Context: an optimization exercise on an open-source flow, tuned for small area, a short achievable clock period and few clock cycles. The choices shown serve that exercise and are no tape-out recipe. Only simulation tests tie the RTL to the original design; equivalence was not proved. The series may have gaps, and a smaller design here may also do less where the tests do not look. No activity file was given, so power comes from the tool's default toggle rates.

File: run.sh
#!/bin/bash
# synth_recipe.tcl (not shown) runs the flow's synth.tcl, then flattens the netlist and writes it again
# the make line also repeats each setting of config.mk as NAME=value (left out here)
make -C /OpenROAD-flow-scripts/flow DESIGN_CONFIG=/design/flow/config.mk WORK_HOME=/design/flow/orfs CLKGATE_MAP_FILE= SYNTH_SCRIPT=/design/flow/synth_recipe.tcl finish
File: config.mk
export PLATFORM = sky130hd
export DESIGN_NAME = mips
export DESIGN_NICKNAME = mips
export VERILOG_FILES = /design/flow/design.v
export SDC_FILE = /design/flow/constraint.sdc
export NUM_CORES = 4
export LEC_CHECK = 0
export CAP_MARGIN = 20
export CORE_MARGIN = 2
export CORE_UTILIZATION = 30
export PLACE_DENSITY = 0.5
export SLEW_MARGIN = 20
File: constraint.sdc
create_clock -name core_clock -period 9.0 [get_ports {clk}]
set_input_delay 1.8000 -clock core_clock [delete_from_list [all_inputs] [get_ports {clk}]]
set_output_delay 1.8000 -clock core_clock [all_outputs]
set_load 0.01 [all_outputs]
File: design.v
`timescale 1ns / 1ps
module ctrl(
	 input [5:0] Func, Op,
	 output RegDst,
	 output Branch,   
	 output MtoR,
	 output MW, MR,
	 output [3:0] ALUOp,
	 output Alusel,
	 output RW,
	 output J, Jal, Jr, Jalr,
	 output LB,
	 output addu, subu, ori, lw, sw, beq, lui, j, jal, jr, lb, jalr, rotrv, rotr, blez, bltzal,   clz
    );
	assign addu = (Op == 6'b000000 && Func == 6'b100001),
			 subu = (Op == 6'b000000 && Func == 6'b100011),
			 ori  = (Op == 6'b001101),
			 lw   = (Op == 6'b100011),
			 sw   = (Op == 6'b101011),
			 beq  = (Op == 6'b000100),
			 lui  = (Op == 6'b001111),
			 j    = (Op == 6'b000010),
			 jal  = (Op == 6'b000011),
			 jr   = (Op == 6'b000000 && Func == 6'b001000),
			 jalr = (Op == 6'b000000 && Func == 6'b001001),
			 lb   = (Op == 6'b100000),
			 blez = (Op == 6'b000110),
			 rotrv = (Op == 6'b000000 && Func == 6'b000110),
			 bltzal =(Op == 6'b000001),
			 rotr = (Op == 6'b000000 && Func == 6'b000010),  
			 clz  = (Op == 6'b011100 && Func == 6'b100000);
	assign RegDst = (addu || subu || rotrv || clz),  
			 Branch = beq,
			 MtoR   = lw,
			 MW     = sw,
			 MR     = (lw || lb),
			 ALUOp  = (addu || lw || sw || lb) ? 4'b0001 :
			{
				subu ? 4'b0010 :
				{
					ori ? 4'b0100 :
					{
						lui ? 4'b1000 :
						rotrv ? 4'b1001 : 
						clz ? 4'b1010 : 4'b0000 
					}
				}
			},
			 Alusel = (ori || lw || sw || lui || lb),
			 RW     = (addu || subu || ori || lw || lui || jal || lb || rotrv || bltzal || clz), 
			 J      = j,
			 Jal    = jal,
			 Jalr   = jalr,
			 Jr     = jr,
			 LB     = lb;
endmodule
`timescale 1ns / 1ps
module hazard(
	 output stall_F, stall_D,
	 output [2:0] f_Rs_D, f_Rt_D,
	 output reset_E, 
	 output [2:0] f_jr_D, f_A_E, f_B_E,
	 output [1:0] f_Data_M, f_RD1_D, f_RD2_D,
	 input [31:0] Instr_D, Instr_E, Instr_M, Instr_W
    );
	 wire stall_b, stall_cal_r, stall_cal_i, stall_load, stall_store, stall_jr;
	 reg [5:0] op_D, op_E, op_M, op_W,
				  fun_D, fun_E, fun_M, fun_W;
	 reg [4:0] Rs_D, Rs_E, Rs_M, Rs_W,
				  Rt_D, Rt_E, Rt_M, Rt_W,
				  Rd_D, Rd_E, Rd_M, Rd_W;
	 wire addu_D, addu_E, addu_M, addu_W,
			subu_D, subu_E, subu_M, subu_W,
			ori_D, ori_E, ori_M, ori_W,
			lw_D, lw_E, lw_M, lw_W,
			sw_D, sw_E, sw_M, sw_W,
			beq_D, beq_E, beq_M, beq_W,
			lui_D, lui_E, lui_M, lui_W,
			jr_D, jr_E, jr_M, jr_W,
			jal_D, jal_E, jal_M, jal_W,
			lb_D, lb_E, lb_M, lb_W,
			blez_D, blez_E, blez_M, blez_W,
			rotrv_D, rotrv_E, rotrv_M, rotrv_W,
			bltzal_D, bltzal_E, bltzal_M, bltzal_W,
			clz_D, clz_E, clz_M, clz_W;
ctrl CTRL_D(
	 .Func(fun_D), .Op(op_D), .addu(addu_D), .subu(subu_D), .ori(ori_D), .lw(lw_D), .sw(sw_D), .beq(beq_D), .lui(lui_D), .jr(jr_D), .jal(jal_D), .lb(lb_D), .blez(blez_D), .rotrv(rotrv_D), .bltzal(bltzal_D), .clz(clz_D)
    );
ctrl CTRL_E(
	 .Func(fun_E), .Op(op_E), .addu(addu_E), .subu(subu_E), .ori(ori_E), .lw(lw_E), .sw(sw_E), .beq(beq_E), .lui(lui_E), .jr(jr_E), .jal(jal_E), .lb(lb_E), .blez(blez_E), .rotrv(rotrv_E), .bltzal(bltzal_E), .clz(clz_E)
    );
ctrl CTRL_M(
	 .Func(fun_M), .Op(op_M), .addu(addu_M), .subu(subu_M), .ori(ori_M), .lw(lw_M), .sw(sw_M), .beq(beq_M), .lui(lui_M), .jr(jr_M), .jal(jal_M), .lb(lb_M), .blez(blez_M), .rotrv(rotrv_M), .bltzal(bltzal_M), .clz(clz_M)
    );
ctrl CTRL_W(
	 .Func(fun_W), .Op(op_W), .addu(addu_W), .subu(subu_W), .ori(ori_W), .lw(lw_W), .sw(sw_W), .beq(beq_W), .lui(lui_W), .jr(jr_W), .jal(jal_W), .lb(lb_W), .blez(blez_W), .rotrv(rotrv_W), .bltzal(bltzal_W), .clz(clz_W)
    );
	 wire cal_r_D = addu_D || subu_D || rotrv_D || clz_D, cal_r_E = addu_E || subu_E || rotrv_E || clz_E,
			cal_r_M = addu_M || subu_M || rotrv_M || clz_M, cal_r_W = addu_W || subu_W || rotrv_W || clz_W,
			cal_i_D = lui_D || ori_D, cal_i_E = lui_E || ori_E,
			cal_i_M = lui_M || ori_M, cal_i_W = lui_W || ori_W,
			load_D  = lw_D || lb_D, load_E  = lw_E || lb_E,
			load_M  = lw_M || lb_M, load_W  = lw_W || lb_W,
			store_D = sw_D, store_E = sw_E, store_M = sw_M, store_W = sw_W;
	always @(*) begin
		op_D <= Instr_D[31:26]; op_E <= Instr_E[31:26]; op_M <= Instr_M[31:26]; op_W <= Instr_W[31:26];
		fun_D <= Instr_D[5:0]; fun_E <= Instr_E[5:0]; fun_M <= Instr_M[5:0]; fun_W <= Instr_W[5:0];
	   Rs_D <= Instr_D[25:21]; Rs_E <= Instr_E[25:21]; Rs_M <= Instr_M[25:21]; Rs_W <= Instr_W[25:21];
		Rt_D <= Instr_D[20:16]; Rt_E <= Instr_E[20:16]; Rt_M <= Instr_M[20:16]; Rt_W <= Instr_W[20:16];
		Rd_D <= Instr_D[15:11]; Rd_E <= Instr_E[15:11]; Rd_M <= Instr_M[15:11]; Rd_W <= Instr_W[15:11];
	end
	 assign stall_F = stall_b || stall_cal_r || stall_cal_i || stall_load || stall_store || stall_jr,
			  stall_D = stall_F,
			  reset_E = stall_F,
			  stall_b = beq_D && (
				 (cal_r_E && ((Rd_E == Rs_D && Rs_D != 0) || (Rd_E == Rt_D && Rt_D != 0))) ||
				 (cal_i_E && ((Rt_E == Rs_D && Rs_D != 0) || (Rt_E == Rt_D && Rt_D != 0))) ||
				 (load_E && ((Rt_E == Rt_D && Rt_D != 0) || (Rt_E == Rs_D && Rs_D != 0))) ||
				 (load_M && ((Rt_M == Rt_D && Rt_D != 0) || (Rt_M == Rs_D && Rs_D != 0)))) ||
				 (blez_D || bltzal_D) && (
				 (cal_r_E && Rd_E == Rs_D && Rs_D != 0) ||
				 (cal_i_E && Rt_E == Rs_D && Rs_D != 0) ||
				 (load_E && Rt_E == Rs_D && Rs_D != 0) ||
				 (load_M && Rt_M == Rs_D && Rs_D != 0)),
			  stall_cal_r = load_E && cal_r_D && ((Rt_E == Rs_D && Rs_D != 0) || (Rt_E == Rt_D && Rt_D != 0)),
			  stall_cal_i = load_E && cal_i_D && Rt_E == Rs_D && Rs_D != 0,
			  stall_load = load_E && load_D && Rt_E == Rs_D && Rs_D != 0,
			  stall_store = load_E && store_D && Rt_E == Rs_D && Rs_D != 0,
			  stall_jr = jr_D && Rs_D != 0 && (
					(cal_r_E && Rd_E == Rs_D) ||
					(cal_i_E && Rt_E ==Rs_D) ||
					(load_E && Rt_E == Rs_D) ||
					(load_M && Rt_M == Rs_D)
					),
			  f_RD1_D = (cal_r_D || cal_i_D || load_D || store_D) && cal_r_W && Rs_D == Rd_W && Rd_W != 0 ? 2'b01 :
							(cal_r_D || cal_i_D || load_D || store_D) && cal_i_W && Rs_D == Rt_W && Rt_W != 0 ? 2'b01 :
							(cal_r_D || cal_i_D || load_D || store_D) && load_W && Rs_D == Rt_W && Rt_W != 0 ? 2'b01 :
							(cal_r_D || cal_i_D || load_D || store_D) && (jal_W || bltzal_W) && Rs_D == 5'h1f ? 2'b10 : 2'b00,
			  f_RD2_D = (cal_r_D || store_D) && cal_r_W && Rt_D == Rd_W && Rd_W != 0 ? 2'b01 :
							(cal_r_D || store_D) && cal_i_W && Rt_D == Rt_W && Rt_W != 0 ? 2'b01 :
							(cal_r_D || store_D) && load_W && Rt_D == Rt_W && Rt_W != 0 ? 2'b01 :
							(cal_r_D || store_D) && (jal_W || bltzal_W) && Rt_D == 5'h1f ? 2'b10: 2'b00,
			  f_Rs_D = (beq_D || blez_D || bltzal_D) && (jal_E || bltzal_E) && Rs_D == 5'h1f ? 3'b100 :
						  (beq_D || blez_D || bltzal_D) && (jal_M || bltzal_M) && Rs_D == 5'h1f ? 3'b101 :
						  (beq_D || blez_D || bltzal_D) && cal_r_M && Rs_D == Rd_M && Rd_M != 0 ? 3'b001 :
						  (beq_D || blez_D || bltzal_D) && cal_i_M && Rs_D == Rt_M && Rt_M != 0 ? 3'b001 :
						  (beq_D || blez_D || bltzal_D) && cal_r_W && Rs_D == Rd_W && Rd_W != 0 ? 3'b010 :
						  (beq_D || blez_D || bltzal_D) && cal_i_W && Rs_D == Rt_W && Rt_W != 0 ? 3'b010 :
						  (beq_D || blez_D || bltzal_D) && load_W && Rs_D == Rt_W && Rt_W != 0 ? 3'b011 :
						  (beq_D || blez_D || bltzal_D) && (jal_W || bltzal_W) && Rs_D == 5'h1f ? 3'b110 : 3'b000,
			  f_Rt_D =  beq_D && (jal_E || bltzal_E) && Rt_D == 5'h1f ? 3'b100 :
							beq_D && (jal_M || bltzal_M) && Rt_D == 5'h1f ? 3'b101 :
							beq_D && cal_r_M && Rt_D == Rd_M && Rd_M != 0 ? 3'b001 :
						   beq_D && cal_i_M && Rt_D == Rt_M && Rt_M != 0 ? 3'b001 :
						   beq_D && cal_r_W && Rt_D == Rd_W && Rd_W != 0 ? 3'b010 :
						   beq_D && cal_i_W && Rt_D == Rt_W && Rt_W != 0 ? 3'b010 :
						   beq_D && load_W && Rt_D == Rt_W && Rt_W != 0 ? 3'b011 :
							beq_D && (jal_W || bltzal_W) && Rt_D == 5'h1f ? 3'b110 : 3'b000,
			  f_jr_D = jr_D && (jal_E || bltzal_E) && Rs_D == 5'h1f ? 3'b100 :
						  jr_D && cal_r_M && Rs_D == Rd_M && Rd_M != 0 ? 3'b001 :
						  jr_D && cal_i_M && Rs_D == Rt_M && Rt_M != 0 ? 3'b001 :
						  jr_D && (jal_M || bltzal_M) && Rs_D == 5'h1f ? 3'b101 :
						  jr_D && cal_r_W && Rs_D == Rd_W && Rd_W != 0 ? 3'b010 :
						  jr_D && cal_i_W && Rs_D == Rt_W && Rt_W != 0 ? 3'b010 :
						  jr_D && load_W && Rs_D == Rt_W && Rt_W != 0 ? 3'b011 :
						  jr_D && (jal_W || bltzal_W) && Rs_D == 5'h1f ? 3'b110 : 3'b000,  
			  f_A_E = (cal_r_E || cal_i_E || load_E || store_E) && cal_r_M && Rs_E == Rd_M && Rd_M != 0 ? 3'b010 :
					  	 (cal_r_E || cal_i_E || load_E || store_E) && cal_i_M && Rs_E == Rt_M && Rt_M != 0 ? 3'b010 :
						 (cal_r_E || cal_i_E || load_E || store_E) && (jal_M || bltzal_M) && Rs_E == 5'h1f ? 3'b100 :
					  	 (cal_r_E || cal_i_E || load_E || store_E) && cal_r_W && Rs_E == Rd_W && Rd_W != 0 ? 3'b001 :
						 (cal_r_E || cal_i_E || load_E || store_E) && cal_i_W && Rs_E == Rt_W && Rt_W != 0 ? 3'b001 :
						 (cal_r_E || cal_i_E || load_E || store_E) && load_W && Rs_E == Rt_W && Rt_W != 0 ? 3'b011 :
						 (cal_r_E || cal_i_E || load_E || store_E) && (jal_W || bltzal_W) && Rs_E == 5'h1f ? 3'b101 : 3'b000,
			  f_B_E = (cal_r_E || store_E) && cal_r_M && Rt_E == Rd_M && Rd_M != 0 ? 3'b010 :
						 (cal_r_E || store_E) && cal_i_M && Rt_E == Rt_M && Rt_M != 0 ? 3'b010 :
						 (cal_r_E || store_E) && (jal_M || bltzal_M) && Rt_E == 5'h1f ? 3'b100 :
						 (cal_r_E || store_E) && cal_r_W && Rt_E == Rd_W && Rd_W != 0 ? 3'b001 :
						 (cal_r_E || store_E) && cal_i_W && Rt_E == Rt_W && Rt_W != 0 ? 3'b001 :
						 (cal_r_E || store_E) && load_W && Rt_E == Rt_W && Rt_W != 0 ? 3'b011 :
						 (cal_r_E || store_E) && (jal_W || bltzal_W) && Rt_E == 5'h1f ? 3'b101 :	3'b000,
			  f_Data_M = store_M && load_W && Rt_M == Rt_W && Rt_W !=0 ? 2'b01 :
							 store_M && (jal_W || bltzal_W) && Rt_M == 5'h1f ? 2'b10 : 2'b00;
endmodule
`timescale 1ns / 1ps
module IFU(
    input CLK,
	 input RESET,
	 input PCsrc_D,  
	 input [31:0] IM_D,  
	 input [31:0] NPC, 
	 output [31:0]Instr,
	 output [31:0] PC, PC_,  
	 output reg [31:0] Instr_D,
	 output reg [31:0] PC_D,
	 input stall_D, stall_F
	 );
	always @(posedge CLK) begin  
		if(RESET) begin
			Instr_D <= 0; PC_D <= 0;
		end
		else if(!stall_D) begin
			Instr_D <= Instr; PC_D <= PC;
		end
	end
	reg [31:0] rgt; 
	always @(posedge CLK) begin  
		if(RESET) rgt <= 32'h00003000;  
		else if(!stall_F) rgt <= PC_; 
	end
	assign PC = rgt;
	assign Instr = IM_D;
	assign PC_ = PCsrc_D ? NPC : (PC + 32'h4);
endmodule
`timescale 1ns / 1ps
module GRF(
	 input CLK,
	 input RESET,
	 output PCsrc_D,  
	 input [31:0] PC_D, Instr_D,
	 output reg [31:0] Instr_E,
	 output reg [31:0] PC_E,
	 output reg [31:0] RD1_E, RD2_E,
	 output reg [4:0] Rs_E, Rt_E, Rd_E,
	 output reg [31:0] EXT_E,
	 output [31:0] NPC,
	 input [2:0] f_Rs_D, f_Rt_D, f_jr_D,
	 input [1:0] f_RD1_D ,f_RD2_D,
	 input reset_E,  
	 input [31:0] ALUOut_M, PC_M,
	 input [31:0] RD_W, ALUOut_W, PC_W, RF_WD, Instr_W,
	 input [4:0] WReg_W,
	 output TR_WE,
	 output [4:0] TR_WA,
	 output [31:0] TR_WD, TR_PC
    );
	 wire [3:0] ALUOp_D;
	 wire Branch_D, MtoR_D, MW_D, MR_D, Alusel_D, RW_D, J, Jal, Jr, LB_D, blez_D, rotrv_D, bltzal_D;
	 wire RW_W, LB_W, Jal_W, bltzal_W;
ctrl D_CTRL(
	 .Func(Instr_D[5:0]), .Op(Instr_D[31:26]), .Branch(Branch_D), .MtoR(MtoR_D),
    .MW(MW_D), .MR(MR_D), .RW(RW_D),
    .J(J), .Jal(Jal), .Jr(Jr), .LB(LB_D), .blez(blez_D), .rotrv(rotrv_D), .bltzal(bltzal_D)
    );
ctrl WB_CTRL(
	 .Func(Instr_W[5:0]), .Op(Instr_W[31:26]),
    .RW(RW_W), .Jal(Jal_W), .LB(LB_W), .bltzal(bltzal_W)
    );
	always @(posedge CLK) begin  
		if(RESET || reset_E) begin
			Instr_E <= 32'b0; PC_E <= 32'b0; RD1_E <= 32'b0; RD2_E <= 32'b0;
			Rs_E <= 5'b0; Rt_E <= 5'b0; Rd_E <= 5'b0; EXT_E <= 32'b0;
		end
		else begin
			Instr_E <= Instr_D;
			PC_E <= PC_D;
			RD1_E <= RegRD1;
			RD2_E <= RegRD2;
			Rs_E <= Instr_D[25:21];
			Rt_E <= Instr_D[20:16];
			Rd_E <= Instr_D[15:11];
			EXT_E <= {{16{imm[15]}}, imm};
		end
	end
	wire WE; 
	wire [31:0] WD;
	wire [4:0] WA; 
	wire [4:0] Rs = Instr_D[25:21], Rt = Instr_D[20:16], Rd = Instr_D[15:11];
	wire [4:0] A1 = Rs, A2 = Rt;
	wire [25:0] index = Instr_D[25:0];
	wire [31:0] index_s;
	wire [31:0] WPC;
	wire [31:0] RegRD1 = f_RD1_D == 2'b01 ? RF_WD : f_RD1_D == 2'b10 ? (PC_W + 32'h8) : grf[A1]; 
	wire [31:0] RegRD2 = f_RD2_D == 2'b01 ? RF_WD : f_RD2_D == 2'b10 ? (PC_W + 32'h8) : grf[A2];
	wire [31:0] ext = {{14{imm[15]}}, imm, 2'b0};
	wire [15:0] imm = Instr_D[15:0];
	reg [31:0] grf[0:31];  
	integer i;
	always @(posedge CLK) begin 
		if(RESET)  
			for(i = 0; i <= 31; i = i + 1) grf[i] <= 32'h0;
		else if(WE) begin 
			if(WA != 32'h0) begin
				grf[WA] <= WD;  
			end
		end
	end
	wire [31:0] RD1, RD2;
   reg [2:0] PCsel;
	assign RD1 = f_Rs_D == 3'b001 ? ALUOut_M :
					 f_Rs_D == 3'b010 ? ALUOut_W :
					 f_Rs_D == 3'b011 ? RF_WD :
					 f_Rs_D == 3'b100 ? (PC_E + 32'h8) :
					 f_Rs_D == 3'b101 ? (PC_M + 32'h8) :
					 f_Rs_D == 3'b110 ? (PC_W + 32'h8) : RegRD1,  
			 RD2 = f_Rt_D == 3'b001 ? ALUOut_M :
					 f_Rt_D == 3'b010 ? ALUOut_W :
					 f_Rt_D == 3'b011 ? RF_WD :
					 f_Rt_D == 3'b100 ? (PC_E + 32'h8) :
					 f_Rt_D == 3'b101 ? (PC_M + 32'h8) :
					 f_Rt_D == 3'b110 ? (PC_W + 32'h8) : RegRD2;  
	always @(*) begin
		if($signed(RD1) < 0 && bltzal_D) PCsel <= 3'b000;  
		else if($signed(RD1) == $signed(RD2) && Branch_D) PCsel <= 3'b000;  
		else if($signed(RD1) <= 0 && blez_D) PCsel <= 3'b000;  
		else if(J) PCsel <= 3'b010;
		else if(Jal) PCsel <= 3'b011;
		else if(Jr) PCsel <= 3'b100;
		else PCsel <= 3'b111;
	end
	assign NPC = PCsel == 3'b000 ? (ext + PC_D + 32'h4) :  
					 PCsel == 3'b010 ? index_s :  
					 PCsel == 3'b011 ? index_s :
					 PCsel == 3'b100 ? ra : 0,  
			 PCsrc_D = !(PCsel == 3'b111);
	wire [31:0] ra = f_jr_D == 3'b001 ? ALUOut_M : 
						  f_jr_D == 3'b010 ? ALUOut_W :
						  f_jr_D == 3'b011 ? RF_WD :
						  f_jr_D == 3'b100 ? (PC_E + 32'h8) :
						  f_jr_D == 3'b101 ? (PC_M + 32'h8) :
						  f_jr_D == 3'b110 ? (PC_W + 32'h8) : RegRD1;  
	 assign index_s = {PC_D[31:28], index, 2'b0},  
			  WE = RW_W,
			  WA = (Jal_W || bltzal_W) ? 5'h1f : WReg_W,  
			  WD = (Jal_W || bltzal_W)? (PC_W + 32'h8) : RF_WD,  
			  WPC = PC_W, 
			  TR_WE = WE && (WA != 5'h0),
			  TR_WA = WA,
			  TR_WD = WD,
			  TR_PC = WPC;
endmodule
`timescale 1ns / 1ps
module ALU(
	 input CLK, RESET,
	 input [31:0] Instr_E,
	 input [31:0] PC_E,
	 input [31:0] RD1_E, RD2_E,
	 input [4:0] Rs_E, Rt_E, Rd_E,
	 input [31:0] EXT_E,
	 output reg [31:0] Instr_M, ALUOut_M,
	 output reg [31:0] WData_M,
	 output reg [4:0] WReg_M,
	 output reg [31:0] PC_M,
	 input [2:0] f_A_E, f_B_E,
	 input [1:0] f_Data_M,
	 input [31:0] RF_WD, RD_W, ALUOut_W, PC_W
    );
	 wire RegDst_E, Alusel_E, clz_E;
	 wire [3:0] ALUOp_E;
ctrl E_CTRL(
	 .Func(Instr_E[5:0]), .Op(Instr_E[31:26]), .RegDst(RegDst_E), .ALUOp(ALUOp_E), .Alusel(Alusel_E), .clz(clz_E)
    );
	 always @(posedge CLK) begin
		if(RESET) begin
			Instr_M <= 0;ALUOut_M <= 0;WReg_M <= 0; WData_M <= 0; PC_M <= 0;
		end
		else begin
			Instr_M <= Instr_E;
			ALUOut_M <= Result;
			WReg_M <= RegDst_E ? Rd_E : Rt_E; 
			WData_M <= (f_B_E == 3'b000) ? RD2_E :
						  (f_B_E == 3'b001) ? ALUOut_W :
						  (f_B_E == 3'b010) ? ALUOut_M :
						  (f_B_E == 3'b100) ? (PC_M + 32'h8) :
						  (f_B_E == 3'b101) ? (PC_W + 32'h8) : RF_WD; 
			PC_M <= PC_E;
		end
	 end
	wire [31:0] A, B, HI, OR; 
	wire [31:0] Result;
	assign HI = {B[15:0], 16'b0},  
			 OR = {16'b0, B[15:0]},  
			 A = (f_A_E == 3'b000) ? RD1_E :
				  (f_A_E == 3'b001) ? ALUOut_W :
				  (f_A_E == 3'b010) ? ALUOut_M :
				  (f_A_E == 3'b100) ? (PC_M + 32'h8) :
				  (f_A_E == 3'b101) ? (PC_W + 32'h8) : RF_WD,
			 B = Alusel_E ? EXT_E :
				  (f_B_E == 3'b000) ? RD2_E :
				  (f_B_E == 3'b001) ? ALUOut_W :
				  (f_B_E == 3'b010) ? ALUOut_M :
				  (f_B_E == 3'b100) ? (PC_M + 32'h8) :
				  (f_B_E == 3'b101) ? (PC_W + 32'h8) : RF_WD;
	assign Result = ALUOp_E == 4'b0001 ? (A + B) :
						 ALUOp_E == 4'b0010 ? (A - B) :
						 ALUOp_E == 4'b0100 ? A | OR :
						 ALUOp_E == 4'b1000 ? HI :
						 ALUOp_E == 4'b1001 ? temp :
						 ALUOp_E == 4'b1010 ? {26'b0, count} : 32'h0;
	 wire [4:0] s = A[4:0];
	 wire [31:0] temp = (B >> s) | (B << (6'd32 - {1'b0, s}));  
	 reg [5:0] count;  
	 integer i;
	 always @(*) begin
		count = 6'd32;
		for(i = 0; i <= 31; i = i + 1)
			if(A[i]) count = 6'd31 - i[5:0];
	 end
endmodule
`timescale 1ns / 1ps
module DM(
	 input clk,
    input clr,
	 input [31:0] Instr_M, ALUOut_M, PC_M,
	 input [31:0] WData_M,
	 input [4:0] WReg_M,
	 input [1:0] f_Data_M,
	 output reg [31:0] Instr_W, ALUOut_W, PC_W,
	 output reg [31:0] RD_W,
	 output reg [4:0] WReg_W,
	 output [31:0] RF_WD,
	 output [31:0] MEM_A, MEM_WD,
	 output MEM_WE,
	 input [31:0] MEM_RD
    );
	 wire MtoR_M, MR_M, RW_M, LB_M, Jal_M;
	 wire MtoR_W, LB_W;
ctrl M_CTRL(
	 .Func(Instr_M[5:0]), .Op(Instr_M[31:26]), .MtoR(MtoR_M),
    .MW(MW_M), .MR(MR_M), .RW(RW_M),
    .Jal(Jal_M), .LB(LB_M)
    );
ctrl D_W_CTRL(
	 .Func(Instr_W[5:0]), .Op(Instr_W[31:26]), .MtoR(MtoR_W), .LB(LB_W)
    );
	always @(posedge clk) begin
		if(clr) begin
			PC_W <= 0;Instr_W <= 0;ALUOut_W <= 0;RD_W <= 0;WReg_W <= 0;
		end
		else begin
			PC_W <= PC_M;
			Instr_W <= Instr_M;
			ALUOut_W <= ALUOut_M;
			RD_W <= RD;
			WReg_W <= WReg_M;
		end
	end
	wire [9:0] A;
	wire [31:0] WD;
	wire SD; 
	wire [31:0] PC;  
	wire [31:0] RD;
	wire [1:0] Byte;  
	wire MW_M;
	assign A = ALUOut_M[11:2],
			 WD = f_Data_M == 2'b01 ? RF_WD : f_Data_M == 2'b10 ? (PC_W + 32'h8) : WData_M,  
			 RD = MEM_RD,
			 MEM_A = ALUOut_M,
			 MEM_WD = WD,
			 MEM_WE = SD,
			 PC = PC_M,
			 SD = MW_M,
			 RF_WD = LB_W ? {  
						 (Byte == 2'b11) ? {{24{RD_W[31]}}, RD_W[31:24]} :
						 (Byte == 2'b10) ? {{24{RD_W[23]}}, RD_W[23:16]} :
						 (Byte == 2'b01) ? {{24{RD_W[15]}}, RD_W[15:8]} :
						 {{24{RD_W[7]}}, RD_W[7:0]}
						 } : MtoR_W ? RD_W : ALUOut_W,
			 Byte = ALUOut_W[1:0];
endmodule
`timescale 1ns / 1ps
module mips(
    input clk,
	 input reset,
	 output [31:0] i_addr,
	 input  [31:0] i_data,
	 output [31:0] d_addr,
	 output [31:0] d_wdata,
	 output        d_we,
	 input  [31:0] d_rdata,
	 output        rf_we,
	 output [4:0]  rf_waddr,
	 output [31:0] rf_wdata,
	 output [31:0] rf_wpc
    );
	wire PCsrc_D;  
	wire [31:0] Instr,
		  PC, PC_,  
		  NPC; 
	wire [31:0] Instr_D,
		  PC_D;
	wire r_WE;  
	wire [4:0]A1, A2, r_WA;  
	wire [31:0] r_WD,  
	     RD1, RD2;
	wire [31:0] Instr_E;
	wire [31:0] PC_E,
		  RD1_E, RD2_E;
	wire [4:0] Rs_E, Rt_E, Rd_E;
	wire [31:0] EXT_E;
	wire [31:0] B;  
	wire [3:0] ALUOp;
   wire [31:0] Result;
	wire [31:0] Instr_M, ALUOut_M,
		  WData_M;
	wire [4:0] WReg_M;
	wire [31:0] PC_M;
	wire [31:0] RD_W, Instr_W, ALUOut_W;
	wire [4:0] WReg_W;
	wire [31:0] PC_W, RF_WD;
	wire stall_D, stall_F,
		  reset_E;  
	wire [2:0] f_Rs_D, f_Rt_D, f_jr_D, f_A_E, f_B_E;
	wire [1:0] f_Data_M, f_RD1_D ,f_RD2_D;
IFU F_IFU(
    .CLK(clk), .RESET(reset), .IM_D(i_data),
    .PCsrc_D(PCsrc_D), .NPC(NPC),
    .Instr(Instr), .PC(PC), .PC_(PC_),
	 .Instr_D(Instr_D), .PC_D(PC_D),
	 .stall_D(stall_D), .stall_F(stall_F)
    );
GRF D_GRF(
    .CLK(clk), .RESET(reset),
	 .PCsrc_D(PCsrc_D),
	 .PC_D(PC_D), .Instr_D(Instr_D), .Instr_E(Instr_E), .PC_E(PC_E),
	 .RD1_E(RD1_E), .RD2_E(RD2_E), .Rs_E(Rs_E), .Rt_E(Rt_E), .Rd_E(Rd_E), .EXT_E(EXT_E),
	 .NPC(NPC), .f_Rs_D(f_Rs_D), .f_Rt_D(f_Rt_D), .f_jr_D(f_jr_D),
	 .f_RD1_D(f_RD1_D), .f_RD2_D(f_RD2_D), .reset_E(reset_E), .ALUOut_M(ALUOut_M), .PC_M(PC_M),
	 .RD_W(RD_W), .ALUOut_W(ALUOut_W), .PC_W(PC_W), .RF_WD(RF_WD), .Instr_W(Instr_W),
	 .WReg_W(WReg_W),
	 .TR_WE(rf_we), .TR_WA(rf_waddr), .TR_WD(rf_wdata), .TR_PC(rf_wpc)
    );
ALU E_ALU(
	 .CLK(clk), .RESET(reset),
	 .Instr_E(Instr_E), .PC_E(PC_E),
	 .RD1_E(RD1_E), .RD2_E(RD2_E), .Rs_E(Rs_E), .Rt_E(Rt_E), .Rd_E(Rd_E), .EXT_E(EXT_E),
	 .Instr_M(Instr_M), .ALUOut_M(ALUOut_M), .WData_M(WData_M),
    .WReg_M(WReg_M), .PC_M(PC_M),
    .f_A_E(f_A_E), .f_B_E(f_B_E), .f_Data_M(f_Data_M),
    .RF_WD(RF_WD), .RD_W(RD_W), .ALUOut_W(ALUOut_W), .PC_W(PC_W)
    );
DM M_DM(
	 .clk(clk), .clr(reset),
	 .Instr_M(Instr_M), .ALUOut_M(ALUOut_M), .PC_M(PC_M),
	 .WData_M(WData_M), .WReg_M(WReg_M),
	 .f_Data_M(f_Data_M),
	 .Instr_W(Instr_W), .ALUOut_W(ALUOut_W), .PC_W(PC_W), .RD_W(RD_W), .WReg_W(WReg_W), .RF_WD(RF_WD),
	 .MEM_A(d_addr), .MEM_WD(d_wdata), .MEM_WE(d_we), .MEM_RD(d_rdata)
    );
hazard HAZARD(
	 .stall_F(stall_F), .stall_D(stall_D),
	 .f_Rs_D(f_Rs_D), .f_Rt_D(f_Rt_D), .reset_E(reset_E),  
	 .f_jr_D(f_jr_D), .f_A_E(f_A_E), .f_B_E(f_B_E), .f_Data_M(f_Data_M), .f_RD1_D(f_RD1_D), .f_RD2_D(f_RD2_D),
	 .Instr_D(Instr_D), .Instr_E(Instr_E), .Instr_M(Instr_M), .Instr_W(Instr_W)
	 );
assign i_addr = PC;
endmodule
==> impl_results.md, run 1 <==
- Status: finished clean
- Total placed instance area: 0.103 mm²
- Crit path to: E_ALU.ALUOut_M[30]$_SDFF_PP0_
- Max reg flops: 1024
- Post-CTS Setup Inserts: 0
- Vias in the first global route: 82800
- DIE AREA: 0.315 mm²
- First-pass GRT wire length: 744000 µm
- Core area: 0.309 mm²
- Synth Area in Compound Gates: 0.144
- Area contributors post-synth: edfxtp_1 (33%), mux4_2 (12%), dfxtp_1 (10%)
- WP data required: 9.75 ns
- Worst-margin pin slew: 1.35 ns
- CP Capture Type: flop
- # rows: 204
- Share of post-route cells with drive strength above 1: 0.166
- Fin util: 0.352
- Seq Cell Count: 1504
- Multi-input gate share of total cell area: 0.461
- Pint: 13200 µW
- Top delay family on crit path: compound AO/OA/AOI/OAI gates
- Worst Path Arrival: 9.00 ns
- Gate Count Post-Synth: 9381
- Worst reg2reg startpoint: E_ALU.Instr_M[30]$_SDFF_PP0_
- Initial DRT Pass Iterations: 9
- Final Slew Violations: 0
- CP Buf/Inv Count: 3
- Starting Density: 0.302
- Antenna violations before repair: 58
- CTS H-Tree Depth: 4
- Mux contribution to synthesized area: 0.171
- Num Clock Sinks: 1504
- Min Tclk post-route: 8.24 ns
- FF-to-FF path depth: 28
- Gr usage total: 0.343
- Nonclk buf count: 768
- Grt ovf: 0
- First DRT Iteration DRCs: 13300
- Area grow syn2layout: 16.7%
- # diodes: 26
- Register bit total from synthesis: 1504
- Dpl ws: 0.848 ns
- Flop pwr share: 0.411
- EDFF count, synth: 1024
- FMAX: 121 MHz
- Worst hold slack: 0.455 ns
- Largest net degree at the start of global routing: 98
- Fin area: 0.109 mm²
- Final Instance Count excl. Fillers: 13800
- Hold_buf cts: 0
- Most frequent cells in the layout: nor2_1 (1677), edfxtp_1 (1024), nand2_1 (660)
- Final nets: 9759
- Die width: 561 µm
- Tap cells: 4120
- Synth Area in Adders: 0.0194
- Hold Path Origin: E_ALU.WReg_M[1]$_SDFF_PP0_
- Port bufs: 232
- Met2 wire len: 240000 µm
- Critical path class: flop to flop
- Worst Hold End: M_DM.WReg_W[1]$_SDFF_PP0_
- IO Count: 233
Testbench counts for the RTL of run 1, summed over its fixed seeds: cycles 173,075.
Figure 1. Clock network drawn from the DEF (run 1).
Drawn at 1 px/µm.
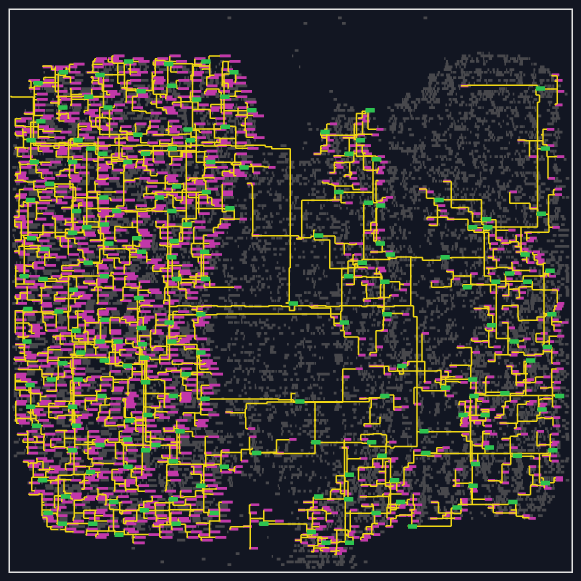
[clock wires] yellow | length: 23.8 mm
[clock drivers] green | count: 187
[flip-flops] magenta | count: 1504
routed clock nets: 188
worst skew pair latency: 0.94 ns
P_clk: 7590 µW
Clock Skew: 0.117 ns

Figure 2. Where the registers sit (run 1).
Drawn at 1 px/µm. Other sequential cells in the stronger grey, the rest of the logic in the fainter grey.
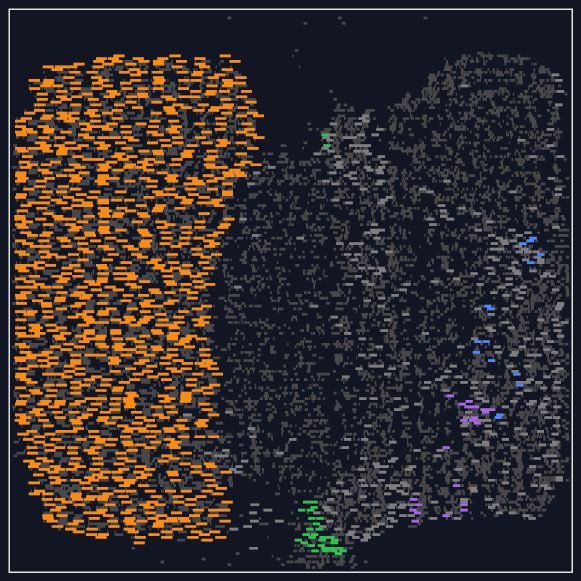
| signal | colour | placed flops |
|---|---|---|
| `D_GRF.EXT_E` | blue | 15 |
| `M_DM.Instr_W` | purple | 22 |
| `D_GRF.grf` | orange | 1024 |
| `M_DM.RD_W` | green | 32 |
Seq. cell area: 0.0404 mm²
Power Sequential: 7930 µW

Figure 3. Wire density map (run 1).
Drawn at 0.5 px/µm. 28 x 28 tiles, from black (low) to pale yellow (high), scaled to the fullest tile. Values are wire area over tile area, all layers added.
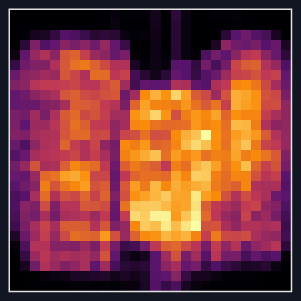
tiles over half the peak: 40%
emptiest ninth of the die: north
mean over tiles: 0.31
nearly empty tiles: 13%
fullest tile: 0.75
wire per inst: 40.3 µm
wirelength, routed: 557000 µm

--- run 2 (changed files replaced; the others as in run 1) ---
==> design.v <==
module mips(
    input         clk,
    input         reset,
    output [31:0] i_addr,
    input  [31:0] i_data,
    output [31:0] d_addr,
    output [31:0] d_wdata,
    output        d_we,
    input  [31:0] d_rdata,
    output        rf_we,
    output [4:0]  rf_waddr,
    output [31:0] rf_wdata,
    output [31:0] rf_wpc
);
    localparam [19:0] PC_HI = 20'h00003;
    reg  [9:0]  pc_f;
    wire        stall;
    wire        redirect;
    wire [9:0]  target;
    wire [9:0]  pc_f1 = pc_f + 10'd1;
    always @(posedge clk) begin
        if (reset)        pc_f <= 10'h000;
        else if (!stall)  pc_f <= redirect ? target : pc_f1;
    end
    assign i_addr = {PC_HI, pc_f, 2'b00};
    reg  [31:0] ir_d;
    reg  [9:0]  pc_d;
    always @(posedge clk) begin
        if (reset) begin
            ir_d[31:26] <= 6'd0;
            ir_d[5:0]   <= 6'd0;
        end else if (!stall) begin
            ir_d[31:26] <= i_data[31:26];
            ir_d[5:0]   <= i_data[5:0];
        end
        if (!stall) begin
            ir_d[25:6] <= i_data[25:6];
            pc_d       <= pc_f;
        end
    end
    wire [5:0]  op = ir_d[31:26], fn = ir_d[5:0];
    wire [4:0]  rs = ir_d[25:21], rt = ir_d[20:16], rd = ir_d[15:11];
    wire [15:0] imm = ir_d[15:0];
    wire sp      = (op == 6'h00);
    wire i_addu  = sp && fn == 6'h21;
    wire i_subu  = sp && fn == 6'h23;
    wire i_rotrv = sp && fn == 6'h06;
    wire i_jr    = sp && fn == 6'h08;
    wire i_clz   = (op == 6'h1c) && fn == 6'h20;
    wire i_ori   = (op == 6'h0d);
    wire i_lui   = (op == 6'h0f);
    wire i_lw    = (op == 6'h23);
    wire i_lb    = (op == 6'h20);
    wire i_sw    = (op == 6'h2b);
    wire i_beq   = (op == 6'h04);
    wire i_blez  = (op == 6'h06);
    wire i_bltzal= (op == 6'h01);
    wire i_j     = (op == 6'h02);
    wire i_jal   = (op == 6'h03);
    wire i_load  = i_lw | i_lb;
    wire i_link  = i_jal | i_bltzal;
    wire i_rtype = i_addu | i_subu | i_rotrv | i_clz;
    wire use_rs  = i_rtype | i_ori | i_load | i_sw;         
    wire use_rt  = i_addu | i_subu | i_rotrv;               
    wire br_rs   = i_beq | i_blez | i_bltzal | i_jr;        
    wire br_rt   = i_beq;                                   
    wire [4:0] dst_d = i_rtype ? rd : (i_ori | i_lui | i_load) ? rt : i_link ? 5'd31 : 5'd0;
    reg  [31:0] rf [1:31];
    reg  [31:0] res_w;
    reg  [4:0]  dst_w;
    integer k;
    always @(posedge clk) begin
        if (reset) begin
            for (k = 1; k < 32; k = k + 1) rf[k] <= 32'd0;
        end else if (dst_w != 5'd0) begin
            rf[dst_w] <= res_w;
        end
    end
    wire [31:0] rf_a = (rs == 5'd0) ? 32'd0 : rf[rs];
    wire [31:0] rf_b = (rt == 5'd0) ? 32'd0 : rf[rt];
    reg  [4:0]  dst_e, dst_m;
    reg         load_e, load_m;
    reg  [31:0] res_m;
    wire a_fm = (rs == dst_m) && !load_m && dst_m != 5'd0;
    wire a_fw = (rs == dst_w) && dst_w != 5'd0;
    wire b_fm = (rt == dst_m) && !load_m && dst_m != 5'd0;
    wire b_fw = (rt == dst_w) && dst_w != 5'd0;
    wire [31:0] va = a_fm ? res_m : a_fw ? res_w : rf_a;
    wire [31:0] vb = b_fm ? res_m : b_fw ? res_w : rf_b;
    wire a_zero = (va == 32'd0);
    wire taken  = (i_beq && va == vb) || (i_blez && (va[31] || a_zero)) || (i_bltzal && va[31]);
    assign redirect = taken | i_j | i_jal | i_jr;
    assign target = (i_j | i_jal) ? ir_d[9:0] : i_jr ? va[11:2] : (pc_f + imm[9:0]);
    wire rs_e = (rs == dst_e) && dst_e != 5'd0;
    wire rt_e = (rt == dst_e) && dst_e != 5'd0;
    wire rs_ml = (rs == dst_m) && load_m && dst_m != 5'd0;
    wire rt_ml = (rt == dst_m) && load_m && dst_m != 5'd0;
    assign stall = (br_rs && (rs_e || rs_ml)) || (br_rt && (rt_e || rt_ml)) ||
                   (load_e && ((use_rs && rs_e) || (use_rt && rt_e)));
    reg  [31:0] a_e, b_e;
    reg  [15:0] imm_e;
    reg  [9:0]  pc_e;
    reg         a_sm, a_sw, b_sm, b_sw, use_imm_e;
    reg         add_e, sub_e, or_e, rot_e, clz_e, lui_e, sext_e;
    reg         lb_e, sw_e, sdw_e;
    wire [31:0] link_d = {PC_HI, pc_f1, 2'b00};
    always @(posedge clk) begin
        if (reset || stall) begin
            dst_e <= 5'd0; load_e <= 1'b0; lb_e <= 1'b0; sw_e <= 1'b0;
        end else begin
            dst_e <= dst_d; load_e <= i_load; lb_e <= i_lb; sw_e <= i_sw;
        end
        a_e   <= i_link ? link_d : va;
        b_e   <= vb;
        imm_e <= imm;
        pc_e  <= pc_d;
        a_sm  <= use_rs && rs_e;
        a_sw  <= use_rs && !rs_e && (rs == dst_m) && dst_m != 5'd0;
        b_sm  <= (use_rt | i_sw) && rt_e;
        b_sw  <= (use_rt | i_sw) && !rt_e && (rt == dst_m) && dst_m != 5'd0;
        sdw_e <= i_sw && rt_e && load_e;
        use_imm_e <= i_ori | i_lui | i_load | i_sw;
        add_e <= i_addu | i_load | i_sw;
        sub_e <= i_subu;
        or_e  <= i_ori | i_lui | i_link;
        rot_e <= i_rotrv;
        clz_e <= i_clz;
        lui_e <= i_lui;
        sext_e <= i_load | i_sw;
    end
    wire [31:0] A  = a_sm ? res_m : a_sw ? res_w : (lui_e ? 32'd0 : a_e);
    wire [31:0] Bf = b_sm ? res_m : b_sw ? res_w : b_e;
    wire [31:0] immx = lui_e ? {imm_e, 16'd0} : {{16{sext_e & imm_e[15]}}, imm_e};
    wire [31:0] B  = use_imm_e ? immx : Bf;
    wire [31:0] sum = A + (sub_e ? ~B : B) + {31'd0, sub_e};
    wire [31:0] orr = A | (or_e & ~use_imm_e ? 32'd0 : B);
    wire [31:0] rot = (B >> A[4:0]) | (B << (6'd32 - {1'b0, A[4:0]}));
    reg  [5:0]  cnt;
    integer i;
    always @(*) begin
        cnt = 6'd32;
        for (i = 0; i < 32; i = i + 1)
            if (A[i]) cnt = 6'd31 - i[5:0];
    end
    wire [31:0] res_e = (add_e | sub_e) ? sum :
                        rot_e ? rot :
                        clz_e ? {26'd0, cnt} : orr;
    reg  [31:0] sd_m;
    reg  [9:0]  pc_m;
    reg         lb_m, sw_m, sdw_m;
    always @(posedge clk) begin
        if (reset) begin
            dst_m <= 5'd0; load_m <= 1'b0; lb_m <= 1'b0; sw_m <= 1'b0;
        end else begin
            dst_m <= dst_e; load_m <= load_e; lb_m <= lb_e; sw_m <= sw_e;
        end
        res_m <= res_e;
        sd_m  <= Bf;
        sdw_m <= sdw_e;
        pc_m  <= pc_e;
    end
    assign d_addr  = res_m;
    assign d_wdata = sdw_m ? res_w : sd_m;
    assign d_we    = sw_m;
    reg [7:0] byte_m;
    always @(*) begin
        case (res_m[1:0])
            2'd0: byte_m = d_rdata[7:0];
            2'd1: byte_m = d_rdata[15:8];
            2'd2: byte_m = d_rdata[23:16];
            default: byte_m = d_rdata[31:24];
        endcase
    end
    wire [31:0] ld_m = lb_m ? {{24{byte_m[7]}}, byte_m} : d_rdata;
    reg [9:0] pc_w;
    always @(posedge clk) begin
        if (reset) dst_w <= 5'd0;
        else       dst_w <= dst_m;
        res_w <= load_m ? ld_m : res_m;
        pc_w  <= pc_m;
    end
    assign rf_we    = (dst_w != 5'd0);
    assign rf_waddr = dst_w;
    assign rf_wdata = res_w;
    assign rf_wpc   = {PC_HI, pc_w, 2'b00};
endmodule
Figure 4. Cell classes on the final placement (run 2).
Drawn at 1.5 px/µm.
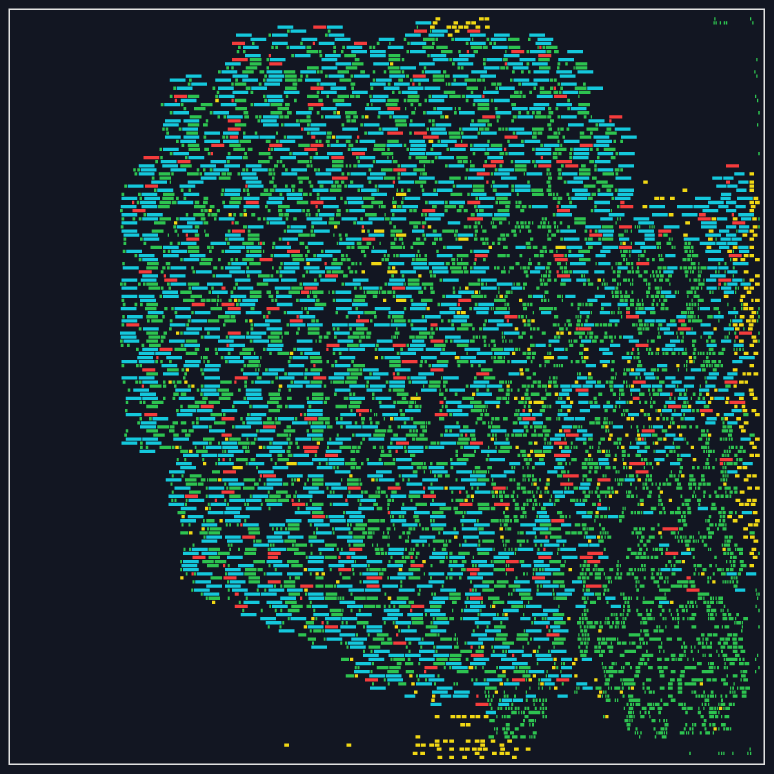
| class | colour | cells |
|---|---|---|
| sequential cells | cyan | 1327 |
| clock drivers and dummy loads | red | 282 |
| remaining buffers and delay cells | yellow | 419 |
| combinational and other logic | green | 4180 |
sequential cell area share: 0.434
core area: 0.246 mm²
fin area: 0.0857 mm²
# rows: 182
fin util: 0.348

Figure 5. Clock network drawn from the DEF (run 2).
Drawn at 1 px/µm.
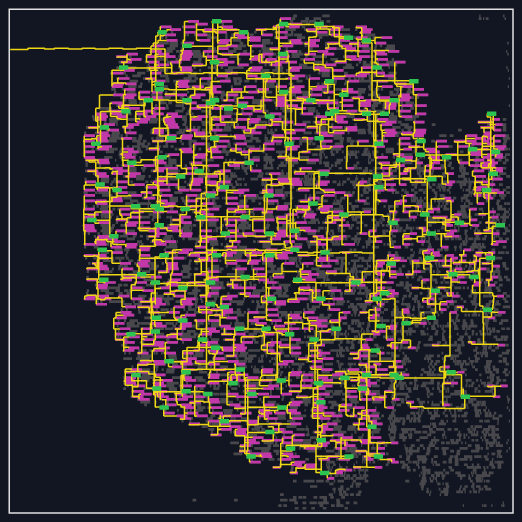
[clock wires] yellow | length: 19200 µm
[clock drivers] green | count: 154
[flip-flops] magenta | count: 1327
flops lie: all over the die
P_clk: 6460 µW
clock network fraction of total power: 0.352
worst skew pair latency: 0.85 ns

==> run 2 against run 1 <==
Against the previous run:
- clock power fell by 15%
- sequential share of layout area rose by 6.2 points
- critical path depth fell by 17
- first-iteration DRC count fell by 44%
- combinational power rose by 18%
- power fell by 4.9%
- sequential power fell by 6.4%
- core utilization fell by 0.42 points
- synthesized cell count fell by 35%
- non-clock buffer count fell by 349
- area after synthesis fell by 20%
- global-route usage fell by 8.7 points
==> impl_results.md, run 2 <==
- Status: finished clean
- Vias post-DR: 55900
- Final Instance Count excl. Fillers: 9531 (-31%)
- Worst Hold End: pc_m[9]$_DFF_P_
- Most frequent cells in the layout: edfxtp_1 (1054), and2_1 (725), mux4_2 (493)
- Initial DRT Pass Iterations: 6 (-3)
- Gpl congestion: 0.960
- Grt ovf: 0 (unchanged)
- Clock Skew: 0.0536 ns (-0.0632 ns)
- Worst vdd ir: 0.223 mV
- Seq Cell Count: 1327 (-12%)
- Vias in the first global route: 54200 (-35%)
- Clock buf/inv share: 0.0597
- CTS H-Tree Depth: 4 (unchanged)
- Cell Area, Synth: 0.0745 mm²
- Setup TNS: 0 ns
- CP Capture Type: flop
- Met2 wire len: 152000 µm (-37%)
- Uppermost routed layer: met5
- # DRC: 0
- Simple-Gate Fraction of Synth Area: 0.142
- Final hold violations: 0
- Critical path class: flop to flop
- Hold_buf cts: 0 (unchanged)
- Seq. cell area: 0.0372 mm² (-8.0%)
- Wirelength, routed: 330000 µm (-41%)
- Final nets: 6193 (-37%)
- # diodes: 11 (-58%)
- Post-CTS Setup Inserts: 0 (unchanged)
- Sequential element share of the synthesized area: 0.498
- Worst Path Arrival: 7.06 ns (-1.94 ns)
- Crit share post-route: 0.701
- Total placed instance area: 0.0805 mm² (-22%)
- Crit path to: pc_f[4]$_SDFFE_PP0N_
- Area grow syn2layout: 15.0%
- Number of fill cells: 24200
- Power Sequential: 7420 µW (-6.4%)
- Die width: 502 µm (-11%)
- Port bufs: 188 (-19%)
- Max stage delay cell, worst path: or3_2
- FF-to-FF path depth: 11 (-61%)
- FMAX: 159 MHz (+31%)
- Multi-input gate share of total cell area: 0.410 (-0.0505)
- Crit path launch: dst_w[3]$_SDFF_PP0_
- Met2 usage: 0.406
- Clk_buf instances: 184
- Antenna violations before repair: 24 (-59%)
- CTS tree: done
- Largest net degree at the start of global routing: 97 (-1.0%)
- Starting Density: 0.302 (+0.000845)
- First-pass GRT wire length: 452000 µm (-39%)
- Busiest layer in global routing: met2
- Tap cells: 3312 (-20%)
- DP HPWL: 218000 µm
- Share of post-route cells with drive strength above 1: 0.193 (+0.0270)
- IO Count: 233 (unchanged)
- Area contributors post-synth: edfxtp_1 (42%), mux4_2 (15%), dfxtp_1 (7.3%)
- Leak pwr: 0.0307 µW
- Clock root cell: clkbuf_16
- Min Tclk post-route: 6.31 ns (-1.93 ns)
- WP data required: 9.75 ns (about the same)
- Unrepaired setup endpoints after global routing: no
- Average size of a mapped cell: 12.2 µm²
- DIE AREA: 0.252 mm² (-20%)
- Flop pwr share: 0.404 (-0.007)
- Worst hold slack: 0.326 ns (-0.129 ns)
- Synth Area in Adders: 0.00776 (-0.0117)
- NetSw: 6200 µW
- Max reg flops: 1024 (unchanged)
- Synth Area in Compound Gates: 0.0860 (-0.0578)
- Top delay family on crit path: compound AO/OA/AOI/OAI gates
- Num Clock Sinks: 1327 (-12%)
- Main power group: registers
- Worst-margin pin slew: 1.24 ns (-0.105 ns)
- Max transition margin: 0.164
- CP Buf/Inv Count: 0 (-3)
- Leading cell type in the layout, fill and taps excluded: edfxtp_1
- EDFF count, synth: 1054 (+2.9%)
- Gate Count Post-Synth: 6086 (-35%)
- Register bit total from synthesis: 1327 (-12%)
- CP Depth: 11
- Dpl ws: 2.69 ns (+1.85 ns)
- Hold Path Origin: pc_e[9]$_DFF_P_
- Pint: 12200 µW (-8.1%)
- Mux contribution to synthesized area: 0.207 (+0.0364)
- Final Slew Violations: 0 (unchanged)
- First DRT Iteration DRCs: 7427 (-44%)
- Worst reg2reg startpoint: dst_w[3]$_SDFF_PP0_
- Nonclk buf count: 419 (-45%)
Testbench counts for the RTL of run 2, summed over its fixed seeds: cycles 173,019.
Figure 6. Routing view (run 2).
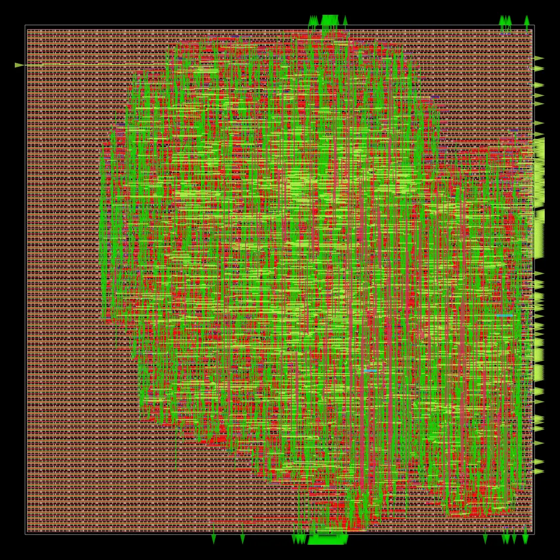
gr usage total: 0.256
wire per inst: 34.6 µm

--- run 3 (diff from run 2) ---
--- a/config.mk
+++ b/config.mk
@@ -5,8 +5,10 @@
 export SDC_FILE = /design/flow/constraint.sdc
 export NUM_CORES = 4
 export LEC_CHECK = 0
+export ABC_CLOCK_PERIOD_IN_PS = 3500
 export CAP_MARGIN = 20
 export CORE_MARGIN = 2
 export CORE_UTILIZATION = 30
 export PLACE_DENSITY = 0.5
+export SETUP_SLACK_MARGIN = 5
 export SLEW_MARGIN = 20
Figure 7. Cell classes on the final placement (run 3).
Drawn at 1.5 px/µm.
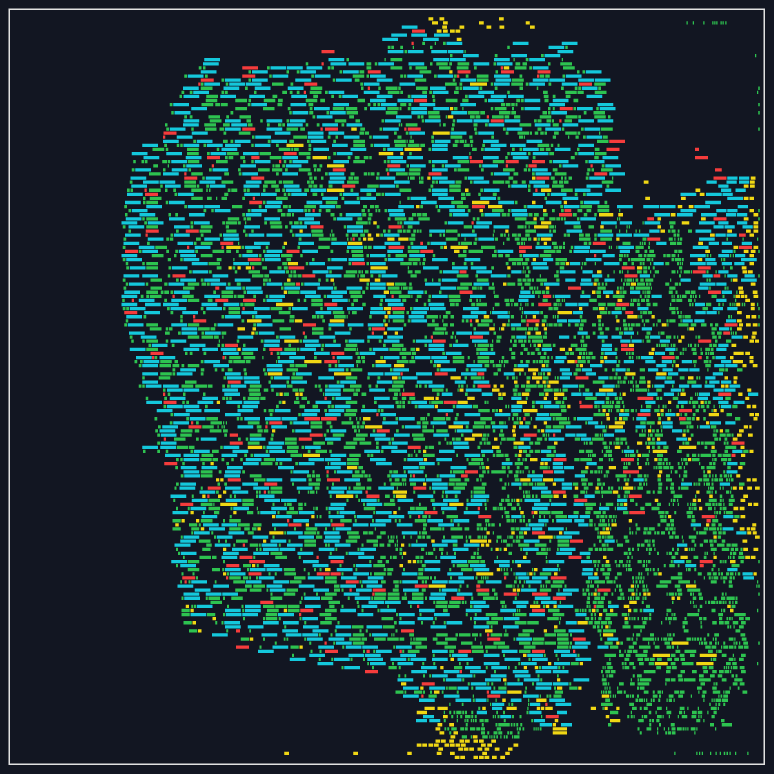
| class | colour | cells |
|---|---|---|
| clock drivers and dummy loads | red | 280 |
| combinational and other logic | green | 4185 |
| sequential cells | cyan | 1327 |
| remaining buffers and delay cells | yellow | 605 |
fin util: 0.366
sequential cell area share: 0.413
fin area: 0.0902 mm²

Figure 8. Wire density map (run 3).
25 x 25 tiles, from black (low) to pale yellow (high), scaled to the fullest tile. Values are wire area over tile area, all layers added.
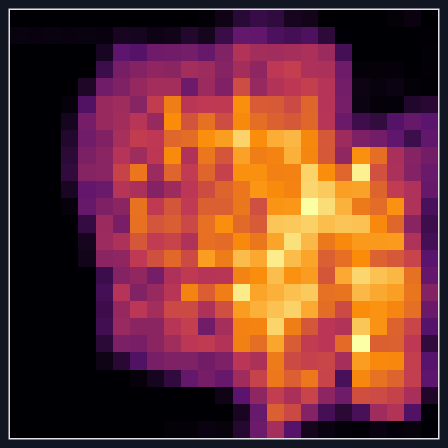
fullest tile: 0.67
tiles over half the peak: 35%
nearly empty tiles: 27%
vias post-DR: 58200
wirelength, routed: 349000 µm
gr usage total: 0.269

==> run 3 against run 2 <==
Against the previous run:
- via count up 4.1%
- wire length up 5.7%
- sequential share of layout area down 2.1 points
- flip-flop and latch count unchanged
- highest routed layer unchanged
- first-iteration DRC count up 12%
- fmax up 40%
- largest cell class unchanged
- power up 2.3%
- still clean on timing, DRC and antenna
==> impl_results.md, run 3 <==
- Dpl ws: 3.13 ns (+0.438 ns)
- Clk_buf instances: 193 (+4.9%)
- Initial DRT Pass Iterations: 8 (+2)
- Pint: 12300 µW (+1.2%)
- Final nets: 6381 (+3.0%)
- Gate Count Post-Synth: 6086 (unchanged)
- Worst Hold End: pc_w[5]$_DFF_P_
- Multi-input gate share of total cell area: 0.405 (-0.00481)
- Post-synth cell types: 93
- Worst skew pair latency: 0.86 ns (about the same)
- Number of fill cells: 23700 (-2.0%)
- CP Depth: 14 (+3)
- Area contributors post-synth: edfxtp_1 (42%), mux4_2 (15%), dfxtp_1 (7.3%)
- Share of post-route cells with drive strength above 1: 0.256 (+0.0631)
- P_clk: 6300 µW (-2%)
- Nonclk buf count: 605 (+44%)
- Busiest layer in global routing: met2
- Leading cell type in the layout, fill and taps excluded: edfxtp_1
- Non-Clock Inverter Count: 79
- Cell Area, Synth: 0.0745 mm² (unchanged)
- Total placed instance area: 0.0804 mm² (-0.14%)
- Clock Skew: 0.0567 ns (+0.00312 ns)
- Worst hold slack: 0.311 ns (-0.0147 ns)
- Simple-Gate Fraction of Synth Area: 0.142 (unchanged)
- Leak pwr: 0.0326 µW (+6.2%)
- Max transition margin: 0.208 (+0.0439)
- Clock root cell: clkbuf_16
- Starting Density: 0.302 (unchanged)
- CP Buf/Inv Count: 4 (+4)
- Cells after DPL: 9227
- Area grow syn2layout: 21.1%
- Vias in the first global route: 55600 (+2.5%)
- FMAX: 222 MHz (+40%)
- Worst Hold Depth: 0
- Crit share post-route: 0.500 (-0.201)
- Setup TNS: 0 ns (unchanged)
- Sequential element share of the synthesized area: 0.498 (unchanged)
- Seq. cell area: 0.0373 mm² (+0.24%)
- Top delay family on crit path: compound AO/OA/AOI/OAI gates
- FF-to-FF path depth: 14 (+3)
- Antenna violations before repair: 34 (+42%)
- Yosys top cell by area: edfxtp_1
- CTS tree: done
- DIE AREA: 0.252 mm² (unchanged)
- First-pass GRT wire length: 474000 µm (+4.8%)
- Synth Area in Compound Gates: 0.0860 (unchanged)
- Max stage delay cell, worst path: dfxtp_4
- NetSw: 6470 µW (+4.3%)
- Final Instance Count excl. Fillers: 9714 (+1.9%)
- Worst vdd ir: 0.227 mV (+1.5%)
- Hold Path Origin: pc_m[5]$_DFF_P_
- Hold_buf cts: 0 (unchanged)
- Synth Area in Adders: 0.00776 (unchanged)
- Final hold violations: 0 (unchanged)
- Most frequent cells in the layout: edfxtp_1 (1054), and2_1 (723), mux4_2 (493)
- Final Slew Violations: 0 (unchanged)
- Gpl congestion: 0.973 (+1.4%)
- Final Total Pwr: 18800 µW
- CTS Buffer Depth: 3
- Num CTS Buffers: 151
- Seq Cell Count: 1327 (unchanged)
- Flop pwr share: 0.397 (-0.007)
- Worst Path Arrival: 5.20 ns (-1.86 ns)
- Power Sequential: 7470 µW (+0.7%)
- Main flop type after synthesis: edfxtp_1
- WP data required: 9.70 ns (-0.05 ns)
- Worst-margin pin slew: 1.19 ns (-0.0556 ns)
- Unrepaired setup endpoints after global routing: yes
- Worst-path clk slew: 0.06 ns
- Max reg flops: 1024 (unchanged)
- IO Count: 233 (unchanged)
- Clock buf/inv share: 0.0549 (-0.00483)
- Critical path class: flop to flop
- # diodes: 5 (-6)
- # DRC: 0 (unchanged)
- Asr flop ratio synth: 0
- Setup violations, final: 0
- Mux contribution to synthesized area: 0.207 (unchanged)
- Grt ovf: 0 (unchanged)
- CTS H-Tree Depth: 4 (unchanged)
- Largest net degree at the start of global routing: 68 (-30%)
- Crit path to: pc_f[6]$_SDFFE_PP0N_
- Tap cells: 3312 (unchanged)
- Num Clock Sinks: 1327 (unchanged)
- Min Tclk post-route: 4.50 ns (-1.81 ns)
- Yosys warns: 1
- Register bit total from synthesis: 1327 (unchanged)
- DP HPWL: 216000 µm (-0.78%)
- # rows: 182 (unchanged)
- Post-CTS Setup Inserts: 112 (+112)
- Critical-path cell list: clkbuf_4, bufbuf_16, mux4_2, mux2_2, o22ai_2, a211oi_1, a221o_1, xnor2_1, nand4_1, nor3_4, buf_12, a41oi_4, buf_6, o311ai_2
- Met2 usage: 0.420 (+0.0139)
- Core area: 0.246 mm² (unchanged)
- Clock network fraction of total power: 0.336 (-0.016)
- CP Capture Type: flop
- Average size of a mapped cell: 12.2 µm² (unchanged)
- Port bufs: 188 (unchanged)
- Main power group: registers
- First DRT Iteration DRCs: 8329 (+12%)
- EDFF count, synth: 1054 (unchanged)
- Die width: 502 µm (unchanged)
- Status: finished clean
Figure 9. Routing view (run 3).
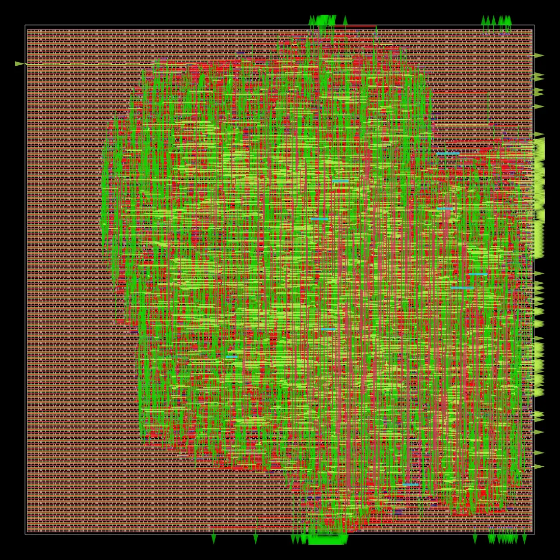
Metal-1 WL: 133000 µm
wire per inst: 35.9 µm
met3 routed WL: 35700 µm
uppermost routed layer: met5
met2 wire len: 157000 µm

--- run 4 (diff from run 3) ---
--- a/design.v
+++ b/design.v
@@ -68,25 +68,30 @@
     reg  [31:0] rf [1:31];
     reg  [31:0] res_w;
     reg  [4:0]  dst_w;
-    integer k;
-    always @(posedge clk) begin
-        if (reset) begin
-            for (k = 1; k < 32; k = k + 1) rf[k] <= 32'd0;
-        end else if (dst_w != 5'd0) begin
-            rf[dst_w] <= res_w;
-        end
-    end
-    wire [31:0] rf_a = (rs == 5'd0) ? 32'd0 : rf[rs];
-    wire [31:0] rf_b = (rt == 5'd0) ? 32'd0 : rf[rt];
+    reg         we_w;
+    wire [31:0] wd = res_w & {32{~reset}};
+    genvar g;
+    generate for (g = 1; g < 32; g = g + 1) begin : rfw
+        always @(posedge clk)
+            if (reset || (we_w && dst_w == g)) rf[g] <= wd;
+    end endgenerate
+    wire [4:0]  rs_f = i_data[25:21], rt_f = i_data[20:16];
+    wire [31:0] rf_a = (rs_f == 5'd0) ? 32'd0 : (we_w && rs_f == dst_w) ? res_w : rf[rs_f];
+    wire [31:0] rf_b = (rt_f == 5'd0) ? 32'd0 : (we_w && rt_f == dst_w) ? res_w : rf[rt_f];
+    reg  [31:0] a_d, b_d;
     reg  [4:0]  dst_e, dst_m;
     reg         load_e, load_m;
     reg  [31:0] res_m;
     wire a_fm = (rs == dst_m) && !load_m && dst_m != 5'd0;
-    wire a_fw = (rs == dst_w) && dst_w != 5'd0;
+    wire a_fw = (rs == dst_w) && we_w;
     wire b_fm = (rt == dst_m) && !load_m && dst_m != 5'd0;
-    wire b_fw = (rt == dst_w) && dst_w != 5'd0;
-    wire [31:0] va = a_fm ? res_m : a_fw ? res_w : rf_a;
-    wire [31:0] vb = b_fm ? res_m : b_fw ? res_w : rf_b;
+    wire b_fw = (rt == dst_w) && we_w;
+    wire [31:0] va = a_fm ? res_m : a_fw ? res_w : a_d;
+    wire [31:0] vb = b_fm ? res_m : b_fw ? res_w : b_d;
+    always @(posedge clk) begin
+        a_d <= stall ? va : rf_a;
+        b_d <= stall ? vb : rf_b;
+    end
     wire a_zero = (va == 32'd0);
     wire taken  = (i_beq && va == vb) || (i_blez && (va[31] || a_zero)) || (i_bltzal && va[31]);
     assign redirect = taken | i_j | i_jal | i_jr;
@@ -102,7 +107,7 @@
     reg  [9:0]  pc_e;
     reg         a_sm, a_sw, b_sm, b_sw, use_imm_e;
     reg         add_e, sub_e, or_e, rot_e, clz_e, lui_e, sext_e;
-    reg         lb_e, sw_e, sdw_e;
+    reg         lb_e, sw_e, sdl_e;
     wire [31:0] link_d = {PC_HI, pc_f1, 2'b00};
     always @(posedge clk) begin
         if (reset || stall) begin
@@ -118,7 +123,7 @@
         a_sw  <= use_rs && !rs_e && (rs == dst_m) && dst_m != 5'd0;
         b_sm  <= (use_rt | i_sw) && rt_e;
         b_sw  <= (use_rt | i_sw) && !rt_e && (rt == dst_m) && dst_m != 5'd0;
-        sdw_e <= i_sw && rt_e && load_e;
+        sdl_e <= i_sw && rt_e && load_e;
         use_imm_e <= i_ori | i_lui | i_load | i_sw;
         add_e <= i_addu | i_load | i_sw;
         sub_e <= i_subu;
@@ -147,21 +152,7 @@
                         clz_e ? {26'd0, cnt} : orr;
     reg  [31:0] sd_m;
     reg  [9:0]  pc_m;
-    reg         lb_m, sw_m, sdw_m;
-    always @(posedge clk) begin
-        if (reset) begin
-            dst_m <= 5'd0; load_m <= 1'b0; lb_m <= 1'b0; sw_m <= 1'b0;
-        end else begin
-            dst_m <= dst_e; load_m <= load_e; lb_m <= lb_e; sw_m <= sw_e;
-        end
-        res_m <= res_e;
-        sd_m  <= Bf;
-        sdw_m <= sdw_e;
-        pc_m  <= pc_e;
-    end
-    assign d_addr  = res_m;
-    assign d_wdata = sdw_m ? res_w : sd_m;
-    assign d_we    = sw_m;
+    reg         lb_m, sw_m;
     reg [7:0] byte_m;
     always @(*) begin
         case (res_m[1:0])
@@ -172,14 +163,28 @@
         endcase
     end
     wire [31:0] ld_m = lb_m ? {{24{byte_m[7]}}, byte_m} : d_rdata;
+    always @(posedge clk) begin
+        if (reset) begin
+            dst_m <= 5'd0; load_m <= 1'b0; lb_m <= 1'b0; sw_m <= 1'b0;
+        end else begin
+            dst_m <= dst_e; load_m <= load_e; lb_m <= lb_e; sw_m <= sw_e;
+        end
+        res_m <= res_e;
+        sd_m  <= sdl_e ? ld_m : Bf;
+        pc_m  <= pc_e;
+    end
+    assign d_addr  = res_m;
+    assign d_wdata = sd_m;
+    assign d_we    = sw_m;
     reg [9:0] pc_w;
     always @(posedge clk) begin
-        if (reset) dst_w <= 5'd0;
-        else       dst_w <= dst_m;
+        if (reset) we_w <= 1'b0;
+        else       we_w <= (dst_m != 5'd0);
+        dst_w <= dst_m;
         res_w <= load_m ? ld_m : res_m;
         pc_w  <= pc_m;
     end
-    assign rf_we    = (dst_w != 5'd0);
+    assign rf_we    = we_w;
     assign rf_waddr = dst_w;
     assign rf_wdata = res_w;
     assign rf_wpc   = {PC_HI, pc_w, 2'b00};
--- a/config.mk
+++ b/config.mk
@@ -5,7 +5,6 @@
 export SDC_FILE = /design/flow/constraint.sdc
 export NUM_CORES = 4
 export LEC_CHECK = 0
-export ABC_CLOCK_PERIOD_IN_PS = 3500
 export CAP_MARGIN = 20
 export CORE_MARGIN = 2
 export CORE_UTILIZATION = 30
Figure 10. Clock network drawn from the DEF (run 4).
Drawn at 1 px/µm.
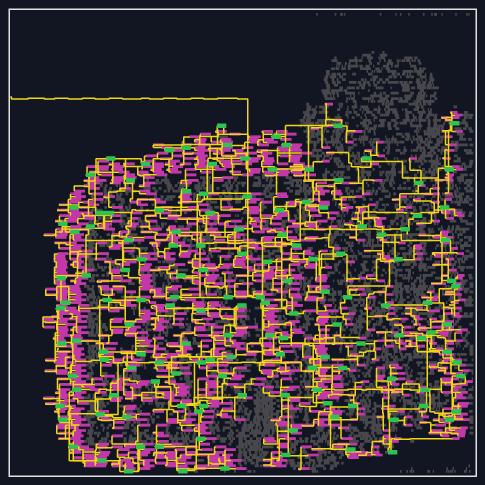
[clock drivers] green | count: 142
[clock wires] yellow | length: 17900 µm
[flip-flops] magenta | count: 1349
routed clock nets: 143
P_clk: 6310 µW
clock network fraction of total power: 0.305
worst skew pair latency: 0.83 ns

Figure 11. Routing view (run 4).
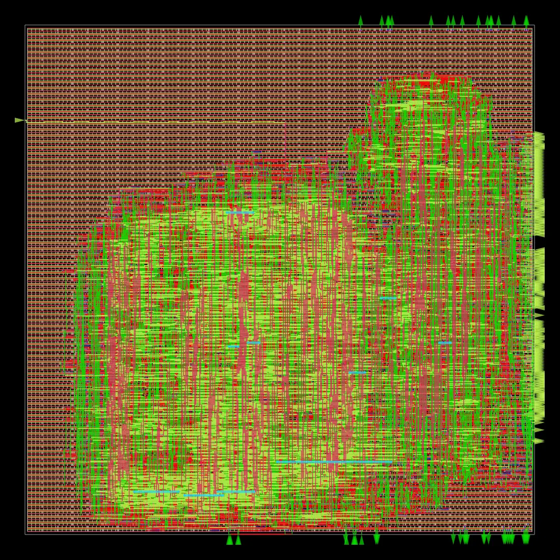
wirelength, routed: 366000 µm
met2 wire len: 148000 µm
Metal-1 WL: 127000 µm

==> run 4 against run 3 <==
Against the previous run:
- sequential share of layout area increased by 5.8 points
- core utilization increased by 0.79 points
- clock-buffer cell count decreased by 7
- largest power group unchanged
- clock skew decreased by 0.019 ns
- setup slack got worse by 0.011 ns
- wire length increased by 5.0%
- highest routed layer unchanged
- fmax decreased by 0.24%
- clock power about the same
==> impl_results.md, run 4 <==
- First DRT Iteration DRCs: 12800 (+54%)
- Grt ovf: 0 (unchanged)
- Critical-path cell list: xor2_2, or4_4, buf_4, nor4_1, a31oi_4, buf_4, nor4_1, nand4_1, or4_4, o211ai_1, buf_4, a21oi_4, mux2_4, a211oi_2
- DP HPWL: 212000 µm (-1.6%)
- Setup violations, final: 0 (unchanged)
- Gate Count Post-Synth: 5571 (-8.5%)
- Setup TNS: 0 ns (unchanged)
- Leading cell type in the layout, fill and taps excluded: edfxtp_1
- Count leader, synth: edfxtp_1
- Yosys warns: 34 (+33)
- Met1 usage: 0.388
- Vias in the first global route: 55400 (-0.35%)
- Worst-path clk slew: 0.06 ns (about the same)
- Final nets: 6034 (-5.4%)
- FMAX: 222 MHz (-0.24%)
- Worst Hold End: pc_m[2]$_DFF_P_
- Pint: 13500 µW (+9.3%)
- Largest net degree at the start of global routing: 61 (-10%)
- Antenna violations before repair: 22 (-35%)
- Gpl congestion: 0.967 (-0.64%)
- Non-Clock Inverter Count: 54 (-32%)
- Clock Skew: 0.0376 ns (-0.0192 ns)
- Main flop type after synthesis: edfxtp_1
- Status: finished clean
- Tap cells: 2821 (-15%)
- Hold_buf cts: 0 (unchanged)
- Asr flop ratio synth: 0 (unchanged)
- CP Capture Type: flop
- Crit path to: pc_f[7]$_SDFFE_PP0N_
- Gr usage total: 0.321 (+0.0520)
- CP Depth: 14 (unchanged)
- FF-to-FF path depth: 14 (unchanged)
- Post-CTS Setup Inserts: 138 (+23%)
- Min Tclk post-route: 4.51 ns (+0.0110 ns)
- First-pass GRT wire length: 483000 µm (+1.8%)
- GRT met3 Usage: 0.142
- Yosys top cell by area: edfxtp_1
- CTS Buffer Depth: 3 (unchanged)
- Number of fill cells: 20300 (-14%)
- Flop pwr share: 0.434 (+0.037)
- Synth Area in Compound Gates: 0.207 (+0.121)
- Top delay family on crit path: simple AND/OR/NAND/NOR gates
- # DRC: 0 (unchanged)
- Starting Density: 0.301 (-0.000950)
- R2r endpoint: pc_f[7]$_SDFFE_PP0N_
- CTS tree: done
- Area contributors post-synth: edfxtp_1 (48%), dfxtp_1 (10%), a22oi_1 (6.4%)
- Wire per inst: 41.2 µm (+15%)
- Final Instance Count excl. Fillers: 8875 (-8.6%)
- Worst Path Arrival: 5.24 ns (+0.04 ns)
- Total placed instance area: 0.0701 mm² (-13%)
- # resized after CTS: 355
- CP Buf/Inv Count: 3 (-1)
- Simple-Gate Fraction of Synth Area: 0.108 (-0.0336)
- Mux contribution to synthesized area: 0.0400 (-0.167)
- Initial DRT Pass Iterations: 12 (+4)
- Multi-input gate share of total cell area: 0.339 (-0.0660)
- Clock buf/inv share: 0.0617 (+0.00677)
- Clock root cell: clkbuf_16
- Busiest layer in global routing: met2
- Nonclk buf count: 636 (+5.1%)
- Multi-input logic area: 0.0269 mm²
- Sequential element share of the synthesized area: 0.583 (+0.0849)
- NonClk Buf Share: 0.0796
- Vias post-DR: 60500 (+4.0%)
- Worst-margin pin slew: 1.34 ns (+0.153 ns)
- Clk_buf instances: 186 (-3.6%)
- Die width: 465 µm (-7.4%)
- Switching Fraction: 0.349
- Worst hold slack: 0.325 ns (+0.0143 ns)
- Power per cell area: 261 mW/mm²
- Cell Area, Synth: 0.0639 mm² (-14%)
- Worst vdd ir: 0.195 mV (-14%)
- Dpl ws: 3.04 ns (-0.0938 ns)
- Uppermost routed layer: met5
- Crit path launch: ir_d[22]$_DFFE_PN_
- # rows: 169 (-7.1%)
- WP data required: 9.73 ns (+0.03 ns)
- Max transition margin: 0.107 (-0.100)
- Max stage delay cell, worst path: or4_4
- Core area: 0.212 mm² (-14%)
- EDFF count, synth: 1022 (-3.0%)
- CTS H-Tree Depth: 4 (unchanged)
- Average size of a mapped cell: 11.5 µm² (-6.4%)
- Final Total Pwr: 20700 µW (+10%)
- Max reg flops: 992 (-3.1%)
- Worst Hold Depth: 0 (unchanged)
- Leading cell kind: sequential cells
- Setup WS post-layout: 4.49 ns
- Hold Path Origin: pc_e[2]$_DFF_P_
- Num CTS Buffers: 142 (-6.0%)
- Num Clock Sinks: 1349 (+1.7%)
- # diodes: 13 (+8)
- NetSw: 7230 µW (+12%)
- Final Slew Violations: 0 (unchanged)
- Share of post-route cells with drive strength above 1: 0.194 (-0.0617)
- Area grow syn2layout: 24.1%
- Synth Area in Adders: 0.00905 (+0.00129)
- Register bit total from synthesis: 1349 (+1.7%)
- Chip Height: 465 µm
- Unrepaired setup endpoints after global routing: yes
- Leak pwr: 0.0278 µW (-15%)
- Met3 routed WL: 58000 µm (+63%)
- Main power group: registers
- Post-synth cell types: 90 (-3.2%)
- Most frequent cells in the layout: edfxtp_1 (1022), a22oi_1 (539), nand2_1 (337)
- IO Count: 233 (unchanged)
- Crit share post-route: 0.501 (+0.00122)
- Fin area: 0.0792 mm² (-12%)
- Met2 usage: 0.462 (+0.0423)
- Final hold violations: 0 (unchanged)
- Critical path class: flop to flop
- Cells after DPL: 8387 (-9.1%)
- Port bufs: 188 (unchanged)
- Seq Cell Count: 1349 (+1.7%)
- DIE AREA: 0.217 mm² (-14%)
Testbench counts for the RTL of run 4, summed over its fixed seeds: cycles 173,019.
Figure 12. Where the registers sit (run 4).
Drawn at 1 px/µm. Other sequential cells in the stronger grey, the rest of the logic in the fainter grey.
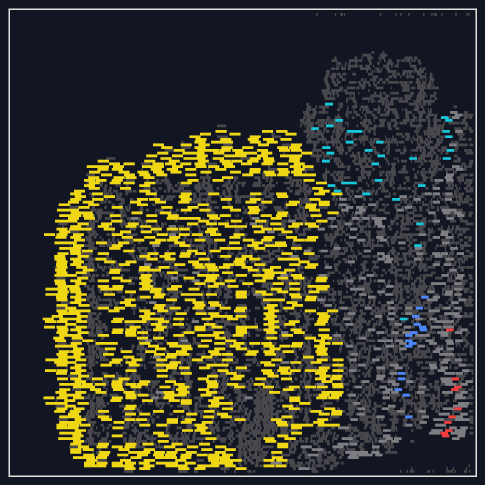
| signal | colour | placed flops |
|---|---|---|
| `pc_e` | red | 10 |
| `imm_e` | blue | 16 |
| `rf` | yellow | 992 |
| `res_m` | cyan | 32 |
not coloured: 299
sequential cell area share: 0.471
Seq. cell area: 0.0373 mm²
fin util: 0.374
Power Sequential: 8990 µW

## Run 5: files that changed since run 4, shown whole
removed: run.sh
==> design.v <==
module mips(
    input         clk,
    input         reset,
    output [31:0] i_addr,
    input  [31:0] i_data,
    output [31:0] d_addr,
    output [31:0] d_wdata,
    output        d_we,
    input  [31:0] d_rdata,
    output        rf_we,
    output [4:0]  rf_waddr,
    output [31:0] rf_wdata,
    output [31:0] rf_wpc
);
    localparam [19:0] PC_HI = 20'h00003;
    reg  [9:0]  pc_f;
    wire        stall;
    wire        redirect;      
    wire [9:0]  target;        
    wire [9:0]  pc_f1 = pc_f + 10'd1;
    wire [9:0]  pc_f2 = pc_f + 10'd2;
    always @(posedge clk) begin
        if (reset)          pc_f <= 10'h000;
        else if (!stall)    pc_f <= redirect ? target : pc_f1;
    end
    assign i_addr = {PC_HI, pc_f, 2'b00};
    wire [5:0]  op = i_data[31:26], fn = i_data[5:0];
    wire [4:0]  rs = i_data[25:21], rt = i_data[20:16], rd = i_data[15:11];
    wire [15:0] imm = i_data[15:0];
    wire sp      = (op == 6'h00);
    wire i_addu  = sp && fn == 6'h21;
    wire i_subu  = sp && fn == 6'h23;
    wire i_rotrv = sp && fn == 6'h06;
    wire i_jr    = sp && fn == 6'h08;
    wire i_clz   = (op == 6'h1c) && fn == 6'h20;
    wire i_ori   = (op == 6'h0d);
    wire i_lui   = (op == 6'h0f);
    wire i_lw    = (op == 6'h23);
    wire i_lb    = (op == 6'h20);
    wire i_sw    = (op == 6'h2b);
    wire i_beq   = (op == 6'h04);
    wire i_blez  = (op == 6'h06);
    wire i_bltzal= (op == 6'h01);
    wire i_j     = (op == 6'h02);
    wire i_jal   = (op == 6'h03);
    wire i_load  = i_lw | i_lb;
    wire i_link  = i_jal | i_bltzal;
    wire i_rtype = i_addu | i_subu | i_rotrv | i_clz;
    wire i_cbr   = i_beq | i_blez | i_bltzal;
    wire use_rs  = i_rtype | i_ori | i_load | i_sw | i_cbr | i_jr;    
    wire use_rt  = i_addu | i_subu | i_rotrv | i_beq;                 
    wire use_imm = i_ori | i_lui | i_load | i_sw | i_link;            
    wire [4:0] dst_f = i_rtype ? rd : (i_ori | i_lui | i_load) ? rt : i_link ? 5'd31 : 5'd0;
    reg  [4:0]  dst_e, dst_m, dst_w;    
    reg         load_e, load_m;
    reg  [31:0] res_m;
    wire [31:0] res_e;                  
    wire [31:0] wr_m;                   
    reg  [31:0] rf [1:31];
    wire [31:0] wd = wr_m & {32{~reset}};
    genvar g;
    generate for (g = 1; g < 32; g = g + 1) begin : rfw
        always @(posedge clk)
            if (reset || dst_m == g) rf[g] <= wd;
    end endgenerate
    wire [31:0] rf_a = (rs == 5'd0) ? 32'd0 : rf[rs];
    wire [31:0] rf_b = (rt == 5'd0) ? 32'd0 : rf[rt];
    wire ma_e = dst_e != 5'd0 && rs == dst_e;
    wire mb_e = dst_e != 5'd0 && rt == dst_e;
    wire ma_m = dst_m != 5'd0 && rs == dst_m;
    wire mb_m = dst_m != 5'd0 && rt == dst_m;
    wire [31:0] va_m = ma_m ? wr_m : rf_a;
    wire [31:0] vb_m = mb_m ? wr_m : rf_b;
    wire [31:0] va = ma_e ? res_e : va_m;
    wire [31:0] vb = mb_e ? res_e : vb_m;
    assign stall = load_e && ((use_rs && ma_e) || (use_rt && mb_e));
    wire [31:0] immx = i_link ? {PC_HI, pc_f2, 2'b00} :
                       i_lui  ? {imm, 16'd0} :
                       {{16{(i_load | i_sw) & imm[15]}}, imm};
    reg  [31:0] a_e, b_e, sd_e;
    reg  [9:0]  pc_e, tgt_e;
    reg         arith_e, sub_e, rot_e, clz_e, zra_e;
    reg         lb_e, sw_e, sdl_e;
    reg         jmp_e, jr_e, beq_e, blez_e, bltz_e;
    always @(posedge clk) begin
        if (reset || stall) begin
            dst_e <= 5'd0; load_e <= 1'b0; lb_e <= 1'b0; sw_e <= 1'b0;
            jmp_e <= 1'b0; jr_e <= 1'b0; beq_e <= 1'b0; blez_e <= 1'b0; bltz_e <= 1'b0;
        end else begin
            dst_e <= dst_f; load_e <= i_load; lb_e <= i_lb; sw_e <= i_sw;
            jmp_e <= i_j | i_jal; jr_e <= i_jr; beq_e <= i_beq; blez_e <= i_blez; bltz_e <= i_bltzal;
        end
        a_e     <= va;
        b_e     <= i_blez ? 32'd0 : use_imm ? immx : vb;
        sd_e    <= vb;
        sdl_e   <= i_sw && mb_e && load_e;
        pc_e    <= pc_f;
        tgt_e   <= (i_j | i_jal) ? i_data[9:0] : pc_f1 + imm[9:0];
        arith_e <= i_addu | i_subu | i_load | i_sw;
        sub_e   <= i_subu;
        rot_e   <= i_rotrv;
        clz_e   <= i_clz;
        zra_e   <= i_lui | i_link;
    end
    wire [31:0] A = a_e;
    wire [31:0] B = b_e;
    wire eq_e = (A == B);
    assign redirect = jmp_e | jr_e | (beq_e & eq_e) | (blez_e & (A[31] | eq_e)) | (bltz_e & A[31]);
    assign target   = jr_e ? A[11:2] : tgt_e;
    wire [31:0] sum = A + (sub_e ? ~B : B) + {31'd0, sub_e};
    wire [31:0] orr = (zra_e ? 32'd0 : A) | B;
    wire [31:0] rot = (B >> A[4:0]) | (B << (6'd32 - {1'b0, A[4:0]}));
    reg  [5:0]  cnt;
    integer i;
    always @(*) begin
        cnt = 6'd32;
        for (i = 0; i < 32; i = i + 1)
            if (A[i]) cnt = 6'd31 - i[5:0];
    end
    wire [31:0] oth = rot_e ? rot : clz_e ? {26'd0, cnt} : orr;
    assign res_e = arith_e ? sum : oth;
    reg  [31:0] sd_m;
    reg  [9:0]  pc_m;
    reg         lb_m, sw_m;
    reg  [7:0]  byte_m;
    always @(*) begin
        case (res_m[1:0])
            2'd0: byte_m = d_rdata[7:0];
            2'd1: byte_m = d_rdata[15:8];
            2'd2: byte_m = d_rdata[23:16];
            default: byte_m = d_rdata[31:24];
        endcase
    end
    wire [31:0] ld_m = lb_m ? {{24{byte_m[7]}}, byte_m} : d_rdata;
    assign wr_m = load_m ? ld_m : res_m;
    always @(posedge clk) begin
        if (reset) begin
            dst_m <= 5'd0; load_m <= 1'b0; lb_m <= 1'b0; sw_m <= 1'b0;
        end else begin
            dst_m <= dst_e; load_m <= load_e; lb_m <= lb_e; sw_m <= sw_e;
        end
        res_m <= res_e;
        sd_m  <= sdl_e ? ld_m : sd_e;
        pc_m  <= pc_e;
    end
    assign d_addr  = res_m;
    assign d_wdata = sd_m;
    assign d_we    = sw_m;
    reg        we_w;
    reg [31:0] res_w;
    reg [9:0]  pc_w;
    always @(posedge clk) begin
        if (reset) we_w <= 1'b0;
        else       we_w <= (dst_m != 5'd0);
        dst_w <= dst_m;
        res_w <= wr_m;
        pc_w  <= pc_m;
    end
    assign rf_we    = we_w;
    assign rf_waddr = dst_w;
    assign rf_wdata = res_w;
    assign rf_wpc   = {PC_HI, pc_w, 2'b00};
endmodule
==> flow/run.sh <==
#!/bin/bash
set -euo pipefail
M=${MARGIN:-5.4}
sed -e "s/SETUP_SLACK_MARGIN=[0-9.]*/SETUP_SLACK_MARGIN=$M/" standard.sh > standard_margin.sh
grep -q "SETUP_SLACK_MARGIN=$M" standard_margin.sh
bash standard_margin.sh > standard.log 2>&1
==> standard.sh <==
#!/bin/bash
# synth_recipe.tcl (not shown) runs the flow's synth.tcl, then flattens the netlist and writes it again
# the make line also repeats each setting of config.mk as NAME=value (left out here)
make -C /OpenROAD-flow-scripts/flow DESIGN_CONFIG=/design/flow/config.mk WORK_HOME=/design/flow/orfs CLKGATE_MAP_FILE= SYNTH_SCRIPT=/design/flow/synth_recipe.tcl "${@:-finish}"
==> config.mk <==
export PLATFORM = sky130hd
export DESIGN_NAME = mips
export DESIGN_NICKNAME = mips
export VERILOG_FILES = /design/flow/design.v
export SDC_FILE = /design/flow/constraint.sdc
export NUM_CORES = 4
export LEC_CHECK = 0
export CAP_MARGIN = 20
export CORE_MARGIN = 2
export CORE_UTILIZATION = 45
export CTS_CLUSTER_DIAMETER = 80
export CTS_CLUSTER_SIZE = 30
export PLACE_DENSITY = 0.6
export SETUP_SLACK_MARGIN = 5
export SLEW_MARGIN = 20
Figure 13. The whole layout, all layers (run 5).
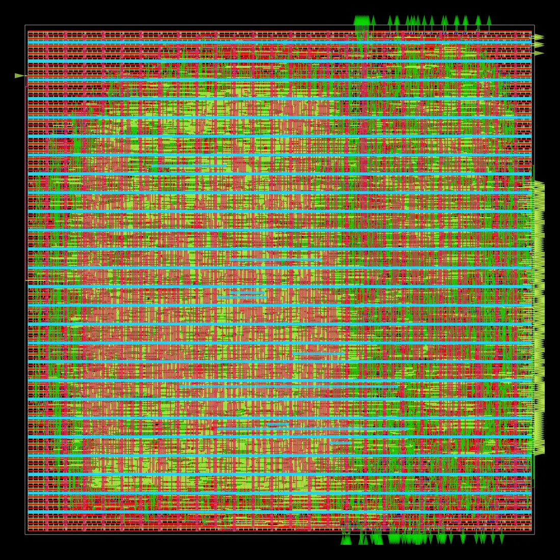
die width: 369 µm
fin util: 0.558
fin area: 0.0735 mm²

Figure 14. Routing view (run 5).
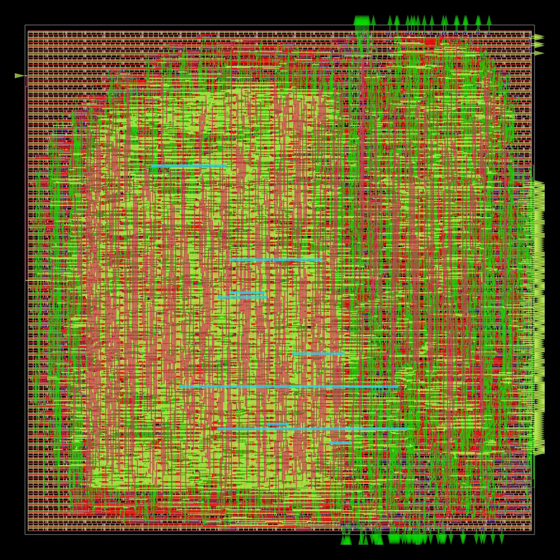
vias post-DR: 56100
met2 wire len: 132000 µm
wire per inst: 45.9 µm
met3 routed WL: 56900 µm
wirelength, routed: 331000 µm

==> run 5 against run 4 <==
Against the previous run:
- fmax up 16%
- flip-flop and latch count down 82
- non-clock buffer count up 76
- clock power down 43%
- register-to-register slack better by 0.83 ns
- clock-buffer cell count down 118
- critical path type is now input port to flop
==> impl_results.md, run 5 <==
- Power per cell area: 235 mW/mm² (-10%)
- Area grow syn2layout: 22.7%
- Antenna violations before repair: 11 (-50%)
- Largest net degree at the start of global routing: 58 (-4.9%)
- Yosys top cell by area: edfxtp_1
- First DRT Iteration DRCs: 13800 (+7.8%)
- NetSw: 6340 µW (-12%)
- Number of fill cells: 10900 (-46%)
- IO Count: 233 (unchanged)
- Worst-margin pin slew: 1.20 ns (-0.141 ns)
- Setup WS post-layout: 5.11 ns (+0.627 ns)
- Starting Density: 0.455 (+0.153)
- Main power group: registers
- Final hold violations: 0 (unchanged)
- Leading cell kind: sequential cells
- DP HPWL: 189000 µm (-11%)
- Worst hold slack: 0.335 ns (+0.00964 ns)
- Gpl congestion: 1.01 (+4.9%)
- Max reg flops: 992 (unchanged)
- Synth Area in Adders: 0.0103 (+0.00122)
- First-pass GRT wire length: 432000 µm (-10%)
- Num CTS Buffers: 61 (-57%)
- R2r endpoint: rf[1][3]$_DFFE_PP_
- Share of post-route cells with drive strength above 1: 0.233 (+0.0389)
- GRT met3 Usage: 0.211 (+0.0693)
- Seq Cell Count: 1267 (-6.1%)
- Simple-Gate Fraction of Synth Area: 0.0945 (-0.0136)
- Clock root cell: clkbuf_16
- Hold Path Origin: pc_m[3]$_DFF_P_
- Uppermost routed layer: met5
- Clk_buf instances: 68 (-63%)
- Met1 usage: 0.549 (+0.161)
- EDFF count, synth: 992 (-2.9%)
- Area contributors post-synth: edfxtp_1 (50%), a22oi_1 (9.6%), dfxtp_1 (9.2%)
- CTS H-Tree Depth: 2 (-2)
- Cell Area, Synth: 0.0599 mm² (-6.2%)
- Grt ovf: 0 (unchanged)
- Critical path class: input port to flop
- FF-to-FF path depth: 6 (-8)
- Sequential cell area share: 0.481 (+0.0102)
- Metal-1 WL: 107000 µm (-16%)
- Port bufs: 188 (unchanged)
- Final Slew Violations: 0 (unchanged)
- Max stage delay cell, worst path: a211o_1
- Crit path to: b_e[23]$_SDFF_PP0_
- Seq. cell area: 0.0354 mm² (-5.2%)
- Core area: 0.132 mm² (-38%)
- CTS Buffer Depth: 3 (unchanged)
- Pint: 10900 µW (-19%)
- Num Clock Sinks: 1267 (-6.1%)
- NonClk Buf Share: 0.105 (+0.0254)
- Multi-input gate share of total cell area: 0.350 (+0.0108)
- Hold_buf cts: 0 (unchanged)
- Final nets: 5510 (-8.7%)
- Worst Hold End: pc_w[3]$_DFF_P_
- CTS tree: done
- Average size of a mapped cell: 12.0 µm² (+4.4%)
- # resized after CTS: 536 (+51%)
- Non-Clock Inverter Count: 62 (+15%)
- Switching Fraction: 0.367 (+0.0172)
- Multi-input logic area: 0.0257 mm² (-4.3%)
- Post-synth cell types: 107 (+19%)
- Crit share post-route: 0.432 (-0.0697)
- Met2 usage: 0.651 (+0.189)
- Worst skew pair latency: 0.79 ns (-0.04 ns)
- Final Total Pwr: 17300 µW (-17%)
- Register bit total from synthesis: 1267 (-6.1%)
- Setup TNS: 0 ns (unchanged)
- Mux contribution to synthesized area: 0.0454 (+0.00539)
- Asr flop ratio synth: 0 (unchanged)
- Critical-path cell list: buf_12, nand3b_1, buf_4, nor2_4, buf_6, buf_8, buf_12, buf_16, buf_4, a22oi_1, nand2_1, nor3_1, a211o_1, a2bb2oi_2, a21bo_2
- Post-CTS Setup Inserts: 207 (+50%)
- # diodes: 17 (+4)
- P_clk: 3620 µW (-43%)
- Cells after DPL: 6734 (-20%)
- Status: finished clean
- Flop pwr share: 0.482 (+0.048)
- Clock network fraction of total power: 0.210 (-0.095)
- # DRC: 0 (unchanged)
- Clock Skew: 0.0548 ns (+0.0172 ns)
- # rows: 133 (-21%)
- Total placed instance area: 0.0646 mm² (-7.8%)
- Worst Hold Depth: 0 (unchanged)
- Final Instance Count excl. Fillers: 7216 (-19%)
- FMAX: 257 MHz (+16%)
- Crit path launch: i_data[19]
- Worst-path clk slew: 0.11 ns (+0.05 ns)
- Yosys warns: 34 (unchanged)
Testbench counts for the RTL of run 5, summed over its fixed seeds: cycles 159,802.
Figure 15. Wire density map (run 5).
Drawn at 1 px/µm. 37 x 37 tiles, from black (low) to pale yellow (high), scaled to the fullest tile. Values are wire area over tile area, all layers added.
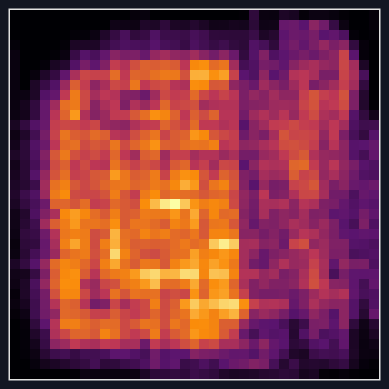
mean over tiles: 0.47
nearly empty tiles: 7.5%
densest ninth of the die: centre
gr usage total: 0.462

--- run 6 (diff from run 5) ---
==> run.sh (new file) <==
#!/bin/bash
# synth_recipe.tcl (not shown) runs the flow's synth.tcl, then flattens the netlist and writes it again
# the make line also repeats each setting of config.mk as NAME=value (left out here)
make -C /OpenROAD-flow-scripts/flow DESIGN_CONFIG=/design/flow/config.mk WORK_HOME=/design/flow/orfs CLKGATE_MAP_FILE= SYNTH_SCRIPT=/design/flow/synth_recipe.tcl finish
--- a/config.mk
+++ b/config.mk
@@ -7,9 +7,9 @@
 export LEC_CHECK = 0
 export CAP_MARGIN = 20
 export CORE_MARGIN = 2
-export CORE_UTILIZATION = 45
+export CORE_UTILIZATION = 35
 export CTS_CLUSTER_DIAMETER = 80
 export CTS_CLUSTER_SIZE = 30
-export PLACE_DENSITY = 0.6
+export PLACE_DENSITY = 0.5
 export SETUP_SLACK_MARGIN = 5
 export SLEW_MARGIN = 20
removed: flow/run.sh
removed: standard.sh
Figure 16. Wire density map (run 6).
Drawn at 1 px/µm. 21 x 21 tiles, from black (low) to pale yellow (high), scaled to the fullest tile. Values are wire area over tile area, all layers added.
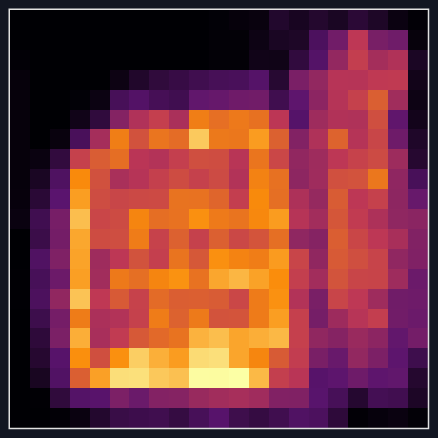
emptiest ninth of the die: north-west
fullest tile: 0.94
mean over tiles: 0.36
tiles over half the peak: 38%
nearly empty tiles: 16%
gr usage total: 0.370
vias post-DR: 53500
wire per inst: 44.8 µm
wirelength, routed: 336000 µm

Figure 17. Where the registers sit (run 6).
Drawn at 1 px/µm. Other sequential cells in the stronger grey, the rest of the logic in the fainter grey.
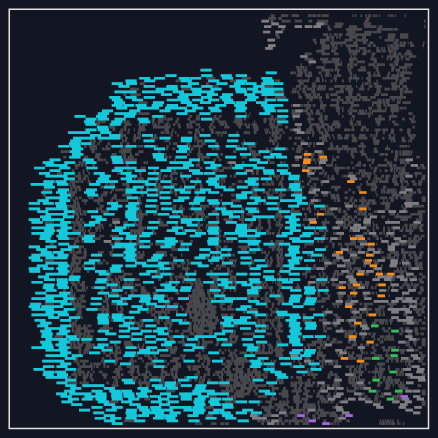
| signal | colour | placed flops |
|---|---|---|
| `tgt_e` | green | 10 |
| `sd_e` | orange | 32 |
| `dst_w` | purple | 5 |
| `rf` | cyan | 992 |
sequential cell area share: 0.502
Seq. cell area: 0.0353 mm²
fin util: 0.415

==> run 6 against run 5 <==
Against the previous run:
- largest cell class unchanged
- final cell count grew 3.9%
- sequential power rose by 0.6%
- highest routed layer unchanged
- non-clock buffer count down 178
- area after synthesis is the same
- design area shrank 4.3%
- first-iteration DRC count decreased by 14%
- hold slack got worse by 0.00085 ns
- clock skew increased by 0.047 ns
- still clean on timing, DRC and antenna
==> impl_results.md, run 6 <==
- Status: finished clean
- CP Launch Type: input port
- XOR/XNOR share of the synthesized area: 0.0180
- Seq Cell Count: 1267 (unchanged)
- R2R Setup Slk: 4.93 ns
- FF-to-FF path depth: 11 (+5)
- Num CTS Buffers: 71 (+16%)
- Clock root cell: clkbuf_16
- CP Capture Type: flop
- Clock buf/inv share: 0.0369
- Met2 usage: 0.542 (-0.109)
- Leading cell type in the layout, fill and taps excluded: edfxtp_1
- Dpl ws: 2.30 ns
- DP HPWL: 205000 µm (+8.2%)
- CP Depth: 10
- Vias in the first global route: 49600
- Final nets: 5328 (-3.3%)
- Final Total Pwr: 17300 µW (+0.10%)
- Sequential element share of the synthesized area: 0.589
- Comb pwr share: 0.281
- Initial DRT Pass Iterations: 11
- Yosys top cell by area: edfxtp_1
- Max Cap Viol: 0
- Worst-path fanout max: 21
- Top cell type's share of synthesized area: 0.497
- Final Slew Violations: 0 (unchanged)
- Most used cell along the critical path: a21oi_1
- Worst-margin pin slew: 1.26 ns (+0.0653 ns)
- Power Sequential: 8380 µW
- Worst Hold End: pc_w[0]$_DFF_P_
- Synth Area in Adders: 0.0103 (unchanged)
- Top delay family on crit path: simple AND/OR/NAND/NOR gates
- Min Tclk post-route: 4.17 ns
- FMAX: 240 MHz (-6.8%)
- Flop pwr share: 0.484 (+0.002)
- Non-Clock Inverter Count: 62 (unchanged)
- NetSw: 6370 µW (+0.57%)
- Yosys warns: 34 (unchanged)
- Post-CTS Setup Inserts: 100 (-52%)
- Uppermost routed layer: met5
- Critical path class: input port to flop
- Grt ovf: 0 (unchanged)
- CTS H-Tree Depth: 3 (+1)
- Nonclk buf count: 534
- Pint: 10900 µW (-0.17%)
- Clock network fraction of total power: 0.235 (+0.025)
- Multi-input gate share of total cell area: 0.344 (-0.00609)
- Starting Density: 0.353 (-0.101)
- Slowest stage delay, CP: 0.59 ns
- Hold_buf cts: 0 (unchanged)
- Max transition margin: 0.153
- Setup WS post-layout: 4.83 ns (-0.282 ns)
- Worst skew pair latency: 0.78 ns (about the same)
- Crit path launch: i_data[21]
- Number of fill cells: 15900 (+46%)
- Mux contribution to synthesized area: 0.0454 (unchanged)
- Cell Area, Synth: 0.0599 mm² (unchanged)
- Met3 routed WL: 48700 µm (-14%)
- Metal-1 WL: 116000 µm (+8.7%)
- # resized after CTS: 284 (-47%)
- Multi-input logic area: 0.0242 mm² (-5.9%)
- Area grow syn2layout: 17.4%
- Synth Area in Compound Gates: 0.204
- Final Instance Count excl. Fillers: 7497 (+3.9%)
- Area contributors post-synth: edfxtp_1 (50%), a22oi_1 (9.6%), dfxtp_1 (9.2%)
- Worst hold slack: 0.334 ns (-0.000846 ns)
- Power per cell area: 246 mW/mm² (+4.6%)
- Asr flop ratio synth: 0 (unchanged)
- Largest net degree at the start of global routing: 58 (unchanged)
- # DRC: 0 (unchanged)
- Setup violations, final: 0
- Tap cells: 2218
- EDFF count, synth: 992 (unchanged)
- Leak pwr: 0.0250 µW
- Final hold violations: 0 (unchanged)
- Main combinational cell family by area after synthesis: compound AO/OA/AOI/OAI gates
- Hold Path Origin: pc_m[0]$_DFF_P_
- Met1 usage: 0.450 (-0.0987)
- Max stage delay cell, worst path: nor2_4
- Share of post-route cells with drive strength above 1: 0.170 (-0.0627)
- Setup TNS: 0 ns (unchanged)
- # diodes: 9 (-8)
- GRT met3 Usage: 0.132 (-0.0788)
- Num Clock Sinks: 1267 (unchanged)
- Max reg flops: 992 (unchanged)
- Port bufs: 188 (unchanged)
- P_clk: 4060 µW (+12%)
- First DRT Iteration DRCs: 12000 (-14%)
- CTS tree: done
- Worst-path clk slew: 0.09 ns (-0.02 ns)
- Crit path to: a_e[13]$_DFF_P_
- Clk_buf instances: 74 (+8.8%)
- Gpl congestion: 0.979 (-3.5%)
- First-pass GRT wire length: 441000 µm (+2.2%)
- DR vias/cell: 7.13
- Average size of a mapped cell: 12.0 µm² (unchanged)
- Unrepaired setup endpoints after global routing: yes
- Main power group: registers
- Simple-Gate Fraction of Synth Area: 0.0945 (unchanged)
- Die width: 418 µm (+13%)
- Antenna violations before repair: 20 (+9)
- Cells after DPL: 7218 (+7.2%)
- Switching Fraction: 0.368 (+0.00172)
- R2r endpoint: a_e[19]$_DFF_P_
- Post-synth cell types: 107 (unchanged)
- NonClk Buf Share: 0.0739 (-0.0311)
- Clock Skew: 0.102 ns (+0.0469 ns)
- Count leader, synth: edfxtp_1
- Comb. pwr: 4860 µW
- Worst Hold Depth: 0 (unchanged)
- Leading cell kind: sequential cells
- Met2 wire len: 140000 µm (+6.4%)
- Register bit total from synthesis: 1267 (unchanged)
- Crit share post-route: 0.463 (+0.0313)
- IO Count: 233 (unchanged)
- Worst Hold Class: flop to flop
- Total placed instance area: 0.0651 mm² (+0.77%)
- CP Buf/Inv Count: 2
- Critical-path cell list: buf_4, or3_4, nor2_4, buf_6, a22oi_1, nand3_1, nor3_1, a21oi_1, a211oi_1, a21oi_1
- CTS Buffer Depth: 3 (unchanged)
Figure 18. Cell classes on the final placement (run 6).
Drawn at 1.5 px/µm.
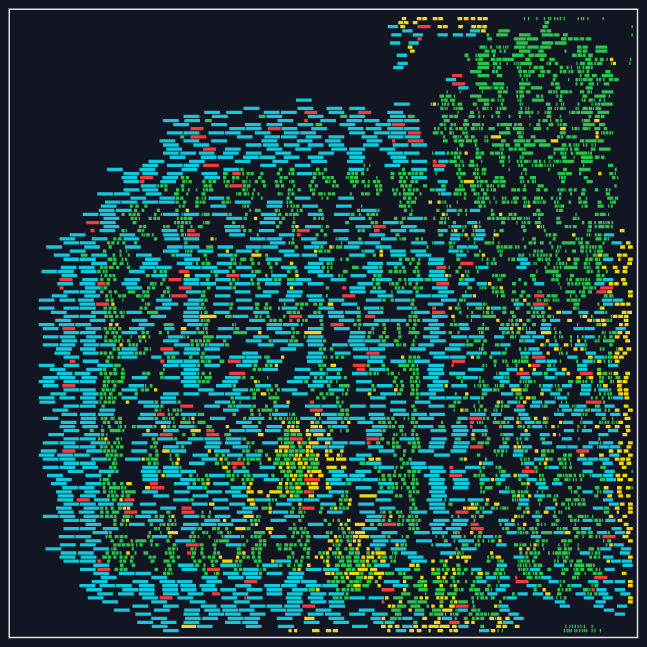
| class | colour | cells |
|---|---|---|
| combinational and other logic | green | 3340 |
| clock drivers and dummy loads | red | 129 |
| remaining buffers and delay cells | yellow | 534 |
| sequential cells | cyan | 1267 |
# rows: 151
core area: 0.170 mm²
fin area: 0.0704 mm²

--- run 7 (diff from run 6) ---
==> flow/run.sh (new file) <==
#!/bin/bash
set -euo pipefail
M=${MARGIN:-5.6}
sed -e "s/SETUP_SLACK_MARGIN=[0-9.]*/SETUP_SLACK_MARGIN=$M 'BUFFER_PORTS_ARGS=-buffer_cell sky130_fd_sc_hd__buf_2'/" standard.sh > standard_custom.sh
grep -q "SETUP_SLACK_MARGIN=$M 'BUFFER_PORTS_ARGS" standard_custom.sh
bash standard_custom.sh > standard.log 2>&1
==> standard.sh (new file) <==
#!/bin/bash
# synth_recipe.tcl (not shown) runs the flow's synth.tcl, then flattens the netlist and writes it again
# the make line also repeats each setting of config.mk as NAME=value (left out here)
make -C /OpenROAD-flow-scripts/flow DESIGN_CONFIG=/design/flow/config.mk WORK_HOME=/design/flow/orfs CLKGATE_MAP_FILE= SYNTH_SCRIPT=/design/flow/synth_recipe.tcl "${@:-finish}"
--- a/config.mk
+++ b/config.mk
@@ -7,9 +7,9 @@
 export LEC_CHECK = 0
 export CAP_MARGIN = 20
 export CORE_MARGIN = 2
-export CORE_UTILIZATION = 35
+export CORE_UTILIZATION = 40
 export CTS_CLUSTER_DIAMETER = 80
 export CTS_CLUSTER_SIZE = 30
-export PLACE_DENSITY = 0.5
+export PLACE_DENSITY = 0.55
 export SETUP_SLACK_MARGIN = 5
 export SLEW_MARGIN = 20
removed: run.sh
Figure 19. Clock network drawn from the DEF (run 7).
Drawn at 1 px/µm.
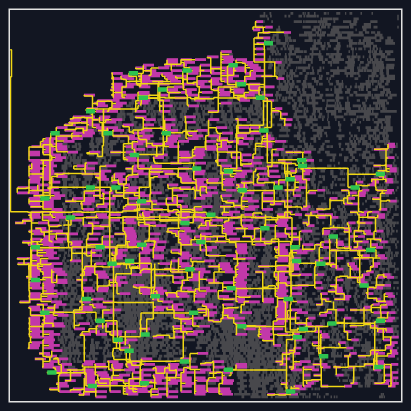
[clock drivers] green | count: 68
[clock wires] yellow | length: 14400 µm
[flip-flops] magenta | count: 1267
routed clock nets: 69
flops lie: all over the die
worst skew pair latency: 0.77 ns
P_clk: 3870 µW
clock network fraction of total power: 0.219
Clock Skew: 0.0797 ns

Figure 20. Cell classes on the final placement (run 7).
Drawn at 1.5 px/µm.
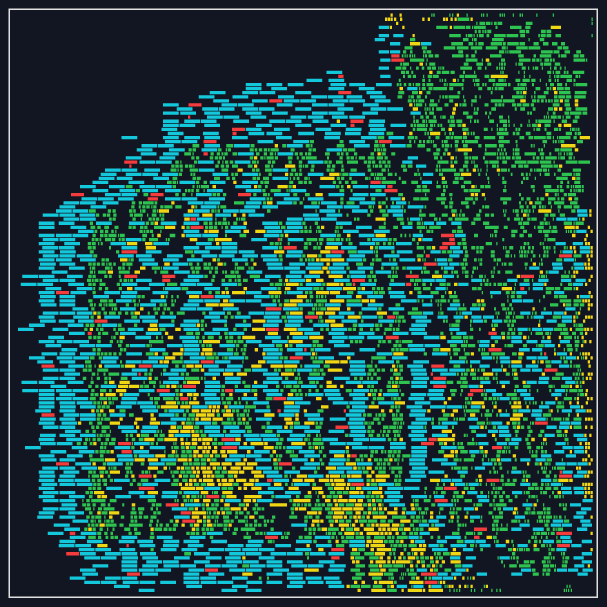
| class | colour | cells |
|---|---|---|
| remaining buffers and delay cells | yellow | 888 |
| sequential cells | cyan | 1267 |
| clock drivers and dummy loads | red | 117 |
| combinational and other logic | green | 3352 |
core area: 0.149 mm²
fin util: 0.518

==> run 7 against run 6 <==
Against the previous run:
- sequential power is essentially flat
- hold slack lost 0.0041 ns
- clock-buffer cell count grew 2
- final cell count grew 1.3%
- combinational power grew 12%
- die area shrank 12%
- still clean
- largest cell class unchanged
==> impl_results.md, run 7 <==
- Critical-path cell list: buf_16, or3b_4, nor2_4, buf_8, buf_12, buf_6, buf_6, buf_12, a22oi_2, nand2_1, a221oi_2, nand4b_1, a2111oi_4, a2bb2oi_1, o21ai_1
- Leading cell kind: sequential cells
- Unrepaired setup endpoints after global routing: yes
- Worst Hold Depth: 0 (unchanged)
- Met1 usage: 0.501 (+0.0512)
- Mux contribution to synthesized area: 0.0454 (unchanged)
- Initial DRT Pass Iterations: 13 (+2)
- Vias post-DR: 58300 (+9.0%)
- Worst Path Arrival: 4.48 ns
- Power Sequential: 8390 µW (about the same)
- Antenna violations before repair: 25 (+25%)
- Switching Fraction: 0.373 (+0.00467)
- R2R Setup Slk: 5.42 ns (+0.49 ns)
- Asr flop ratio synth: 0 (unchanged)
- Main combinational cell family by area after synthesis: compound AO/OA/AOI/OAI gates
- Post-synth cell types: 107 (unchanged)
- CTS tree: done
- Final Slew Violations: 0 (unchanged)
- Fin area: 0.0774 mm² (+9.9%)
- Worst-margin pin slew: 1.21 ns (-0.0544 ns)
- Crit path to: a_e[20]$_DFF_P_
- CTS Buffer Depth: 3 (unchanged)
- Share of post-route cells with drive strength above 1: 0.317 (+0.146)
- DR vias/cell: 7.68 (+7.7%)
- Main flop type after synthesis: edfxtp_1
- GRT met3 Usage: 0.206 (+0.0738)
- Post-CTS Setup Inserts: 310 (+210%)
- Setup WS post-layout: 5.13 ns (+0.299 ns)
- Critical path class: input port to flop
- Max reg flops: 992 (unchanged)
- Crit share post-route: 0.430 (-0.0332)
- Max Cap Viol: 0 (unchanged)
- Comb pwr share: 0.307 (+0.026)
- Top delay family on crit path: compound AO/OA/AOI/OAI gates
- Comb_multi_in: 3290
- Final nets: 5691 (+6.8%)
- Largest net degree at the start of global routing: 55 (-5.2%)
- Setup TNS: 0 ns (unchanged)
- Synth Area in Adders: 0.0103 (unchanged)
- # rows: 142 (-6.0%)
- Most frequent cells in the layout: edfxtp_1 (992), a22oi_1 (692), buf_4 (388)
- Seq. cell area: 0.0353 mm² (about the same)
- Cell Area, Synth: 0.0599 mm² (unchanged)
- Commonest cells post-synth: edfxtp_1 (992), a22oi_1 (770), nor2_1 (324)
- Area grow syn2layout: 29.1%
- Sequential cell area share: 0.457 (-0.0450)
- Worst Hold Class: flop to flop
- EDFF count, synth: 992 (unchanged)
- Count leader, synth: edfxtp_1
- Num Clock Sinks: 1267 (unchanged)
- Final Total Pwr: 17700 µW (+2.3%)
- Top reg by flops: rf
- Hold Path Origin: pc_e[8]$_DFF_P_
- Register bit total from synthesis: 1267 (unchanged)
- Worst vdd ir: 0.146 mV
- Leading cell type in the layout, fill and taps excluded: edfxtp_1
- Hold_buf cts: 0 (unchanged)
- Total placed instance area: 0.0644 mm² (-1.2%)
- DP HPWL: 193000 µm (-5.9%)
- Simple-Gate Fraction of Synth Area: 0.0945 (unchanged)
- # resized after CTS: 660 (+130%)
- Clock root cell: clkbuf_16
- CTS H-Tree Depth: 3 (unchanged)
- Met2 usage: 0.595 (+0.0532)
- Multi-input logic area: 0.0270 mm² (+12%)
- Average size of a mapped cell: 12.0 µm² (unchanged)
- Met3 routed WL: 60900 µm (+25%)
- First-pass GRT wire length: 448000 µm (+1.4%)
- Synth Area in Compound Gates: 0.204 (unchanged)
- Clock buf/inv share: 0.0307 (-0.00626)
- Gpl congestion: 1.02 (+4.4%)
- Metal-1 WL: 113000 µm (-2.6%)
- Main power group: registers
- Yosys warns: 34 (unchanged)
- Multi-input gate share of total cell area: 0.350 (+0.00544)
- Gr usage total: 0.429 (+0.0583)
- Port bufs: 188 (unchanged)
- Max transition margin: 0.194 (+0.0413)
- Starting Density: 0.402 (+0.0483)
- Yosys top cell by area: edfxtp_1
- DIE AREA: 0.153 mm²
- Leak pwr: 0.0282 µW (+13%)
- Pint: 11100 µW (+1.5%)
- Power per cell area: 229 mW/mm² (-6.9%)
- Chip Height: 391 µm
- Worst reg2reg startpoint: sub_e$_DFF_P_
- Worst hold slack: 0.330 ns (-0.00409 ns)
- Num CTS Buffers: 68 (-4.2%)
- Area contributors post-synth: edfxtp_1 (50%), a22oi_1 (9.6%), dfxtp_1 (9.2%)
- First DRT Iteration DRCs: 14100 (+18%)
- Final hold violations: 0 (unchanged)
- Worst-path clk slew: 0.11 ns (+0.02 ns)
- Status: finished clean
- Gate Count Post-Synth: 5006
- Wire per inst: 46.6 µm (+3.9%)
- Cells after DPL: 6906 (-4.3%)
- XOR/XNOR share of the synthesized area: 0.0180 (unchanged)
- Busiest layer in global routing: met2
- NetSw: 6600 µW (+3.6%)
- Min Tclk post-route: 3.87 ns (-0.299 ns)
- # diodes: 23 (+14)
- CP Buf/Inv Count: 6 (+4)
- Max stage delay cell, worst path: a2111oi_4
- WP data required: 9.62 ns
- FMAX: 258 MHz (+7.7%)
- Nonclk buf count: 888 (+66%)
- Uppermost routed layer: met5
- Crit path launch: i_data[23]
- IO Count: 233 (unchanged)
- Setup violations, final: 0 (unchanged)
- CP Launch Type: input port
- Slowest stage delay, CP: 0.62 ns (+0.03 ns)
- R2r endpoint: b_e[16]$_SDFF_PP0_
- FF-to-FF path depth: 13 (+2)
- Sequential element share of the synthesized area: 0.589 (unchanged)
- CP Depth: 15 (+5)
- Dpl ws: 3.10 ns (+0.804 ns)
- Vias in the first global route: 51700 (+4.3%)
- Flop pwr share: 0.474 (-0.010)
- Die width: 391 µm (-6.4%)
- Number of fill cells: 12600 (-21%)
- # DRC: 0 (unchanged)
- Met2 wire len: 137000 µm (-1.9%)
- NonClk Buf Share: 0.127 (+0.0536)
- Top cell type's share of synthesized area: 0.497 (unchanged)
- Comb. pwr: 5440 µW (+12%)
- Non-Clock Inverter Count: 62 (unchanged)
- Clk_buf instances: 76 (+2.7%)
- CP Capture Type: flop
- Grt ovf: 0 (unchanged)
- Worst Hold End: pc_m[8]$_DFF_P_
- Tap cells: 1944 (-12%)
- Worst-path fanout max: 6 (-71%)
- Post-route ant nets: 0
- Seq Cell Count: 1267 (unchanged)
Figure 21. The whole layout, all layers (run 7).
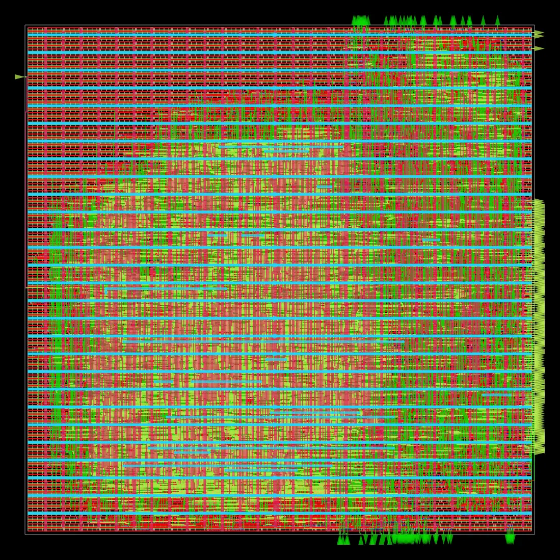
Final Instance Count excl. Fillers: 7591
wirelength, routed: 354000 µm

what the ideal ports hide:
Ports are ideal in the flow. The routed layouts listed here were re-timed in OpenROAD. Step 1 sets driving cells, clkbuf_16 on the clock port and buf_2 on the other inputs (assumed; they add their load-dependent delay and slew). Step 2 adds t to the input delays and takes it off the output delays; t is the mean of the earliest and latest rising clock arrival at the registers after step 1. Input paths then give back, and output paths get back, about the clock's delay inside the block. Three values: no drivers, after step 1, after step 2; two values: the first two.
| run | t (ns) | setup slack, ns | worst hold slack (ns) | worst register clock-pin slew, ns | worst slew at a driven data input, ns |
|---|---|---|---|---|---|
| run 1 | 0.994 | 0.757 / 0.757 / 0.757 | 0.455 / 0.455 / 0.455 | 0.08 / 0.08 | 0.09 |
| run 2 | 0.926 | 2.691 / 2.691 / 2.691 | 0.326 / 0.326 / 0.326 | 0.07 / 0.07 | 0.09 |
| run 3 | 0.934 | 4.498 / 4.498 / 4.134 | 0.311 / 0.311 / 0.311 | 0.07 / 0.07 | 0.10 |
| run 4 | 0.899 | 4.487 / 4.487 / 4.075 | 0.325 / 0.325 / 0.325 | 0.07 / 0.07 | 0.06 |
| run 5 | 0.833 | 5.114 / 5.137 / 4.304 | 0.335 / 0.335 / 0.335 | 0.12 / 0.12 | 0.09 |
| run 6 | 0.812 | 4.832 / 4.893 / 4.081 | 0.334 / 0.334 / 0.334 | 0.12 / 0.12 | 0.13 |
| run 7 | 0.805 | 5.131 / 5.052 / 4.246 | 0.330 / 0.330 / 0.330 | 0.12 / 0.12 | 0.25 |
After both steps every run listed still meets setup and hold. For run 7, which loses most, drivers alone change the setup slack by -0.079 ns; drivers and shift together by -0.885 ns.
